Background: an optimization exercise with open tools, aiming at small area. Do not read the settings as production practice.
Where RTL was checked, it was by simulation tests only, not by an equivalence proof against the original.
Not every run is shown, and edits may drop behaviour that the tests do not exercise.
No functional check of the RTL was part of runs 3 and 4.

--- flow/run.sh ---
#!/bin/bash
# synth_recipe.tcl (not shown) runs the flow's synth.tcl, then flattens the netlist and writes it again
# the make line also repeats each setting of config.mk as NAME=value (left out here)
make -C /OpenROAD-flow-scripts/flow DESIGN_CONFIG=/design/flow/config.mk WORK_HOME=/design/flow/orfs CLKGATE_MAP_FILE= SYNTH_SCRIPT=/design/flow/synth_recipe.tcl finish
--- flow/config.mk ---
export PLATFORM = sky130hd
export DESIGN_NAME = nco
export DESIGN_NICKNAME = nco
export VERILOG_FILES = /design/flow/design.v
export SDC_FILE = /design/flow/constraint.sdc
export NUM_CORES = 4
export LEC_CHECK = 0
export CAP_MARGIN = 20
export CORE_MARGIN = 2
export CORE_UTILIZATION = 40
export SLEW_MARGIN = 20
--- flow/constraint.sdc ---
create_clock -name core_clock -period 5.0 [get_ports {clk_i}]
set_input_delay 1.0000 -clock core_clock [delete_from_list [all_inputs] [get_ports {clk_i}]]
set_output_delay 1.0000 -clock core_clock [all_outputs]
set_load 0.01 [all_outputs]
--- flow/design.v ---
`timescale 1ns / 100ps
module cordic_cell #(
	parameter	VEC_WIDTH = 16,
	parameter	ANG_WIDTH = 16,
	parameter	THETA = 0,
	parameter	N = 0	)(
	input	wire							clk,
	input  	wire	signed	[VEC_WIDTH  :0] x_i,
	input  	wire	signed	[VEC_WIDTH  :0] y_i,
	input  	wire	signed	[ANG_WIDTH-1:0] z_i,
	output	reg 	signed	[VEC_WIDTH  :0] x_o,
	output	reg 	signed	[VEC_WIDTH  :0] y_o,
	output	reg 	signed	[ANG_WIDTH-1:0] z_o
);
always @ (posedge clk)
begin
	if (z_i[ANG_WIDTH-1] == 1'b0)	 
	begin
		x_o <= x_i - (y_i >>> N);
		y_o <= y_i + (x_i >>> N);
		z_o <= z_i - THETA;
	end
	else begin						 
		x_o <= x_i + (y_i >>> N);
		y_o <= y_i - (x_i >>> N);
		z_o <= z_i + THETA;
	end
end
endmodule
`timescale 1ns / 100ps
module cordic_pipelined #(
	parameter	VEC_WIDTH = 16,
	parameter	ANG_WIDTH = 16 )(
	input	wire							clk,
	input	wire		[ANG_WIDTH-1:0]		z_i,
	output	reg	signed	[VEC_WIDTH-1:0]		cos_o,
	output	reg	signed	[VEC_WIDTH-1:0]		sin_o
);
wire signed [VEC_WIDTH  :0] x [0:16];
wire signed [VEC_WIDTH  :0] y [0:16];
wire signed [ANG_WIDTH-1:0] z [0:16];
assign x[0] = 17'sd19898;
assign y[0] = 17'sd0;
wire [ANG_WIDTH-1:0] z_t = z_i - 16'd16384;
assign z[0] = (z_t[ANG_WIDTH-1])? ($signed(z_t) + 16'sd8192) : ($signed(z_t) - 16'sd8192);
reg		sr	[15:0];
integer n;
always @ (posedge clk)
begin
	for (n = 15; n>0; n = n-1)
	begin
		sr[n] <= sr[n-1];
	end
	sr[0] <= z_t[ANG_WIDTH-1];
end
wire sel = sr[15];
cordic_cell #(.THETA(16'sd4096),.N(0)) cell0
(
	.clk(clk),
	.x_i(x[0]),
	.y_i(y[0]), 
	.z_i(z[0]),
	.x_o(x[1]),
	.y_o(y[1]),
	.z_o(z[1])
);
cordic_cell #(.THETA(16'sd2418),.N(1)) cell1
(
	.clk(clk),
	.x_i(x[1]),
	.y_i(y[1]), 
	.z_i(z[1]),
	.x_o(x[2]),
	.y_o(y[2]),
	.z_o(z[2])
);
cordic_cell #(.THETA(16'sd1278),.N(2)) cell2
(
	.clk(clk),
	.x_i(x[2]),
	.y_i(y[2]), 
	.z_i(z[2]),
	.x_o(x[3]),
	.y_o(y[3]),
	.z_o(z[3])
);
cordic_cell #(.THETA(16'sd649),.N(3)) cell3
(
	.clk(clk),
	.x_i(x[3]),
	.y_i(y[3]), 
	.z_i(z[3]),
	.x_o(x[4]),
	.y_o(y[4]),
	.z_o(z[4])
);
cordic_cell #(.THETA(16'sd326),.N(4)) cell4
(
	.clk(clk),
	.x_i(x[4]),
	.y_i(y[4]), 
	.z_i(z[4]),
	.x_o(x[5]),
	.y_o(y[5]),
	.z_o(z[5])
);
cordic_cell #(.THETA(16'sd163),.N(5)) cell5
(
	.clk(clk),
	.x_i(x[5]),
	.y_i(y[5]), 
	.z_i(z[5]),
	.x_o(x[6]),
	.y_o(y[6]),
	.z_o(z[6])
);
cordic_cell #(.THETA(16'sd81),.N(6)) cell6
(
	.clk(clk),
	.x_i(x[6]),
	.y_i(y[6]), 
	.z_i(z[6]),
	.x_o(x[7]),
	.y_o(y[7]),
	.z_o(z[7])
);
cordic_cell #(.THETA(16'sd41),.N(7)) cell7
(
	.clk(clk),
	.x_i(x[7]),
	.y_i(y[7]), 
	.z_i(z[7]),
	.x_o(x[8]),
	.y_o(y[8]),
	.z_o(z[8])
);
cordic_cell #(.THETA(16'sd20),.N(8)) cell8
(
	.clk(clk),
	.x_i(x[8]),
	.y_i(y[8]), 
	.z_i(z[8]),
	.x_o(x[9]),
	.y_o(y[9]),
	.z_o(z[9])
);
cordic_cell #(.THETA(16'sd10),.N(9)) cell9
(
	.clk(clk),
	.x_i(x[9]),
	.y_i(y[9]), 
	.z_i(z[9]),
	.x_o(x[10]),
	.y_o(y[10]),
	.z_o(z[10])
);
cordic_cell #(.THETA(16'sd5),.N(10)) cell10
(
	.clk(clk),
	.x_i(x[10]),
	.y_i(y[10]), 
	.z_i(z[10]),
	.x_o(x[11]),
	.y_o(y[11]),
	.z_o(z[11])
);
cordic_cell #(.THETA(16'sd3),.N(11)) cell11
(
	.clk(clk),
	.x_i(x[11]),
	.y_i(y[11]), 
	.z_i(z[11]),
	.x_o(x[12]),
	.y_o(y[12]),
	.z_o(z[12])
);
cordic_cell #(.THETA(16'sd1),.N(12)) cell12
(
	.clk(clk),
	.x_i(x[12]),
	.y_i(y[12]), 
	.z_i(z[12]),
	.x_o(x[13]),
	.y_o(y[13]),
	.z_o(z[13])
);
cordic_cell #(.THETA(16'sd1),.N(13)) cell13
(
	.clk(clk),
	.x_i(x[13]),
	.y_i(y[13]), 
	.z_i(z[13]),
	.x_o(x[14]),
	.y_o(y[14]),
	.z_o(z[14])
);
cordic_cell #(.THETA(16'sd0),.N(14)) cell14
(
	.clk(clk),
	.x_i(x[14]),
	.y_i(y[14]), 
	.z_i(z[14]),
	.x_o(x[15]),
	.y_o(y[15]),
	.z_o(z[15])
);
cordic_cell #(.THETA(16'sd0),.N(15)) cell15
(
	.clk(clk),
	.x_i(x[15]),
	.y_i(y[15]), 
	.z_i(z[15]),
	.x_o(x[16]),
	.y_o(y[16]),
	.z_o(z[16])
);
wire signed [VEC_WIDTH:0] x_t = (sel) ? -y[16] : y[16];
wire signed [VEC_WIDTH:0] y_t = (sel) ? x[16] : -x[16];
always @ (posedge clk)
begin
	cos_o <= (x_t[VEC_WIDTH]) ? ((x_t[VEC_WIDTH-1]==1'b1) ? x_t[15:0] : 16'h8001) : ((x_t[VEC_WIDTH-1]==1'b0) ?x_t[15:0] : 16'h7FFF);
	sin_o <= (y_t[VEC_WIDTH]) ? ((y_t[VEC_WIDTH-1]==1'b1) ? y_t[15:0] : 16'h8001) : ((y_t[VEC_WIDTH-1]==1'b0) ?y_t[15:0] : 16'h7FFF);
end
endmodule
`timescale 1ns / 100ps
module nco #(
	parameter	VEC_WIDTH = 16,
	parameter	ANG_WIDTH = 16,
	parameter	ACC_WIDTH = 32	)(
	input	wire						clk_i,
	input	wire						rst_n,
	input	wire	[ACC_WIDTH-1:0]		acc_i,
	output	signed	[VEC_WIDTH-1:0]		cos_o,
	output	signed	[VEC_WIDTH-1:0]		sin_o
	);
reg		[ACC_WIDTH-1:0]		acc;
always @ (posedge clk_i, negedge rst_n)
begin
	if (!rst_n)
		acc <= 'd0;
	else
		acc <= acc + acc_i;
end
wire [ANG_WIDTH-1:0] z_i = acc[ACC_WIDTH-1 : ACC_WIDTH-ANG_WIDTH+1];
cordic_pipelined #(
	.VEC_WIDTH		(VEC_WIDTH),
	.ANG_WIDTH		(ANG_WIDTH)
)	cordic_inst (
	.clk			(clk_i),
	.z_i			(z_i),
	.cos_o			(cos_o), 
	.sin_o			(sin_o)
);
endmodule
==> results.yml, run 1 <==
route:
  ant_nets: 0
  drtIter0Drc: 2338
  drcViolationCount: 0
placement:
  gp_congestion: 0.878
  portBuffers: 65
  place_hpwl_mm: 94.4
  dp_worst_setup_slack_ps: 1020
floorplanning:
  ios: 66
  rows: 132
  start_util_pct: 40.4
global_route:
  grt_start_max_net_pins: 33
  first_global_vias: 40500
synthesis:
  yosys_warnings: 20
  synth_ff_type: "dfxtp_1"
  synth_seq_cells: 789
  async_flop_share_pct: 4.06
  synth_fp_nets: 6759
  syn_area_per_cell_um2: 8.82
  ys_seq_area_share_pct: 30.4
  synthMuxAreaShare_pct: 1.05
  yosys.area_share.simple_pct: 13.8
sta:
  setup_viol: 0
  max_freq_mhz: 257
  fin_ws_ps: 1100
  period_share_pct: 78.0
  slew_headroom_pct: 28.2
  worst_slew_pin_slew_ps: 1080
  final_hold_viol_count: 0
  fin_setup_tns_ps: 0
  fin_crit_ps: 3900
clock_tree:
  clockBufferDepth: 3
  cts-root-buf: "clkbuf_16"
  cts_tree: "done"
worst_hold_path:
  holdPathStages: 0
  min_path_type: "reg -> reg"
  min_to: "cordic_inst.sr[6]$_DFF_P_"
setup_path:
  r2r_cells: 11
  cp_max_fo: 4
outcome:
  status: "no timing/DRC/antenna violations"
layout:
  largest_register: "acc"
  layout-drive-gt1-share_pct: 3.91
## run 1: logic make-up (layout without fill, tap and decap cells)
group,Yosys count,after routing
and+or+nand+nor,1481,1481
AOI/OAI and AO/OA,1623,1623
xor gates and xnor gates,735,735
adders and majority gates,777,777
other,1,1
DFF,789,789
muxes,53,53
buffers and inverters,494,656
## run 1: metal layers
layer | vias to the layer above | GRT usage [%] | share of wire, %
li1 | 21600 | - | -
met1 | 19300 | 21.2 | 45
met2 | 631 | 31.5 | 49
met3 | 210 | 2.41 | 3.1
met4 | 0 | 5.32 | 2.7
met5 | - | 0 | 0
## run 1: metrics by stage
step	cell area, um2	cells
finish	58300	7857
global route	58300	7857
CTS	58300	7857
detailed placement	55100	7691
global placement	55100	7691
floorplan	52500	5953
## run 1: cell usage after synthesis (all sizes together) (13+ instances only)
cell       n  area, um2
buf       17       82.6
o2111ai   18        158
mux2i     35        350
mux2      18        203
inv      403       1510
ha       729       9120
and3      72        450
o41ai     30        289
o311ai    13        114
or4       25        195
or2       14       87.6
a211o     15        131
xor2     238       2100
o22ai     16        100
o211ai    26        195
dfxtp    757      15200
o31ai     33        248
a221oi    18        158
clkbuf    70        273
a21oi    563       2850
or3       31        194
o21ai    269       1350
a31oi     78        488
nor2b     62        388
o21bai    84        631
a21boi    22        169
o31a      26        228
nand4     53        332
nor3     226       1130
dfrtp     32        801
a311oi    13        114
nor4      46        294
a211oi    37        278
nor3b     18        135
xnor2    497       4360
a21o     205       1540
nand2b    53        332
nand3    107        536
a2111oi   28        246
nand2    241        907
o21a      66        495
and2      17        106
nor2     475       1790
fa        43        861
## run 1: final cells by class
cell class	instances	area (um2)
clock buffer	122	2560
clock inverter	44	591
fill	12800	71600
inverter	407	1530
multi-input combinational	4670	34600
sequential	789	16000
tap	1742	2180
timing repair buffer	83	786
## run 1: critical path: stages, from the launching register on
cell and delay (ps):
dfxtp_1 350, nor2_1 250, nor4b_1 620, nor2_1 120
xnor2_1 180, ha_1 210, a2111oi_0 630, o21ai_0 290
nor3b_1 260, o31a_1 310, o31ai_1 340, a21boi_0 260
Run 1, placement view:
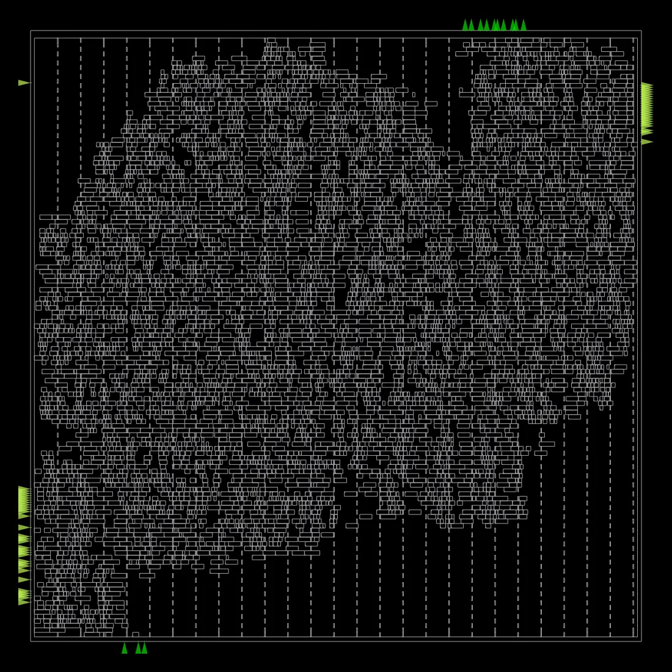
final core occ: 44.9%
Layout Cells excl Fill: 7,857

Run 1, M1 wires:
Drawn at 1.5 px/um. Supply wires on this layer in grey.
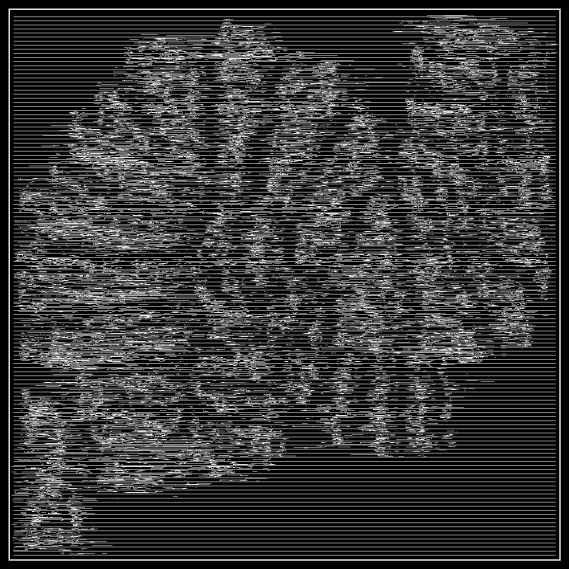
share of all routed wire: 45%
wire length on this layer: 53.3 mm
main direction: horizontal
nets with wire on the layer: 6,600
longest straight run: 59.8 um
met1 usage: 21.2%
DR vias: 41,800
total routed wirelength: 119 mm

Run 1, cell classes on the final placement:
Drawn at 1 px/um.
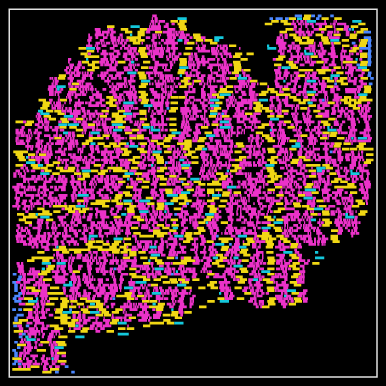
| class | colour | cells | share of their area |
|---|---|---|---|
| registers | yellow | 789 | 28% |
| remaining logic cells | magenta | 5,077 | 65% |
| remaining buffers and delay cells | blue | 83 | 1.4% |
| clock drivers and dummy loads | cyan | 166 | 5.6% |

Run 1, port wiring:
Drawn at 1.5 px/um.
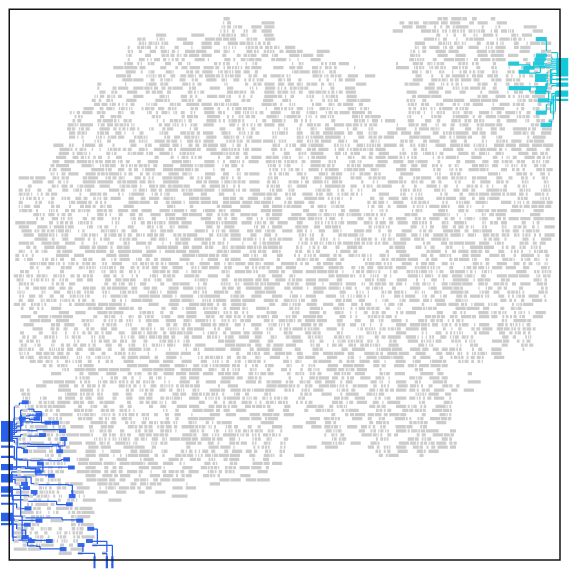

==> run 2: a larger rewrite; changed files in full <==
==> flow/design.v <==
module nco (
	input  wire        clk_i,
	input  wire        rst_n,
	input  wire [31:0] acc_i,
	output wire [15:0] cos_o,
	output wire [15:0] sin_o
);
reg [31:0] acc;
always @(posedge clk_i, negedge rst_n)
	if (!rst_n) acc <= 32'd0;
	else acc <= acc + acc_i;
wire [14:0] ph1 = acc[31:17];
wire [12:0] zv1 = {~ph1[12], ph1[11:0]};
wire dv2 = ~ph1[12];
wire [12:0] z3 = dv2 ? (zv1[12:0] + 13'd2418) : (zv1[12:0] - 13'd2418);
reg [0:0] r1_sel;
always @(posedge clk_i) r1_sel <= ~ph1[14];
reg [0:0] r1_d0;
always @(posedge clk_i) r1_d0 <= ~ph1[13];
reg [0:0] r1_d1;
always @(posedge clk_i) r1_d1 <= ~ph1[12];
reg [12:0] r1_z2;
always @(posedge clk_i) r1_z2 <= z3;
reg [0:0] r1_d2;
always @(posedge clk_i) r1_d2 <= z3[12];
wire [12:0] zv4 = r1_z2;
wire dv5 = r1_d2;
wire [11:0] z6 = dv5 ? (zv4[11:0] + 12'd1278) : (zv4[11:0] - 12'd1278);
reg [0:0] r2_sel;
always @(posedge clk_i) r2_sel <= r1_sel;
reg [0:0] r2_d0;
always @(posedge clk_i) r2_d0 <= r1_d0;
reg [0:0] r2_d1;
always @(posedge clk_i) r2_d1 <= r1_d1;
reg [0:0] r2_d2;
always @(posedge clk_i) r2_d2 <= r1_d2;
reg [11:0] r2_z3;
always @(posedge clk_i) r2_z3 <= z6;
reg [0:0] r2_d3;
always @(posedge clk_i) r2_d3 <= z6[11];
wire [11:0] zv7 = r2_z3;
wire dv8 = r2_d3;
wire [10:0] z9 = dv8 ? (zv7[10:0] + 11'd649) : (zv7[10:0] - 11'd649);
reg [0:0] r3_sel;
always @(posedge clk_i) r3_sel <= r2_sel;
reg [0:0] r3_d0;
always @(posedge clk_i) r3_d0 <= r2_d0;
reg [0:0] r3_d1;
always @(posedge clk_i) r3_d1 <= r2_d1;
reg [0:0] r3_d2;
always @(posedge clk_i) r3_d2 <= r2_d2;
reg [0:0] r3_d3;
always @(posedge clk_i) r3_d3 <= r2_d3;
reg [10:0] r3_z4;
always @(posedge clk_i) r3_z4 <= z9;
reg [0:0] r3_d4;
always @(posedge clk_i) r3_d4 <= z9[10];
wire [10:0] zv10 = r3_z4;
wire dv11 = r3_d4;
wire [9:0] z12 = dv11 ? (zv10[9:0] + 10'd326) : (zv10[9:0] - 10'd326);
reg [0:0] r4_sel;
always @(posedge clk_i) r4_sel <= r3_sel;
reg [0:0] r4_d0;
always @(posedge clk_i) r4_d0 <= r3_d0;
reg [0:0] r4_d1;
always @(posedge clk_i) r4_d1 <= r3_d1;
reg [0:0] r4_d2;
always @(posedge clk_i) r4_d2 <= r3_d2;
reg [0:0] r4_d3;
always @(posedge clk_i) r4_d3 <= r3_d3;
reg [0:0] r4_d4;
always @(posedge clk_i) r4_d4 <= r3_d4;
reg [9:0] r4_z5;
always @(posedge clk_i) r4_z5 <= z12;
reg [0:0] r4_d5;
always @(posedge clk_i) r4_d5 <= z12[9];
wire [9:0] zv13 = r4_z5;
wire dv14 = r4_d5;
wire [8:0] z15 = dv14 ? (zv13[8:0] + 9'd163) : (zv13[8:0] - 9'd163);
reg [0:0] r5_sel;
always @(posedge clk_i) r5_sel <= r4_sel;
reg [0:0] r5_d0;
always @(posedge clk_i) r5_d0 <= r4_d0;
reg [0:0] r5_d1;
always @(posedge clk_i) r5_d1 <= r4_d1;
reg [0:0] r5_d2;
always @(posedge clk_i) r5_d2 <= r4_d2;
reg [0:0] r5_d3;
always @(posedge clk_i) r5_d3 <= r4_d3;
reg [0:0] r5_d4;
always @(posedge clk_i) r5_d4 <= r4_d4;
reg [0:0] r5_d5;
always @(posedge clk_i) r5_d5 <= r4_d5;
reg [8:0] r5_z6;
always @(posedge clk_i) r5_z6 <= z15;
reg [0:0] r5_d6;
always @(posedge clk_i) r5_d6 <= z15[8];
wire [8:0] zv16 = r5_z6;
wire dv17 = r5_d6;
wire [7:0] z18 = dv17 ? (zv16[7:0] + 8'd81) : (zv16[7:0] - 8'd81);
reg [0:0] r6_sel;
always @(posedge clk_i) r6_sel <= r5_sel;
reg [0:0] r6_d0;
always @(posedge clk_i) r6_d0 <= r5_d0;
reg [0:0] r6_d1;
always @(posedge clk_i) r6_d1 <= r5_d1;
reg [0:0] r6_d2;
always @(posedge clk_i) r6_d2 <= r5_d2;
reg [0:0] r6_d3;
always @(posedge clk_i) r6_d3 <= r5_d3;
reg [0:0] r6_d4;
always @(posedge clk_i) r6_d4 <= r5_d4;
reg [0:0] r6_d5;
always @(posedge clk_i) r6_d5 <= r5_d5;
reg [0:0] r6_d6;
always @(posedge clk_i) r6_d6 <= r5_d6;
reg [7:0] r6_z7;
always @(posedge clk_i) r6_z7 <= z18;
reg [0:0] r6_d7;
always @(posedge clk_i) r6_d7 <= z18[7];
wire [7:0] zv19 = r6_z7;
wire dv20 = r6_d7;
wire [6:0] z21 = dv20 ? (zv19[6:0] + 7'd41) : (zv19[6:0] - 7'd41);
reg [0:0] r7_sel;
always @(posedge clk_i) r7_sel <= r6_sel;
reg [0:0] r7_d0;
always @(posedge clk_i) r7_d0 <= r6_d0;
reg [0:0] r7_d1;
always @(posedge clk_i) r7_d1 <= r6_d1;
reg [0:0] r7_d2;
always @(posedge clk_i) r7_d2 <= r6_d2;
reg [0:0] r7_d3;
always @(posedge clk_i) r7_d3 <= r6_d3;
reg [0:0] r7_d4;
always @(posedge clk_i) r7_d4 <= r6_d4;
reg [0:0] r7_d5;
always @(posedge clk_i) r7_d5 <= r6_d5;
reg [0:0] r7_d6;
always @(posedge clk_i) r7_d6 <= r6_d6;
reg [0:0] r7_d7;
always @(posedge clk_i) r7_d7 <= r6_d7;
reg [6:0] r7_z8;
always @(posedge clk_i) r7_z8 <= z21;
reg [0:0] r7_d8;
always @(posedge clk_i) r7_d8 <= z21[6];
wire [6:0] zv22 = r7_z8;
wire dv23 = r7_d8;
wire [5:0] z24 = dv23 ? (zv22[5:0] + 6'd20) : (zv22[5:0] - 6'd20);
wire [5:0] tix25 = {r7_d5,r7_d4,r7_d3,r7_d2,r7_d1,r7_d0};
reg [16:0] tx26, ty27;
always @* case (tix25)
  6'd0: begin tx26 = 17'h1edfe; ty27 = 17'h07eb2; end
  6'd1: begin tx26 = 17'h07eb5; ty27 = 17'h01202; end
  6'd2: begin tx26 = 17'h05a8f; ty27 = 17'h05a6e; end
  6'd3: begin tx26 = 17'h05a70; ty27 = 17'h1a571; end
  6'd4: begin tx26 = 17'h02bba; ty27 = 17'h07845; end
  6'd5: begin tx26 = 17'h07847; ty27 = 17'h1d445; end
  6'd6: begin tx26 = 17'h07a75; ty27 = 17'h0252d; end
  6'd7: begin tx26 = 17'h0252f; ty27 = 17'h1858a; end
  6'd8: begin tx26 = 17'h00dbb; ty27 = 17'h07f3c; end
  6'd9: begin tx26 = 17'h07f3f; ty27 = 17'h1f245; end
  6'd10: begin tx26 = 17'h06e08; ty27 = 17'h0415b; end
  6'd11: begin tx26 = 17'h0415d; ty27 = 17'h191f8; end
  6'd12: begin tx26 = 17'h047fd; ty27 = 17'h069ce; end
  6'd13: begin tx26 = 17'h069ce; ty27 = 17'h1b803; end
  6'd14: begin tx26 = 17'h07fd8; ty27 = 17'h005e6; end
  6'd15: begin tx26 = 17'h005e6; ty27 = 17'h18029; end
  6'd16: begin tx26 = 17'h1fde8; ty27 = 17'h07ff6; end
  6'd17: begin tx26 = 17'h07ff7; ty27 = 17'h00218; end
  6'd18: begin tx26 = 17'h0651c; ty27 = 17'h04e73; end
  6'd19: begin tx26 = 17'h04e75; ty27 = 17'h19ae4; end
  6'd20: begin tx26 = 17'h03a5d; ty27 = 17'h071e4; end
  6'd21: begin tx26 = 17'h071e4; ty27 = 17'h1c5a2; end
  6'd22: begin tx26 = 17'h07e22; ty27 = 17'h015a5; end
  6'd23: begin tx26 = 17'h015a5; ty27 = 17'h181dd; end
  6'd24: begin tx26 = 17'h01d77; ty27 = 17'h07c89; end
  6'd25: begin tx26 = 17'h07c8a; ty27 = 17'h1e289; end
  6'd26: begin tx26 = 17'h0754f; ty27 = 17'h03326; end
  6'd27: begin tx26 = 17'h03328; ty27 = 17'h18ab1; end
  6'd28: begin tx26 = 17'h0549a; ty27 = 17'h06007; end
  6'd29: begin tx26 = 17'h06005; ty27 = 17'h1ab68; end
  6'd30: begin tx26 = 17'h07f94; ty27 = 17'h1f5f0; end
  6'd31: begin tx26 = 17'h1f5ee; ty27 = 17'h1806d; end
  6'd32: begin tx26 = 17'h1f5f0; ty27 = 17'h07f94; end
  6'd33: begin tx26 = 17'h07f95; ty27 = 17'h00a10; end
  6'd34: begin tx26 = 17'h06007; ty27 = 17'h0549a; end
  6'd35: begin tx26 = 17'h0549a; ty27 = 17'h19ff9; end
  6'd36: begin tx26 = 17'h03326; ty27 = 17'h0754f; end
  6'd37: begin tx26 = 17'h0754f; ty27 = 17'h1ccd9; end
  6'd38: begin tx26 = 17'h07c89; ty27 = 17'h01d77; end
  6'd39: begin tx26 = 17'h01d77; ty27 = 17'h18376; end
  6'd40: begin tx26 = 17'h015a5; ty27 = 17'h07e22; end
  6'd41: begin tx26 = 17'h07e23; ty27 = 17'h1ea5b; end
  6'd42: begin tx26 = 17'h071e4; ty27 = 17'h03a5d; end
  6'd43: begin tx26 = 17'h03a5d; ty27 = 17'h18e1c; end
  6'd44: begin tx26 = 17'h04e73; ty27 = 17'h0651c; end
  6'd45: begin tx26 = 17'h0651a; ty27 = 17'h1b18d; end
  6'd46: begin tx26 = 17'h07ff6; ty27 = 17'h1fde8; end
  6'd47: begin tx26 = 17'h1fde6; ty27 = 17'h1800b; end
  6'd48: begin tx26 = 17'h005e6; ty27 = 17'h07fd8; end
  6'd49: begin tx26 = 17'h07fd7; ty27 = 17'h1fa1a; end
  6'd50: begin tx26 = 17'h069ce; ty27 = 17'h047fd; end
  6'd51: begin tx26 = 17'h047fd; ty27 = 17'h19632; end
  6'd52: begin tx26 = 17'h0415b; ty27 = 17'h06e08; end
  6'd53: begin tx26 = 17'h06e06; ty27 = 17'h1bea4; end
  6'd54: begin tx26 = 17'h07f3c; ty27 = 17'h00dbb; end
  6'd55: begin tx26 = 17'h00db9; ty27 = 17'h180c3; end
  6'd56: begin tx26 = 17'h0252d; ty27 = 17'h07a75; end
  6'd57: begin tx26 = 17'h07a74; ty27 = 17'h1dad3; end
  6'd58: begin tx26 = 17'h07845; ty27 = 17'h02bba; end
  6'd59: begin tx26 = 17'h02bba; ty27 = 17'h187bb; end
  6'd60: begin tx26 = 17'h05a6e; ty27 = 17'h05a8f; end
  6'd61: begin tx26 = 17'h05a8b; ty27 = 17'h1a594; end
  6'd62: begin tx26 = 17'h07eb2; ty27 = 17'h1edfe; end
  6'd63: begin tx26 = 17'h1edfa; ty27 = 17'h1814f; end
  default: begin tx26 = 17'h0; ty27 = 17'h0; end endcase
wire [16:0] xv28 = tx26; wire [16:0] yv29 = ty27; wire dv30 = r7_d6;
wire nd31 = ~dv30;
wire [16:0] s32;
wire [16:0] a33 = {xv28[16],xv28[15],xv28[14],xv28[13],xv28[12],xv28[11],xv28[10],xv28[9],xv28[8],xv28[7],xv28[6],xv28[5],xv28[4],xv28[3],xv28[2],xv28[1],xv28[0]};
wire [16:0] b34 = {(yv29[16] ^ nd31),(yv29[16] ^ nd31),(yv29[16] ^ nd31),(yv29[16] ^ nd31),(yv29[16] ^ nd31),(yv29[16] ^ nd31),(yv29[16] ^ nd31),(yv29[15] ^ nd31),(yv29[14] ^ nd31),(yv29[13] ^ nd31),(yv29[12] ^ nd31),(yv29[11] ^ nd31),(yv29[10] ^ nd31),(yv29[9] ^ nd31),(yv29[8] ^ nd31),(yv29[7] ^ nd31),(yv29[6] ^ nd31)};
assign s32 = a33 + b34 + nd31;
wire [16:0] s35;
wire [16:0] a36 = {yv29[16],yv29[15],yv29[14],yv29[13],yv29[12],yv29[11],yv29[10],yv29[9],yv29[8],yv29[7],yv29[6],yv29[5],yv29[4],yv29[3],yv29[2],yv29[1],yv29[0]};
wire [16:0] b37 = {(xv28[16] ^ dv30),(xv28[16] ^ dv30),(xv28[16] ^ dv30),(xv28[16] ^ dv30),(xv28[16] ^ dv30),(xv28[16] ^ dv30),(xv28[16] ^ dv30),(xv28[15] ^ dv30),(xv28[14] ^ dv30),(xv28[13] ^ dv30),(xv28[12] ^ dv30),(xv28[11] ^ dv30),(xv28[10] ^ dv30),(xv28[9] ^ dv30),(xv28[8] ^ dv30),(xv28[7] ^ dv30),(xv28[6] ^ dv30)};
assign s35 = a36 + b37 + dv30;
reg [0:0] r8_sel;
always @(posedge clk_i) r8_sel <= r7_sel;
reg [0:0] r8_d7;
always @(posedge clk_i) r8_d7 <= r7_d7;
reg [0:0] r8_d8;
always @(posedge clk_i) r8_d8 <= r7_d8;
reg [5:0] r8_z9;
always @(posedge clk_i) r8_z9 <= z24;
reg [0:0] r8_d9;
always @(posedge clk_i) r8_d9 <= z24[5];
reg [16:0] r8_x;
always @(posedge clk_i) r8_x <= s32;
reg [16:0] r8_y;
always @(posedge clk_i) r8_y <= s35;
wire [5:0] zv38 = r8_z9;
wire dv39 = r8_d9;
wire [4:0] z40 = dv39 ? (zv38[4:0] + 5'd10) : (zv38[4:0] - 5'd10);
wire [16:0] xv41 = r8_x; wire [16:0] yv42 = r8_y; wire dv43 = r8_d7;
wire nd44 = ~dv43;
wire [16:0] s45;
wire [16:0] a46 = {xv41[16],xv41[15],xv41[14],xv41[13],xv41[12],xv41[11],xv41[10],xv41[9],xv41[8],xv41[7],xv41[6],xv41[5],xv41[4],xv41[3],xv41[2],xv41[1],xv41[0]};
wire [16:0] b47 = {(yv42[16] ^ nd44),(yv42[16] ^ nd44),(yv42[16] ^ nd44),(yv42[16] ^ nd44),(yv42[16] ^ nd44),(yv42[16] ^ nd44),(yv42[16] ^ nd44),(yv42[16] ^ nd44),(yv42[15] ^ nd44),(yv42[14] ^ nd44),(yv42[13] ^ nd44),(yv42[12] ^ nd44),(yv42[11] ^ nd44),(yv42[10] ^ nd44),(yv42[9] ^ nd44),(yv42[8] ^ nd44),(yv42[7] ^ nd44)};
assign s45 = a46 + b47 + nd44;
wire [16:0] s48;
wire [16:0] a49 = {yv42[16],yv42[15],yv42[14],yv42[13],yv42[12],yv42[11],yv42[10],yv42[9],yv42[8],yv42[7],yv42[6],yv42[5],yv42[4],yv42[3],yv42[2],yv42[1],yv42[0]};
wire [16:0] b50 = {(xv41[16] ^ dv43),(xv41[16] ^ dv43),(xv41[16] ^ dv43),(xv41[16] ^ dv43),(xv41[16] ^ dv43),(xv41[16] ^ dv43),(xv41[16] ^ dv43),(xv41[16] ^ dv43),(xv41[15] ^ dv43),(xv41[14] ^ dv43),(xv41[13] ^ dv43),(xv41[12] ^ dv43),(xv41[11] ^ dv43),(xv41[10] ^ dv43),(xv41[9] ^ dv43),(xv41[8] ^ dv43),(xv41[7] ^ dv43)};
assign s48 = a49 + b50 + dv43;
reg [0:0] r9_sel;
always @(posedge clk_i) r9_sel <= r8_sel;
reg [0:0] r9_d8;
always @(posedge clk_i) r9_d8 <= r8_d8;
reg [0:0] r9_d9;
always @(posedge clk_i) r9_d9 <= r8_d9;
reg [16:0] r9_x;
always @(posedge clk_i) r9_x <= s45;
reg [16:0] r9_y;
always @(posedge clk_i) r9_y <= s48;
reg [4:0] r9_z10;
always @(posedge clk_i) r9_z10 <= z40;
reg [0:0] r9_d10;
always @(posedge clk_i) r9_d10 <= z40[4];
wire [4:0] zv51 = r9_z10;
wire dv52 = r9_d10;
wire [3:0] z53 = dv52 ? (zv51[3:0] + 4'd5) : (zv51[3:0] - 4'd5);
wire [16:0] xv54 = r9_x; wire [16:0] yv55 = r9_y; wire dv56 = r9_d8;
wire nd57 = ~dv56;
wire [16:0] s58;
wire [16:0] a59 = {xv54[16],xv54[15],xv54[14],xv54[13],xv54[12],xv54[11],xv54[10],xv54[9],xv54[8],xv54[7],xv54[6],xv54[5],xv54[4],xv54[3],xv54[2],xv54[1],xv54[0]};
wire [16:0] b60 = {(yv55[16] ^ nd57),(yv55[16] ^ nd57),(yv55[16] ^ nd57),(yv55[16] ^ nd57),(yv55[16] ^ nd57),(yv55[16] ^ nd57),(yv55[16] ^ nd57),(yv55[16] ^ nd57),(yv55[16] ^ nd57),(yv55[15] ^ nd57),(yv55[14] ^ nd57),(yv55[13] ^ nd57),(yv55[12] ^ nd57),(yv55[11] ^ nd57),(yv55[10] ^ nd57),(yv55[9] ^ nd57),(yv55[8] ^ nd57)};
assign s58 = a59 + b60 + nd57;
wire [16:0] s61;
wire [16:0] a62 = {yv55[16],yv55[15],yv55[14],yv55[13],yv55[12],yv55[11],yv55[10],yv55[9],yv55[8],yv55[7],yv55[6],yv55[5],yv55[4],yv55[3],yv55[2],yv55[1],yv55[0]};
wire [16:0] b63 = {(xv54[16] ^ dv56),(xv54[16] ^ dv56),(xv54[16] ^ dv56),(xv54[16] ^ dv56),(xv54[16] ^ dv56),(xv54[16] ^ dv56),(xv54[16] ^ dv56),(xv54[16] ^ dv56),(xv54[16] ^ dv56),(xv54[15] ^ dv56),(xv54[14] ^ dv56),(xv54[13] ^ dv56),(xv54[12] ^ dv56),(xv54[11] ^ dv56),(xv54[10] ^ dv56),(xv54[9] ^ dv56),(xv54[8] ^ dv56)};
assign s61 = a62 + b63 + dv56;
reg [0:0] r10_sel;
always @(posedge clk_i) r10_sel <= r9_sel;
reg [0:0] r10_d9;
always @(posedge clk_i) r10_d9 <= r9_d9;
reg [16:0] r10_x;
always @(posedge clk_i) r10_x <= s58;
reg [16:0] r10_y;
always @(posedge clk_i) r10_y <= s61;
reg [0:0] r10_d10;
always @(posedge clk_i) r10_d10 <= r9_d10;
reg [3:0] r10_z11;
always @(posedge clk_i) r10_z11 <= z53;
reg [0:0] r10_d11;
always @(posedge clk_i) r10_d11 <= z53[3];
wire [3:0] zv64 = r10_z11;
wire dv65 = r10_d11;
wire [2:0] z66 = dv65 ? (zv64[2:0] + 3'd3) : (zv64[2:0] - 3'd3);
wire [16:0] xv67 = r10_x; wire [16:0] yv68 = r10_y; wire dv69 = r10_d9;
wire nd70 = ~dv69;
wire [16:0] s71;
wire [16:0] a72 = {xv67[16],xv67[15],xv67[14],xv67[13],xv67[12],xv67[11],xv67[10],xv67[9],xv67[8],xv67[7],xv67[6],xv67[5],xv67[4],xv67[3],xv67[2],xv67[1],xv67[0]};
wire [16:0] b73 = {(yv68[16] ^ nd70),(yv68[16] ^ nd70),(yv68[16] ^ nd70),(yv68[16] ^ nd70),(yv68[16] ^ nd70),(yv68[16] ^ nd70),(yv68[16] ^ nd70),(yv68[16] ^ nd70),(yv68[16] ^ nd70),(yv68[16] ^ nd70),(yv68[15] ^ nd70),(yv68[14] ^ nd70),(yv68[13] ^ nd70),(yv68[12] ^ nd70),(yv68[11] ^ nd70),(yv68[10] ^ nd70),(yv68[9] ^ nd70)};
assign s71 = a72 + b73 + nd70;
wire [16:0] s74;
wire [16:0] a75 = {yv68[16],yv68[15],yv68[14],yv68[13],yv68[12],yv68[11],yv68[10],yv68[9],yv68[8],yv68[7],yv68[6],yv68[5],yv68[4],yv68[3],yv68[2],yv68[1],yv68[0]};
wire [16:0] b76 = {(xv67[16] ^ dv69),(xv67[16] ^ dv69),(xv67[16] ^ dv69),(xv67[16] ^ dv69),(xv67[16] ^ dv69),(xv67[16] ^ dv69),(xv67[16] ^ dv69),(xv67[16] ^ dv69),(xv67[16] ^ dv69),(xv67[16] ^ dv69),(xv67[15] ^ dv69),(xv67[14] ^ dv69),(xv67[13] ^ dv69),(xv67[12] ^ dv69),(xv67[11] ^ dv69),(xv67[10] ^ dv69),(xv67[9] ^ dv69)};
assign s74 = a75 + b76 + dv69;
reg [0:0] r11_sel;
always @(posedge clk_i) r11_sel <= r10_sel;
reg [16:0] r11_x;
always @(posedge clk_i) r11_x <= s71;
reg [16:0] r11_y;
always @(posedge clk_i) r11_y <= s74;
reg [0:0] r11_d10;
always @(posedge clk_i) r11_d10 <= r10_d10;
reg [0:0] r11_d11;
always @(posedge clk_i) r11_d11 <= r10_d11;
reg [2:0] r11_z12;
always @(posedge clk_i) r11_z12 <= z66;
reg [0:0] r11_d12;
always @(posedge clk_i) r11_d12 <= z66[2];
wire [2:0] zv77 = r11_z12;
wire dv78 = r11_d12;
wire [1:0] z79 = dv78 ? (zv77[1:0] + 2'd1) : (zv77[1:0] - 2'd1);
wire [16:0] xv80 = r11_x; wire [16:0] yv81 = r11_y; wire dv82 = r11_d10;
wire nd83 = ~dv82;
wire [16:0] s84;
wire [16:0] a85 = {xv80[16],xv80[15],xv80[14],xv80[13],xv80[12],xv80[11],xv80[10],xv80[9],xv80[8],xv80[7],xv80[6],xv80[5],xv80[4],xv80[3],xv80[2],xv80[1],xv80[0]};
wire [16:0] b86 = {(yv81[16] ^ nd83),(yv81[16] ^ nd83),(yv81[16] ^ nd83),(yv81[16] ^ nd83),(yv81[16] ^ nd83),(yv81[16] ^ nd83),(yv81[16] ^ nd83),(yv81[16] ^ nd83),(yv81[16] ^ nd83),(yv81[16] ^ nd83),(yv81[16] ^ nd83),(yv81[15] ^ nd83),(yv81[14] ^ nd83),(yv81[13] ^ nd83),(yv81[12] ^ nd83),(yv81[11] ^ nd83),(yv81[10] ^ nd83)};
assign s84 = a85 + b86 + nd83;
wire [16:0] s87;
wire [16:0] a88 = {yv81[16],yv81[15],yv81[14],yv81[13],yv81[12],yv81[11],yv81[10],yv81[9],yv81[8],yv81[7],yv81[6],yv81[5],yv81[4],yv81[3],yv81[2],yv81[1],yv81[0]};
wire [16:0] b89 = {(xv80[16] ^ dv82),(xv80[16] ^ dv82),(xv80[16] ^ dv82),(xv80[16] ^ dv82),(xv80[16] ^ dv82),(xv80[16] ^ dv82),(xv80[16] ^ dv82),(xv80[16] ^ dv82),(xv80[16] ^ dv82),(xv80[16] ^ dv82),(xv80[16] ^ dv82),(xv80[15] ^ dv82),(xv80[14] ^ dv82),(xv80[13] ^ dv82),(xv80[12] ^ dv82),(xv80[11] ^ dv82),(xv80[10] ^ dv82)};
assign s87 = a88 + b89 + dv82;
reg [0:0] r12_sel;
always @(posedge clk_i) r12_sel <= r11_sel;
reg [16:0] r12_x;
always @(posedge clk_i) r12_x <= s84;
reg [16:0] r12_y;
always @(posedge clk_i) r12_y <= s87;
reg [0:0] r12_d11;
always @(posedge clk_i) r12_d11 <= r11_d11;
reg [0:0] r12_d12;
always @(posedge clk_i) r12_d12 <= r11_d12;
reg [1:0] r12_z13;
always @(posedge clk_i) r12_z13 <= z79;
reg [0:0] r12_d13;
always @(posedge clk_i) r12_d13 <= z79[1];
wire [1:0] zv90 = r12_z13;
wire dv91 = r12_d13;
wire [0:0] z92 = dv91 ? (zv90[0:0] + 1'd1) : (zv90[0:0] - 1'd1);
wire [16:0] xv93 = r12_x; wire [16:0] yv94 = r12_y; wire dv95 = r12_d11;
wire nd96 = ~dv95;
wire [16:0] s97;
wire [16:0] a98 = {xv93[16],xv93[15],xv93[14],xv93[13],xv93[12],xv93[11],xv93[10],xv93[9],xv93[8],xv93[7],xv93[6],xv93[5],xv93[4],xv93[3],xv93[2],xv93[1],xv93[0]};
wire [16:0] b99 = {(yv94[16] ^ nd96),(yv94[16] ^ nd96),(yv94[16] ^ nd96),(yv94[16] ^ nd96),(yv94[16] ^ nd96),(yv94[16] ^ nd96),(yv94[16] ^ nd96),(yv94[16] ^ nd96),(yv94[16] ^ nd96),(yv94[16] ^ nd96),(yv94[16] ^ nd96),(yv94[16] ^ nd96),(yv94[15] ^ nd96),(yv94[14] ^ nd96),(yv94[13] ^ nd96),(yv94[12] ^ nd96),(yv94[11] ^ nd96)};
assign s97 = a98 + b99 + nd96;
wire [16:0] s100;
wire [16:0] a101 = {yv94[16],yv94[15],yv94[14],yv94[13],yv94[12],yv94[11],yv94[10],yv94[9],yv94[8],yv94[7],yv94[6],yv94[5],yv94[4],yv94[3],yv94[2],yv94[1],yv94[0]};
wire [16:0] b102 = {(xv93[16] ^ dv95),(xv93[16] ^ dv95),(xv93[16] ^ dv95),(xv93[16] ^ dv95),(xv93[16] ^ dv95),(xv93[16] ^ dv95),(xv93[16] ^ dv95),(xv93[16] ^ dv95),(xv93[16] ^ dv95),(xv93[16] ^ dv95),(xv93[16] ^ dv95),(xv93[16] ^ dv95),(xv93[15] ^ dv95),(xv93[14] ^ dv95),(xv93[13] ^ dv95),(xv93[12] ^ dv95),(xv93[11] ^ dv95)};
assign s100 = a101 + b102 + dv95;
reg [0:0] r13_sel;
always @(posedge clk_i) r13_sel <= r12_sel;
reg [16:0] r13_x;
always @(posedge clk_i) r13_x <= s97;
reg [16:0] r13_y;
always @(posedge clk_i) r13_y <= s100;
reg [0:0] r13_d12;
always @(posedge clk_i) r13_d12 <= r12_d12;
reg [0:0] r13_d13;
always @(posedge clk_i) r13_d13 <= r12_d13;
reg [0:0] r13_d14;
always @(posedge clk_i) r13_d14 <= z92[0];
reg [0:0] r13_d15;
always @(posedge clk_i) r13_d15 <= z92[0];
wire [16:0] xv103 = r13_x; wire [16:0] yv104 = r13_y; wire dv105 = r13_d12;
wire nd106 = ~dv105;
wire [16:0] s107;
wire [16:0] a108 = {xv103[16],xv103[15],xv103[14],xv103[13],xv103[12],xv103[11],xv103[10],xv103[9],xv103[8],xv103[7],xv103[6],xv103[5],xv103[4],xv103[3],xv103[2],xv103[1],xv103[0]};
wire [16:0] b109 = {(yv104[16] ^ nd106),(yv104[16] ^ nd106),(yv104[16] ^ nd106),(yv104[16] ^ nd106),(yv104[16] ^ nd106),(yv104[16] ^ nd106),(yv104[16] ^ nd106),(yv104[16] ^ nd106),(yv104[16] ^ nd106),(yv104[16] ^ nd106),(yv104[16] ^ nd106),(yv104[16] ^ nd106),(yv104[16] ^ nd106),(yv104[15] ^ nd106),(yv104[14] ^ nd106),(yv104[13] ^ nd106),(yv104[12] ^ nd106)};
assign s107 = a108 + b109 + nd106;
wire [16:0] s110;
wire [16:0] a111 = {yv104[16],yv104[15],yv104[14],yv104[13],yv104[12],yv104[11],yv104[10],yv104[9],yv104[8],yv104[7],yv104[6],yv104[5],yv104[4],yv104[3],yv104[2],yv104[1],yv104[0]};
wire [16:0] b112 = {(xv103[16] ^ dv105),(xv103[16] ^ dv105),(xv103[16] ^ dv105),(xv103[16] ^ dv105),(xv103[16] ^ dv105),(xv103[16] ^ dv105),(xv103[16] ^ dv105),(xv103[16] ^ dv105),(xv103[16] ^ dv105),(xv103[16] ^ dv105),(xv103[16] ^ dv105),(xv103[16] ^ dv105),(xv103[16] ^ dv105),(xv103[15] ^ dv105),(xv103[14] ^ dv105),(xv103[13] ^ dv105),(xv103[12] ^ dv105)};
assign s110 = a111 + b112 + dv105;
reg [0:0] r14_sel;
always @(posedge clk_i) r14_sel <= r13_sel;
reg [16:0] r14_x;
always @(posedge clk_i) r14_x <= s107;
reg [16:0] r14_y;
always @(posedge clk_i) r14_y <= s110;
reg [0:0] r14_d13;
always @(posedge clk_i) r14_d13 <= r13_d13;
reg [0:0] r14_d14;
always @(posedge clk_i) r14_d14 <= r13_d14;
reg [0:0] r14_d15;
always @(posedge clk_i) r14_d15 <= r13_d15;
wire [16:0] xv113 = r14_x; wire [16:0] yv114 = r14_y; wire dv115 = r14_d13;
wire nd116 = ~dv115;
wire [16:0] s117;
wire [16:0] a118 = {xv113[16],xv113[15],xv113[14],xv113[13],xv113[12],xv113[11],xv113[10],xv113[9],xv113[8],xv113[7],xv113[6],xv113[5],xv113[4],xv113[3],xv113[2],xv113[1],xv113[0]};
wire [16:0] b119 = {(yv114[16] ^ nd116),(yv114[16] ^ nd116),(yv114[16] ^ nd116),(yv114[16] ^ nd116),(yv114[16] ^ nd116),(yv114[16] ^ nd116),(yv114[16] ^ nd116),(yv114[16] ^ nd116),(yv114[16] ^ nd116),(yv114[16] ^ nd116),(yv114[16] ^ nd116),(yv114[16] ^ nd116),(yv114[16] ^ nd116),(yv114[16] ^ nd116),(yv114[15] ^ nd116),(yv114[14] ^ nd116),(yv114[13] ^ nd116)};
assign s117 = a118 + b119 + nd116;
wire [16:0] s120;
wire [16:0] a121 = {yv114[16],yv114[15],yv114[14],yv114[13],yv114[12],yv114[11],yv114[10],yv114[9],yv114[8],yv114[7],yv114[6],yv114[5],yv114[4],yv114[3],yv114[2],yv114[1],yv114[0]};
wire [16:0] b122 = {(xv113[16] ^ dv115),(xv113[16] ^ dv115),(xv113[16] ^ dv115),(xv113[16] ^ dv115),(xv113[16] ^ dv115),(xv113[16] ^ dv115),(xv113[16] ^ dv115),(xv113[16] ^ dv115),(xv113[16] ^ dv115),(xv113[16] ^ dv115),(xv113[16] ^ dv115),(xv113[16] ^ dv115),(xv113[16] ^ dv115),(xv113[16] ^ dv115),(xv113[15] ^ dv115),(xv113[14] ^ dv115),(xv113[13] ^ dv115)};
assign s120 = a121 + b122 + dv115;
reg [0:0] r15_sel;
always @(posedge clk_i) r15_sel <= r14_sel;
reg [16:0] r15_x;
always @(posedge clk_i) r15_x <= s117;
reg [16:0] r15_y;
always @(posedge clk_i) r15_y <= s120;
reg [0:0] r15_d14;
always @(posedge clk_i) r15_d14 <= r14_d14;
reg [0:0] r15_d15;
always @(posedge clk_i) r15_d15 <= r14_d15;
wire [16:0] xv123 = r15_x; wire [16:0] yv124 = r15_y; wire dv125 = r15_d14;
wire nd126 = ~dv125;
wire [16:0] s127;
wire [16:0] a128 = {xv123[16],xv123[15],xv123[14],xv123[13],xv123[12],xv123[11],xv123[10],xv123[9],xv123[8],xv123[7],xv123[6],xv123[5],xv123[4],xv123[3],xv123[2],xv123[1],xv123[0]};
wire [16:0] b129 = {(yv124[16] ^ nd126),(yv124[16] ^ nd126),(yv124[16] ^ nd126),(yv124[16] ^ nd126),(yv124[16] ^ nd126),(yv124[16] ^ nd126),(yv124[16] ^ nd126),(yv124[16] ^ nd126),(yv124[16] ^ nd126),(yv124[16] ^ nd126),(yv124[16] ^ nd126),(yv124[16] ^ nd126),(yv124[16] ^ nd126),(yv124[16] ^ nd126),(yv124[16] ^ nd126),(yv124[15] ^ nd126),(yv124[14] ^ nd126)};
assign s127 = a128 + b129 + nd126;
wire [16:0] s130;
wire [16:0] a131 = {yv124[16],yv124[15],yv124[14],yv124[13],yv124[12],yv124[11],yv124[10],yv124[9],yv124[8],yv124[7],yv124[6],yv124[5],yv124[4],yv124[3],yv124[2],yv124[1],yv124[0]};
wire [16:0] b132 = {(xv123[16] ^ dv125),(xv123[16] ^ dv125),(xv123[16] ^ dv125),(xv123[16] ^ dv125),(xv123[16] ^ dv125),(xv123[16] ^ dv125),(xv123[16] ^ dv125),(xv123[16] ^ dv125),(xv123[16] ^ dv125),(xv123[16] ^ dv125),(xv123[16] ^ dv125),(xv123[16] ^ dv125),(xv123[16] ^ dv125),(xv123[16] ^ dv125),(xv123[16] ^ dv125),(xv123[15] ^ dv125),(xv123[14] ^ dv125)};
assign s130 = a131 + b132 + dv125;
reg [0:0] r16_sel;
always @(posedge clk_i) r16_sel <= r15_sel;
reg [16:0] r16_x;
always @(posedge clk_i) r16_x <= s127;
reg [16:0] r16_y;
always @(posedge clk_i) r16_y <= s130;
reg [0:0] r16_d15;
always @(posedge clk_i) r16_d15 <= r15_d15;
wire [16:0] xv133 = r16_x; wire [16:0] yv134 = r16_y; wire dv135 = r16_d15;
wire nd136 = ~dv135;
wire [16:0] s137;
wire [16:0] a138 = {xv133[16],xv133[15],xv133[14],xv133[13],xv133[12],xv133[11],xv133[10],xv133[9],xv133[8],xv133[7],xv133[6],xv133[5],xv133[4],xv133[3],xv133[2],xv133[1],xv133[0]};
wire [16:0] b139 = {(yv134[16] ^ nd136),(yv134[16] ^ nd136),(yv134[16] ^ nd136),(yv134[16] ^ nd136),(yv134[16] ^ nd136),(yv134[16] ^ nd136),(yv134[16] ^ nd136),(yv134[16] ^ nd136),(yv134[16] ^ nd136),(yv134[16] ^ nd136),(yv134[16] ^ nd136),(yv134[16] ^ nd136),(yv134[16] ^ nd136),(yv134[16] ^ nd136),(yv134[16] ^ nd136),(yv134[16] ^ nd136),(yv134[15] ^ nd136)};
assign s137 = a138 + b139 + nd136;
wire [16:0] s140;
wire [16:0] a141 = {yv134[16],yv134[15],yv134[14],yv134[13],yv134[12],yv134[11],yv134[10],yv134[9],yv134[8],yv134[7],yv134[6],yv134[5],yv134[4],yv134[3],yv134[2],yv134[1],yv134[0]};
wire [16:0] b142 = {(xv133[16] ^ dv135),(xv133[16] ^ dv135),(xv133[16] ^ dv135),(xv133[16] ^ dv135),(xv133[16] ^ dv135),(xv133[16] ^ dv135),(xv133[16] ^ dv135),(xv133[16] ^ dv135),(xv133[16] ^ dv135),(xv133[16] ^ dv135),(xv133[16] ^ dv135),(xv133[16] ^ dv135),(xv133[16] ^ dv135),(xv133[16] ^ dv135),(xv133[16] ^ dv135),(xv133[16] ^ dv135),(xv133[15] ^ dv135)};
assign s140 = a141 + b142 + dv135;
wire signed [16:0] xo143 = s137; wire signed [16:0] yo144 = s140; wire so145 = r16_sel;
wire signed [16:0] xt_o = so145 ? -yo144 : yo144;
wire signed [16:0] yt_o = so145 ? xo143 : -xo143;
wire [15:0] cos_n = xt_o[16] ? (xt_o[15] ? xt_o[15:0] : 16'h8001) : (xt_o[15] ? 16'h7FFF : xt_o[15:0]);
wire [15:0] sin_n = yt_o[16] ? (yt_o[15] ? yt_o[15:0] : 16'h8001) : (yt_o[15] ? 16'h7FFF : yt_o[15:0]);
reg [15:0] r17_cos;
always @(posedge clk_i) r17_cos <= cos_n;
reg [15:0] r17_sin;
always @(posedge clk_i) r17_sin <= sin_n;
assign cos_o = r17_cos;
assign sin_o = r17_sin;
endmodule
Run 2, port wiring:
Drawn at 2 px/um.
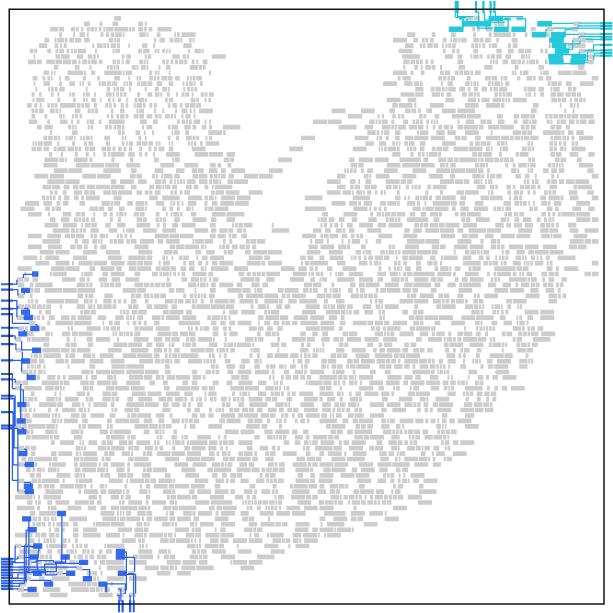
| port | colour | bits | direction | edge | end cells | wire |
|---|---|---|---|---|---|---|
| cos_o | cyan | 16 | output | 10 right, 6 top | 16 | 303 um |
| acc_i | blue | 32 | input | 28 left, 4 bottom | 33 | 786 um |
I/O pins: 66
Port Buf Inserts: 65

Run 2, clock nets:
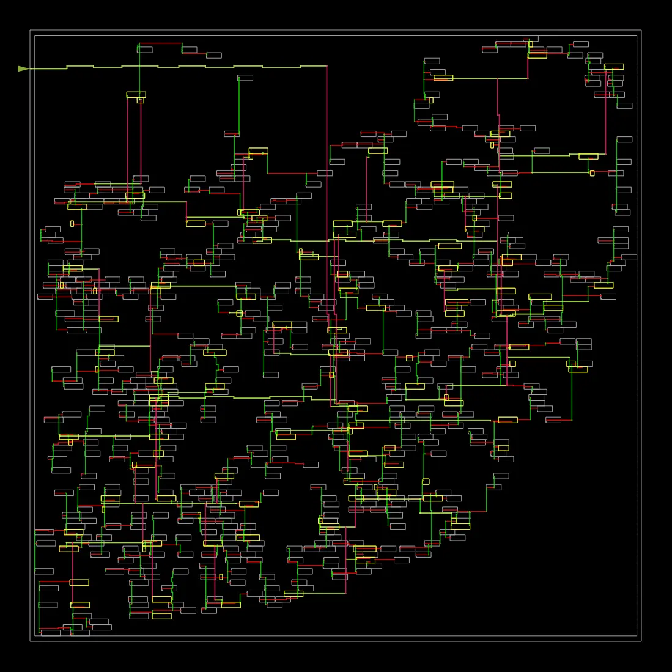
clock buffers: 91
Seq Cell Count: 554

==> run 2 against run 1 <==
  * Sequential share of layout area grew 1.8 points
  * Fmax is 14% lower
  * First-iteration DRC count shrank 31%
  * Global-route usage about the same
  * Register-to-register slack lost 640 ps
  * Area after synthesis fell by 35%
  * Routed wire length fell by 36%
  * Via count is 36% lower
  * Hold slack lost 25 ps
  * Largest cell class unchanged
==> results.yml, run 2 <==
outcome:
  status: "no timing/DRC/antenna violations"
floorplanning:
  rows: 107
  start_util_pct: 40.3
layout:
  nFillCells: 8253
  largest_register: "acc"
  layout-drive-gt1-share_pct: 5.38
  register_area_um2: 11300
  multiInputGateArea_um2: 21900
synthesis:
  yosys-top-cells-count: "dfxtp_1 (522), ha_1 (408), xnor2_1 (350)"
  synth_seq_cells: 554
  async_flop_share_pct: 5.78
  post-synth-top-count-cell: "dfxtp_1"
  synth_area_leaders: "dfxtp_1 (31%), ha_1 (15%), xnor2_1 (9.0%)"
  synth_top_area_cell: "dfxtp_1"
  synth_fp_nets: 4275
  ys_seq_area_share_pct: 32.9
  yosysTopAreaCellShare_pct: 30.5
  synth_ff_type: "dfxtp_1"
  yosys_warnings: 1
  syn_area_per_cell_um2: 9.01
sta:
  setup_viol: 0
  fin_crit_ps: 4530
  final_hold_viol_count: 0
  fin_setup_tns_ps: 0
  period_share_pct: 90.7
  slew_headroom_pct: 30.5
  worst_slew_pin_slew_ps: 1040
  max_freq_mhz: 221
clock_tree:
  cts-root-buf: "clkbuf_16"
  clock-sinks: 554
  clockBufferDepth: 3
  post-cts-setup-buffers: 0
  cts_tree: "done"
  clk_latency_ps: 610
placement:
  dp.cells: 4947
  gp_congestion: 0.921
  place_hpwl_mm: 58.0
route:
  vias: 26700
  drt-vias-per-instance: 5.26
  drcViolationCount: 0
  dr.pass1.iters: 5
  wl_mm: 76.4
  wl_per_cell_um: 15.1
  ant_nets: 0
  drtIter0Drc: 1607
setup_path:
  r2r_cells: 12
  cp_max_fo: 12
  end_kind: "register"
  r2r_setup_slack_ps: 470
global_route:
  grt_start_max_net_pins: 89
  first_global_vias: 25600
worst_hold_path:
  holdPathStages: 0
  min_path_type: "reg -> reg"
  min_to: "r8_sel$_DFF_P_"
Run 2, selected gate families:
Drawn at 1.5 px/um.
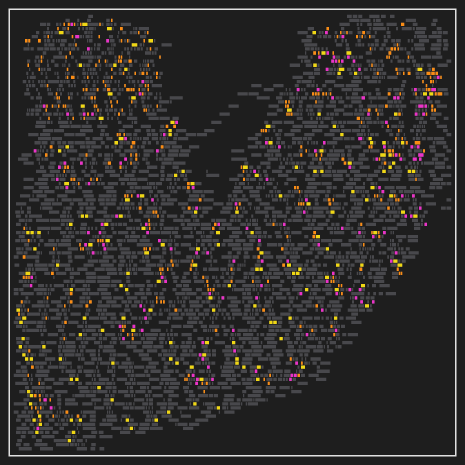
| family | colour | cells | where |
|---|---|---|---|
| and/or cells | magenta | 156 | widely spread |
| nand cells | orange | 371 | widely spread |
| non-inverting ao/oa cells | yellow | 177 | widely spread |
commonest non-fill, non-tap cell in the layout: dfxtp_1
multi-input logic portion of the cell area: 56.8%
Layout Cells excl Fill: 5,068

Run 2, cell classes on the final placement:
Drawn at 1.5 px/um.
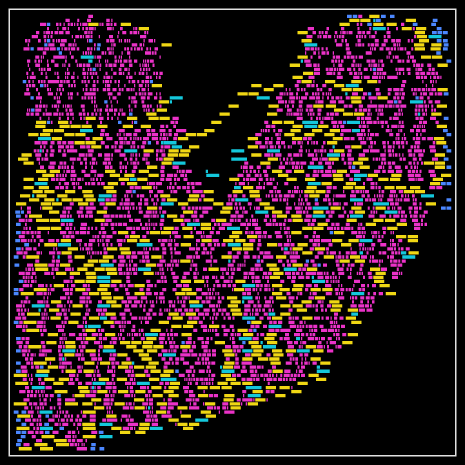
| class | colour | cells | share of their area |
|---|---|---|---|
| clock drivers and dummy loads | cyan | 121 | 6.4% |
| remaining buffers and delay cells | blue | 107 | 2.6% |
| registers | yellow | 554 | 30% |
| remaining logic cells | magenta | 3,142 | 61% |

## run 2: area by class of cell
class	instances	share of cell area, %
Clock buffer	91	5.03
Timing Repair Buffer	107	2.50
Sequential cell	554	29.1
Clock inverter	30	1.11
Inverter	173	1.68
Multi-Input combinational cell	2969	56.8
Tap cell	1144	3.71
## run 2: metal layers
metal,GRT usage [%],routed length [um],up-vias
met1,20.7,32800,12100
met2,30.9,37100,609
met5,0,14,-
li1,-,-,13800
met3,3.09,3890,173
met4,6.64,2560,2
## run 2: logic make-up after synthesis
kind of cell / after synthesis / synth area share (%)
AO/OA/AOI/OAI: 1021 / 19.4
XOR/XNOR: 518 / 13.2
adder cells (fa/ha/maj): 441 / 16.8
buffers and inverters: 278 / 3.09
flip-flops: 554 / 32.9
multiplexers: 28 / 0.968
AND/OR/NAND/NOR: 961 / 13.6
## run 2: worst max path at each step
stage	startpoint	to	slack, ps	depth (start not counted)
after floorplan	r16_d15$_DFF_P_	r17_sin[1]$_DFF_P_	680	14
after global placement	r16_d15$_DFF_P_	r17_sin[2]$_DFF_P_	200	12
after detailed placement	r16_d15$_DFF_P_	r17_sin[5]$_DFF_P_	90	12
after CTS	r16_d15$_DFF_P_	r17_sin[11]$_DFF_P_	80	12
after global routing	r16_y[16]$_DFF_P_	r17_sin[6]$_DFF_P_	120	12
final	r16_y[16]$_DFF_P_	r17_sin[11]$_DFF_P_	470	12
## run 2: per-stage QoR
stage	utilization, %	hold WS [ps]	setup WS (ps)	cell area, um2
2_1_floorplan	-	310	680	34200
6_report	45.4	295	466	38600
3_3_place_gp	42.6	311	202	36200
3_5_place_dp	42.6	312	87.5	36200
5_1_grt	45.4	319	121	38600
4_1_cts	45.4	305	84.5	38600
## run 2: worst max-delay path, cell delays in order, from the launching register on
cell	delay [ps]
dfxtp_1	340
xnor2_2	570
ha_1	440
a21oi_1	290
o21bai_4	90
o2111a_1	280
or4_4	500
a32oi_2	220
nand4bb_1	320
or3_1	550
nand3_1	120
nand3_1	410
o211ai_2	310
Run 2, placement view:
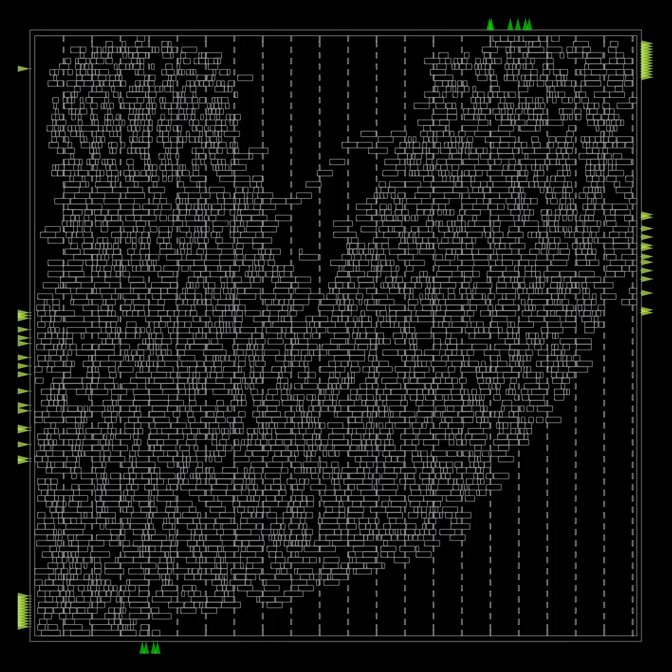

## Run 3: large edit since run 2, in outline
flow/design.v: 457 -> 1555 lines; modules unchanged: 0
  nco: edited, 457 -> 1555 lines
Run 3, placement view:
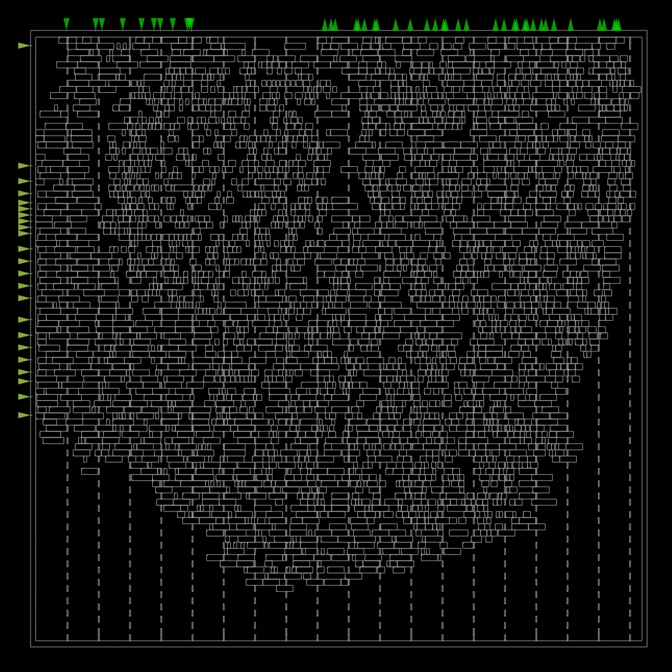
Seq Cell Count: 470
core outline area: 71,400 um2

Run 3, clock nets:
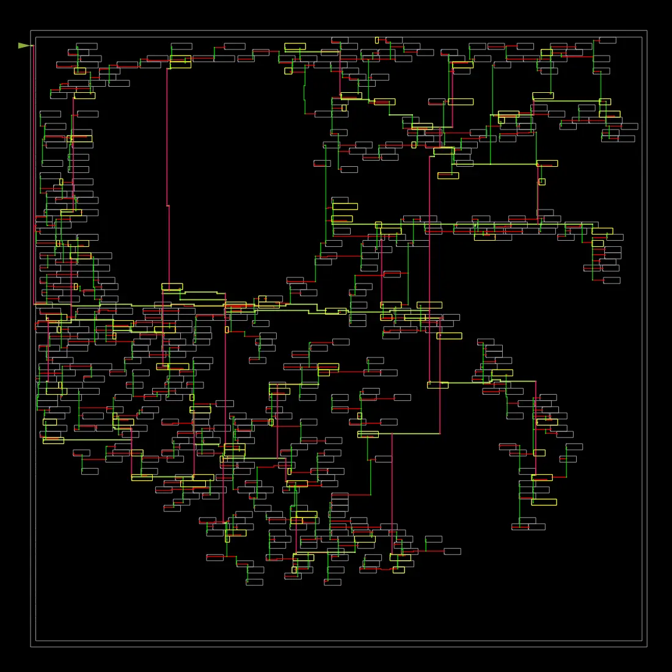
clock buffers: 74
Sink Count: 470

==> run 3 against run 2 <==
  * Area after synthesis down 16%
  * Flip-flop and latch count fell by 84
  * Design area decreased by 15%
  * Critical path type unchanged
  * Critical endpoint is now r15_y[13]$_DFF_P_
  * Highest routed layer unchanged
==> results.yml, run 3 <==
sta:
  whs_ps: 320
  max_freq_mhz: 209
  fin_crit_ps: 4790
  slew_headroom_pct: 24.8
route:
  drtIter0Drc: 2323
  drt-vias-per-instance: 5.52
  dr.pass1.iters: 6
  wl_mm: 77.4
synthesis:
  yosysTopAreaCellShare_pct: 26.9
  yosys-top-cells-count: "dfxtp_1 (387), xnor2_1 (300), nor2_1 (209)"
  yosys_warnings: 1
  synth-xor-area-share_pct: 14.3
  synth_ff_type: "dfxtp_1"
  yosys.area_share.simple_pct: 14.2
  synth_area_leaders: "dfxtp_1 (27%), xnor2_1 (9.1%), fa_1 (7.5%)"
layout:
  layout-drive-gt1-share_pct: 10.1
global_route:
  grt_start_max_net_pins: 170
  first_global_vias: 22200
setup_path:
  crit_buf_inv: 1
  crit_path_top_delay_cell: "or3b_2"
  critical_path_depth: 19
  cpPeakStageDelay_ps: 470
  critical_path.top_delay_family: "compound AO/OA/AOI/OAI gates"
  path_cells: "nand2b_1 > and2_1 > fa_2 > a211oi_2 > o21bai_2 > a211oi_2 > a22oi_1 > xnor2_1 > xor2_1 > ha_1 > nand2_1 > or3b_2 > a211oi_2 > a21oi_1 > a31o_4 > nand4b_1 > o32a_1 > buf_4 > xor2_1"
worst_hold_path:
  holdPathStages: 0
placement:
  place_hpwl_mm: 56.5
outcome:
  status: "no timing/DRC/antenna violations"
clock_tree:
  clockBufferDepth: 3
  cts-root-buf: "clkbuf_16"
Run 3, cell classes on the final placement:
Drawn at 1.5 px/um.
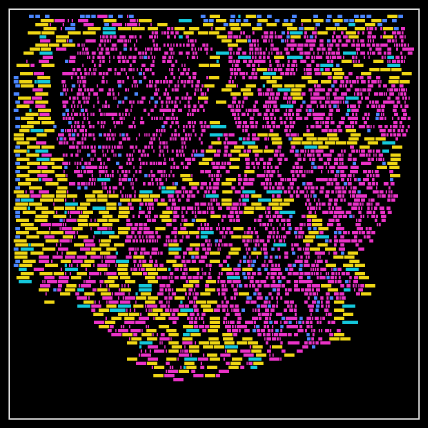
| class | colour | cells | share of their area |
|---|---|---|---|
| remaining buffers and delay cells | blue | 196 | 5.2% |
| clock drivers and dummy loads | cyan | 95 | 5.6% |
| registers | yellow | 470 | 31% |
| remaining logic cells | magenta | 2,539 | 58% |

Run 3, port wiring:
Drawn at 2 px/um.
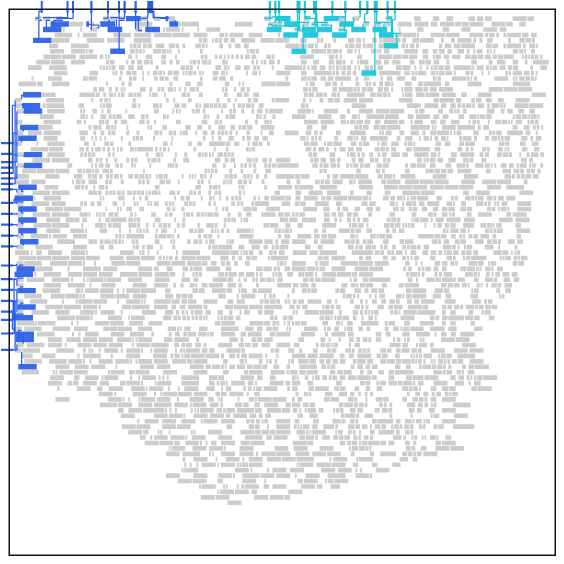
| port | colour | bits | direction | edge | end cells | wire |
|---|---|---|---|---|---|---|
| acc_i | blue | 32 | input | 21 left, 11 top | 32 | 522 um |
| cos_o | cyan | 16 | output | top | 16 | 285 um |

==> run 3: cell types whose count changed after synthesis, moves of 27 or more <==
cell      delta
a21oi_1    -122
o21bai_1    -52
a21o_1      -37
ha_1       -281
dfrtp_1     +51
and2_1      -35
clkbuf_1    +47
nor2_1      -48
nand3_1     -27
dfxtp_1    -135
xnor2_1     -50
nor3_1      -36
fa_1        +76
==> run 3: worst paths after layout <==
kind                                    from           endpoint  slack, ps
setup / recovery           r14_y[11]$_DFF_P_  r15_y[13]$_DFF_P_        210
hold / removal               r15_sel$_DFF_P_    r16_sel$_DFF_P_        320
min in group asynchronous              rst_n   D1a[7]$_DFF_PN0_        420
setup reg to reg           r14_y[11]$_DFF_P_  r15_y[13]$_DFF_P_        210
hold reg to reg              r15_sel$_DFF_P_    r16_sel$_DFF_P_        320
max in group asynchronous              rst_n   D3a[3]$_DFF_PN0_       4060
==> run 3: per-layer routing <==
layer	up-vias	share of wire (%)	wire length (um)	GRT usage, %
met5	-	0.018	14	0
met4	2	5.0	3860	9.67
met3	264	7.7	5990	3.95
met2	954	46	35300	32.9
met1	11000	42	32300	26.5
li1	11200	-	-	-
==> run 3: final cells by class <==
class / instances / area (um2)
Tap cell: 950 / 1190
Clock inverter: 21 / 282
Clock buffer: 74 / 1520
Multi-Input combinational cell: 2348 / 17800
Timing Repair Buffer: 196 / 1660
Sequential cell: 470 / 9840
Fill cell: 6913 / 38400
Inverter: 191 / 717
==> run 3: logic make-up after synthesis <==
| family | Yosys count |
|---|---|
| mux | 55 |
| buf+inv | 353 |
| fa+ha+maj | 244 |
| flops | 470 |
| compound gates | 756 |
| simple gates | 835 |
| xor+xnor | 458 |
==> run 3: per-stage QoR <==
stage	instances	setup WS [ps]
final	4250	206
after floorplan	3171	40.7
after detailed placement	4150	15.6
after global routing	4250	-146
after global placement	4150	63.6
after CTS	4245	108
==> run 3: timing repair <==
| action | CTS | global route |
|---|---|---|
| resized for setup | 2 | 39 |
| buffers inserted | 0 | 5 |
| pin swaps | 0 | 10 |
| cloned | 0 | 0 |
| endpoints found under the setup margin | 3 | 59 |
Run 3, M1 wires:
Drawn at 2 px/um. Supply wires on this layer in grey.
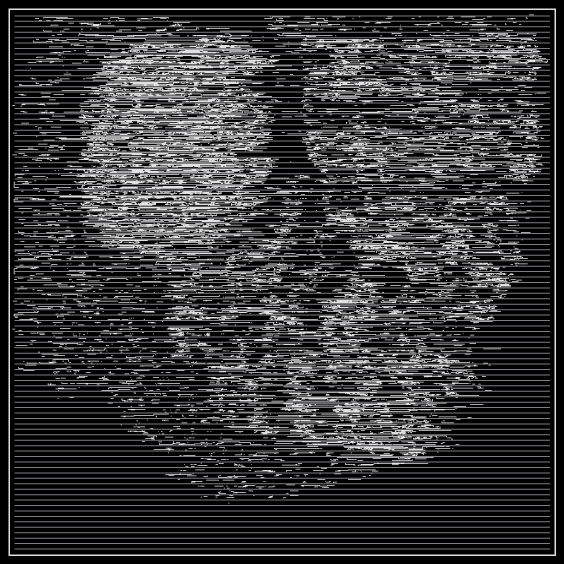

--- run 4: outline of the changes from run 3 ---
flow/design.v: 1555 -> 1498 lines; modules unchanged: 0
  nco: edited, 1555 -> 1498 lines
--- a/flow/config.mk
+++ b/flow/config.mk
@@ -9,3 +9,6 @@
 export CORE_MARGIN = 2
 export CORE_UTILIZATION = 40
+export CTS_BUF_LIST = sky130_fd_sc_hd__clkbuf_16
+export CTS_CLUSTER_DIAMETER = 100
+export CTS_CLUSTER_SIZE = 30
 export SLEW_MARGIN = 20
Run 4, M1 wires:
Drawn at 2 px/um. Supply wires on this layer in grey.
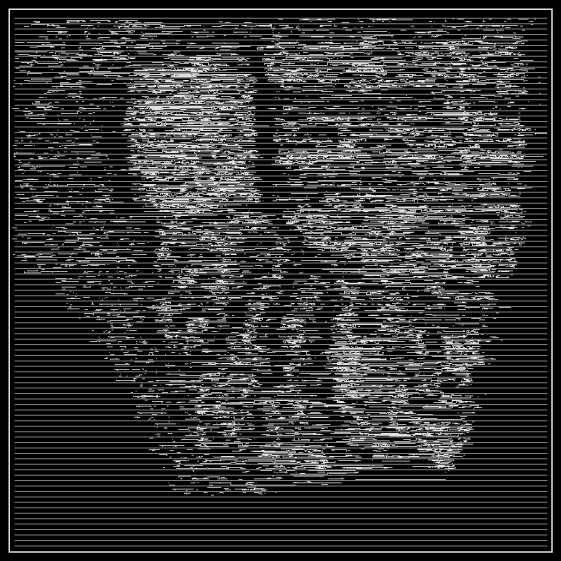
wire length on this layer: 28.4 mm
nets with wire on the layer: 3,378
longest straight run: 46.5 um
share of all routed wire: 45%
total routed wirelength: 63.7 mm
met1 usage: 22.4%
DR vias: 21,700

Run 4, port wiring:
Drawn at 2 px/um.
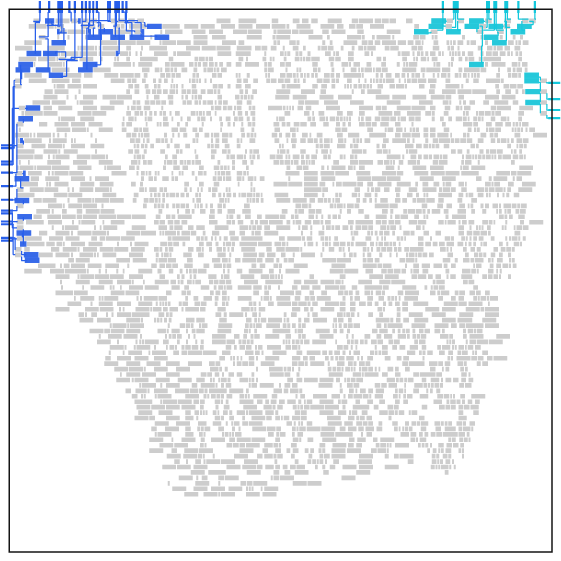
| port | colour | bits | direction | edge | end cells | wire |
|---|---|---|---|---|---|---|
| acc_i | blue | 32 | input | 19 top, 13 left | 32 | 685 um |
| cos_o | cyan | 16 | output | 12 top, 4 right | 16 | 201 um |

Run 4, cell classes on the final placement:
Drawn at 1.5 px/um.
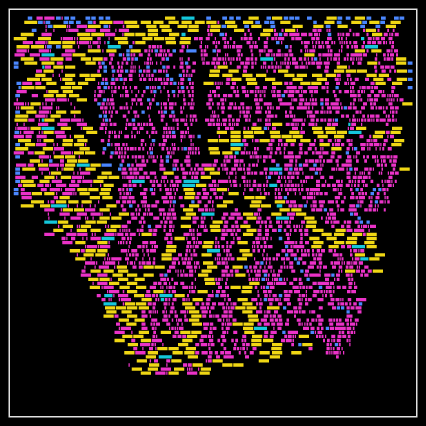
| class | colour | cells | share of their area |
|---|---|---|---|
| remaining logic cells | magenta | 2,579 | 61% |
| registers | yellow | 464 | 31% |
| clock drivers and dummy loads | cyan | 36 | 2.4% |
| remaining buffers and delay cells | blue | 199 | 5.5% |

Run 4, selected gate families:
Drawn at 1.5 px/um.
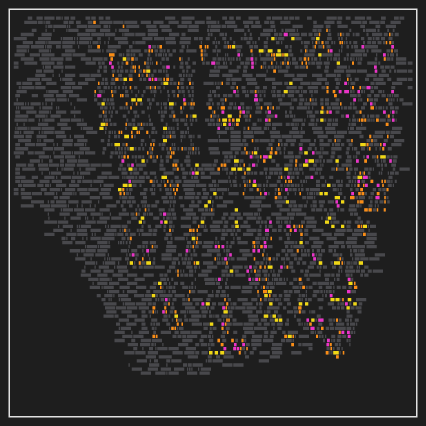
| family | colour | cells |
|---|---|---|
| non-inverting ao/oa cells | yellow | 117 |
| and/or cells | magenta | 118 |
| nand cells | orange | 337 |

==> run 4 against run 3 <==
  * Still clean on timing, DRC and antenna
  * Sequential share of layout area is 0.21 points higher
  * First-iteration DRC count is 41% lower
  * Routed wire length is 18% lower
  * Hold slack worse by 2.9 ps
  * Count of clock-buffer cells in the layout is 52 lower
  * Critical path type unchanged
  * Highest routed layer is now met4
==> results.yml, run 4 <==
outcome:
  status: "no timing/DRC/antenna violations"
sta:
  fin_ws_ps: 340
  max_freq_mhz: 215
  drv_slew: 0
  rsz0062_at_grt: "no"
  slew_headroom_pct: 34.9
  fin_crit_ps: 4660
synthesis:
  yosys-top-cells-count: "dfxtp_1 (429), xnor2_1 (330), inv_1 (251)"
  yosys.area_share.simple_pct: 14.3
  synth_cell_types: 108
  synth_ff_type: "dfxtp_1"
  synth_area_leaders: "dfxtp_1 (30%), xnor2_1 (10%), fa_1 (7.8%)"
  synth_edf_count: 0
  yosysTopAreaCellShare_pct: 30.2
  yosys_warnings: 1
  synth-xor-area-share_pct: 15.9
clock_tree:
  clockBufferDepth: 3
  cts-root-buf: "clkbuf_16"
  clock-sinks: 464
route:
  dr.pass1.iters: 6
  drtIter0Drc: 1374
  drt-vias-per-instance: 5.14
setup_path:
  cp_common_cell: "buf_4"
  cpPeakStageDelay_ps: 420
  crit_path_top_delay_cell: "fa_1"
  r2r_setup_slack_ps: 340
  worstReg2RegStart: "r13_d9$_DFF_P_"
worst_hold_path:
  holdCritStartpoint: "r8_d7$_DFF_P_"
  min_to: "r9_d7$_DFF_P_"
  holdPathStages: 0
  min_path_type: "reg -> reg"
placement:
  place_hpwl_mm: 50.1
  dp_worst_setup_slack_ps: 73.2
global_route:
  grt_start_max_net_pins: 94
  first_global_vias: 20900
floorplanning:
  core-area_um2: 70300
layout:
  finish.utilization_pct: 44.9
  fin_cells: 4219
  layout-drive-gt1-share_pct: 7.75
run 4: how the worst max path moves through the flow:
stage / from / slack (ps) / to / cells past startpoint
2_1_floorplan: r16_sel$_DFF_P_ / 20 / r17_sin[0]$_DFF_P_ / 17
3_3_place_gp: r13_d9$_DFF_P_ / 170 / r14_y[15]$_DFF_P_ / 21
3_5_place_dp: r13_d9$_DFF_P_ / 70 / r14_y[15]$_DFF_P_ / 20
4_1_cts: r13_d9$_DFF_P_ / 20 / r14_y[15]$_DFF_P_ / 20
5_1_grt: r14_y[13]$_DFF_P_ / 10 / r15_y[15]$_DFF_P_ / 19
6_report: r13_d9$_DFF_P_ / 340 / r14_y[14]$_DFF_P_ / 21
run 4: area by class of cell:
cell class / instances / area (um2)
Inverter: 263 / 987
Tap cell: 940 / 1180
Fill cell: 6883 / 38700
Timing Repair Buffer: 199 / 1680
Clock buffer: 22 / 551
Multi-Input combinational cell: 2316 / 17500
Antenna cell: 1 / 2.50
Clock inverter: 14 / 169
Sequential cell: 464 / 9480
run 4: kinds of logic after synthesis:
logic type	Yosys count
XOR/XNOR	507
buffers and inverters	394
flip-flops	464
AO/OA/AOI/OAI	682
AND/OR/NAND/NOR	833
multiplexers	39
adder cells (fa/ha/maj)	255
run 4: repair_timing:
action | CTS | global route
endpoints found under the setup margin | 0 | 61
setup buffers | 0 | 2
resized for setup | 0 | 24
run 4: routing by layer:
metal,wire length [um],up-vias,global-route usage [%]
li1,-,11000,-
met1,28400,10100,22.4
met2,30600,469,30.2
met3,2380,118,1.70
met4,2250,0,5.55
met5,0,-,0
run 4: worst max-delay path, delay by kind of cell, from the launching register on:
kind	cells	cell delay [ps]
and+or+nand+nor	7	900
AOI/OAI and AO/OA	6	1430
buffers and inverters	3	510
DFF	1	410
adders and majority gates	2	720
xor gates and xnor gates	3	620

-- separate check: timing with driven ports --
The results above use ideal ports. As a check the final layouts listed here were re-extracted and re-timed, cells and wires unchanged. Step 1 (the two cells are an assumption about what drives the block):
set clk [get_ports {clk_i}]
set_driving_cell -lib_cell sky130_fd_sc_hd__clkbuf_16 $clk
set_driving_cell -lib_cell sky130_fd_sc_hd__buf_2 [delete_from_list [all_inputs] $clk]
Step 2 times the ports against the registers' clock, not the clock port: input delays grow and output delays shrink by t, the midpoint of the rising clock arrivals with the driver on. Slacks: no drivers / after step 1 / after step 2; pairs: no drivers / after step 1.
| run | t (ns) | slack for setup (ns) | hold slack, ns | cell pins on the clock port's net |
|---|---|---|---|---|
| run 1 | 0.762 | 1.101 / 1.101 / 0.980 | 0.320 / 0.320 / 0.320 | 1 |
| run 2 | 0.657 | 0.466 / 0.466 / 0.466 | 0.295 / 0.295 / 0.295 | 1 |
| run 3 | 0.651 | 0.206 / 0.206 / 0.206 | 0.320 / 0.320 / 0.320 | 1 |
| run 4 | 0.647 | 0.340 / 0.340 / 0.340 | 0.317 / 0.317 / 0.317 | 1 |
After both steps setup and hold are still met in every run listed. The setup slack of run 1, which loses most, moves by 0.000 ns with the drivers and by -0.121 ns with both steps.
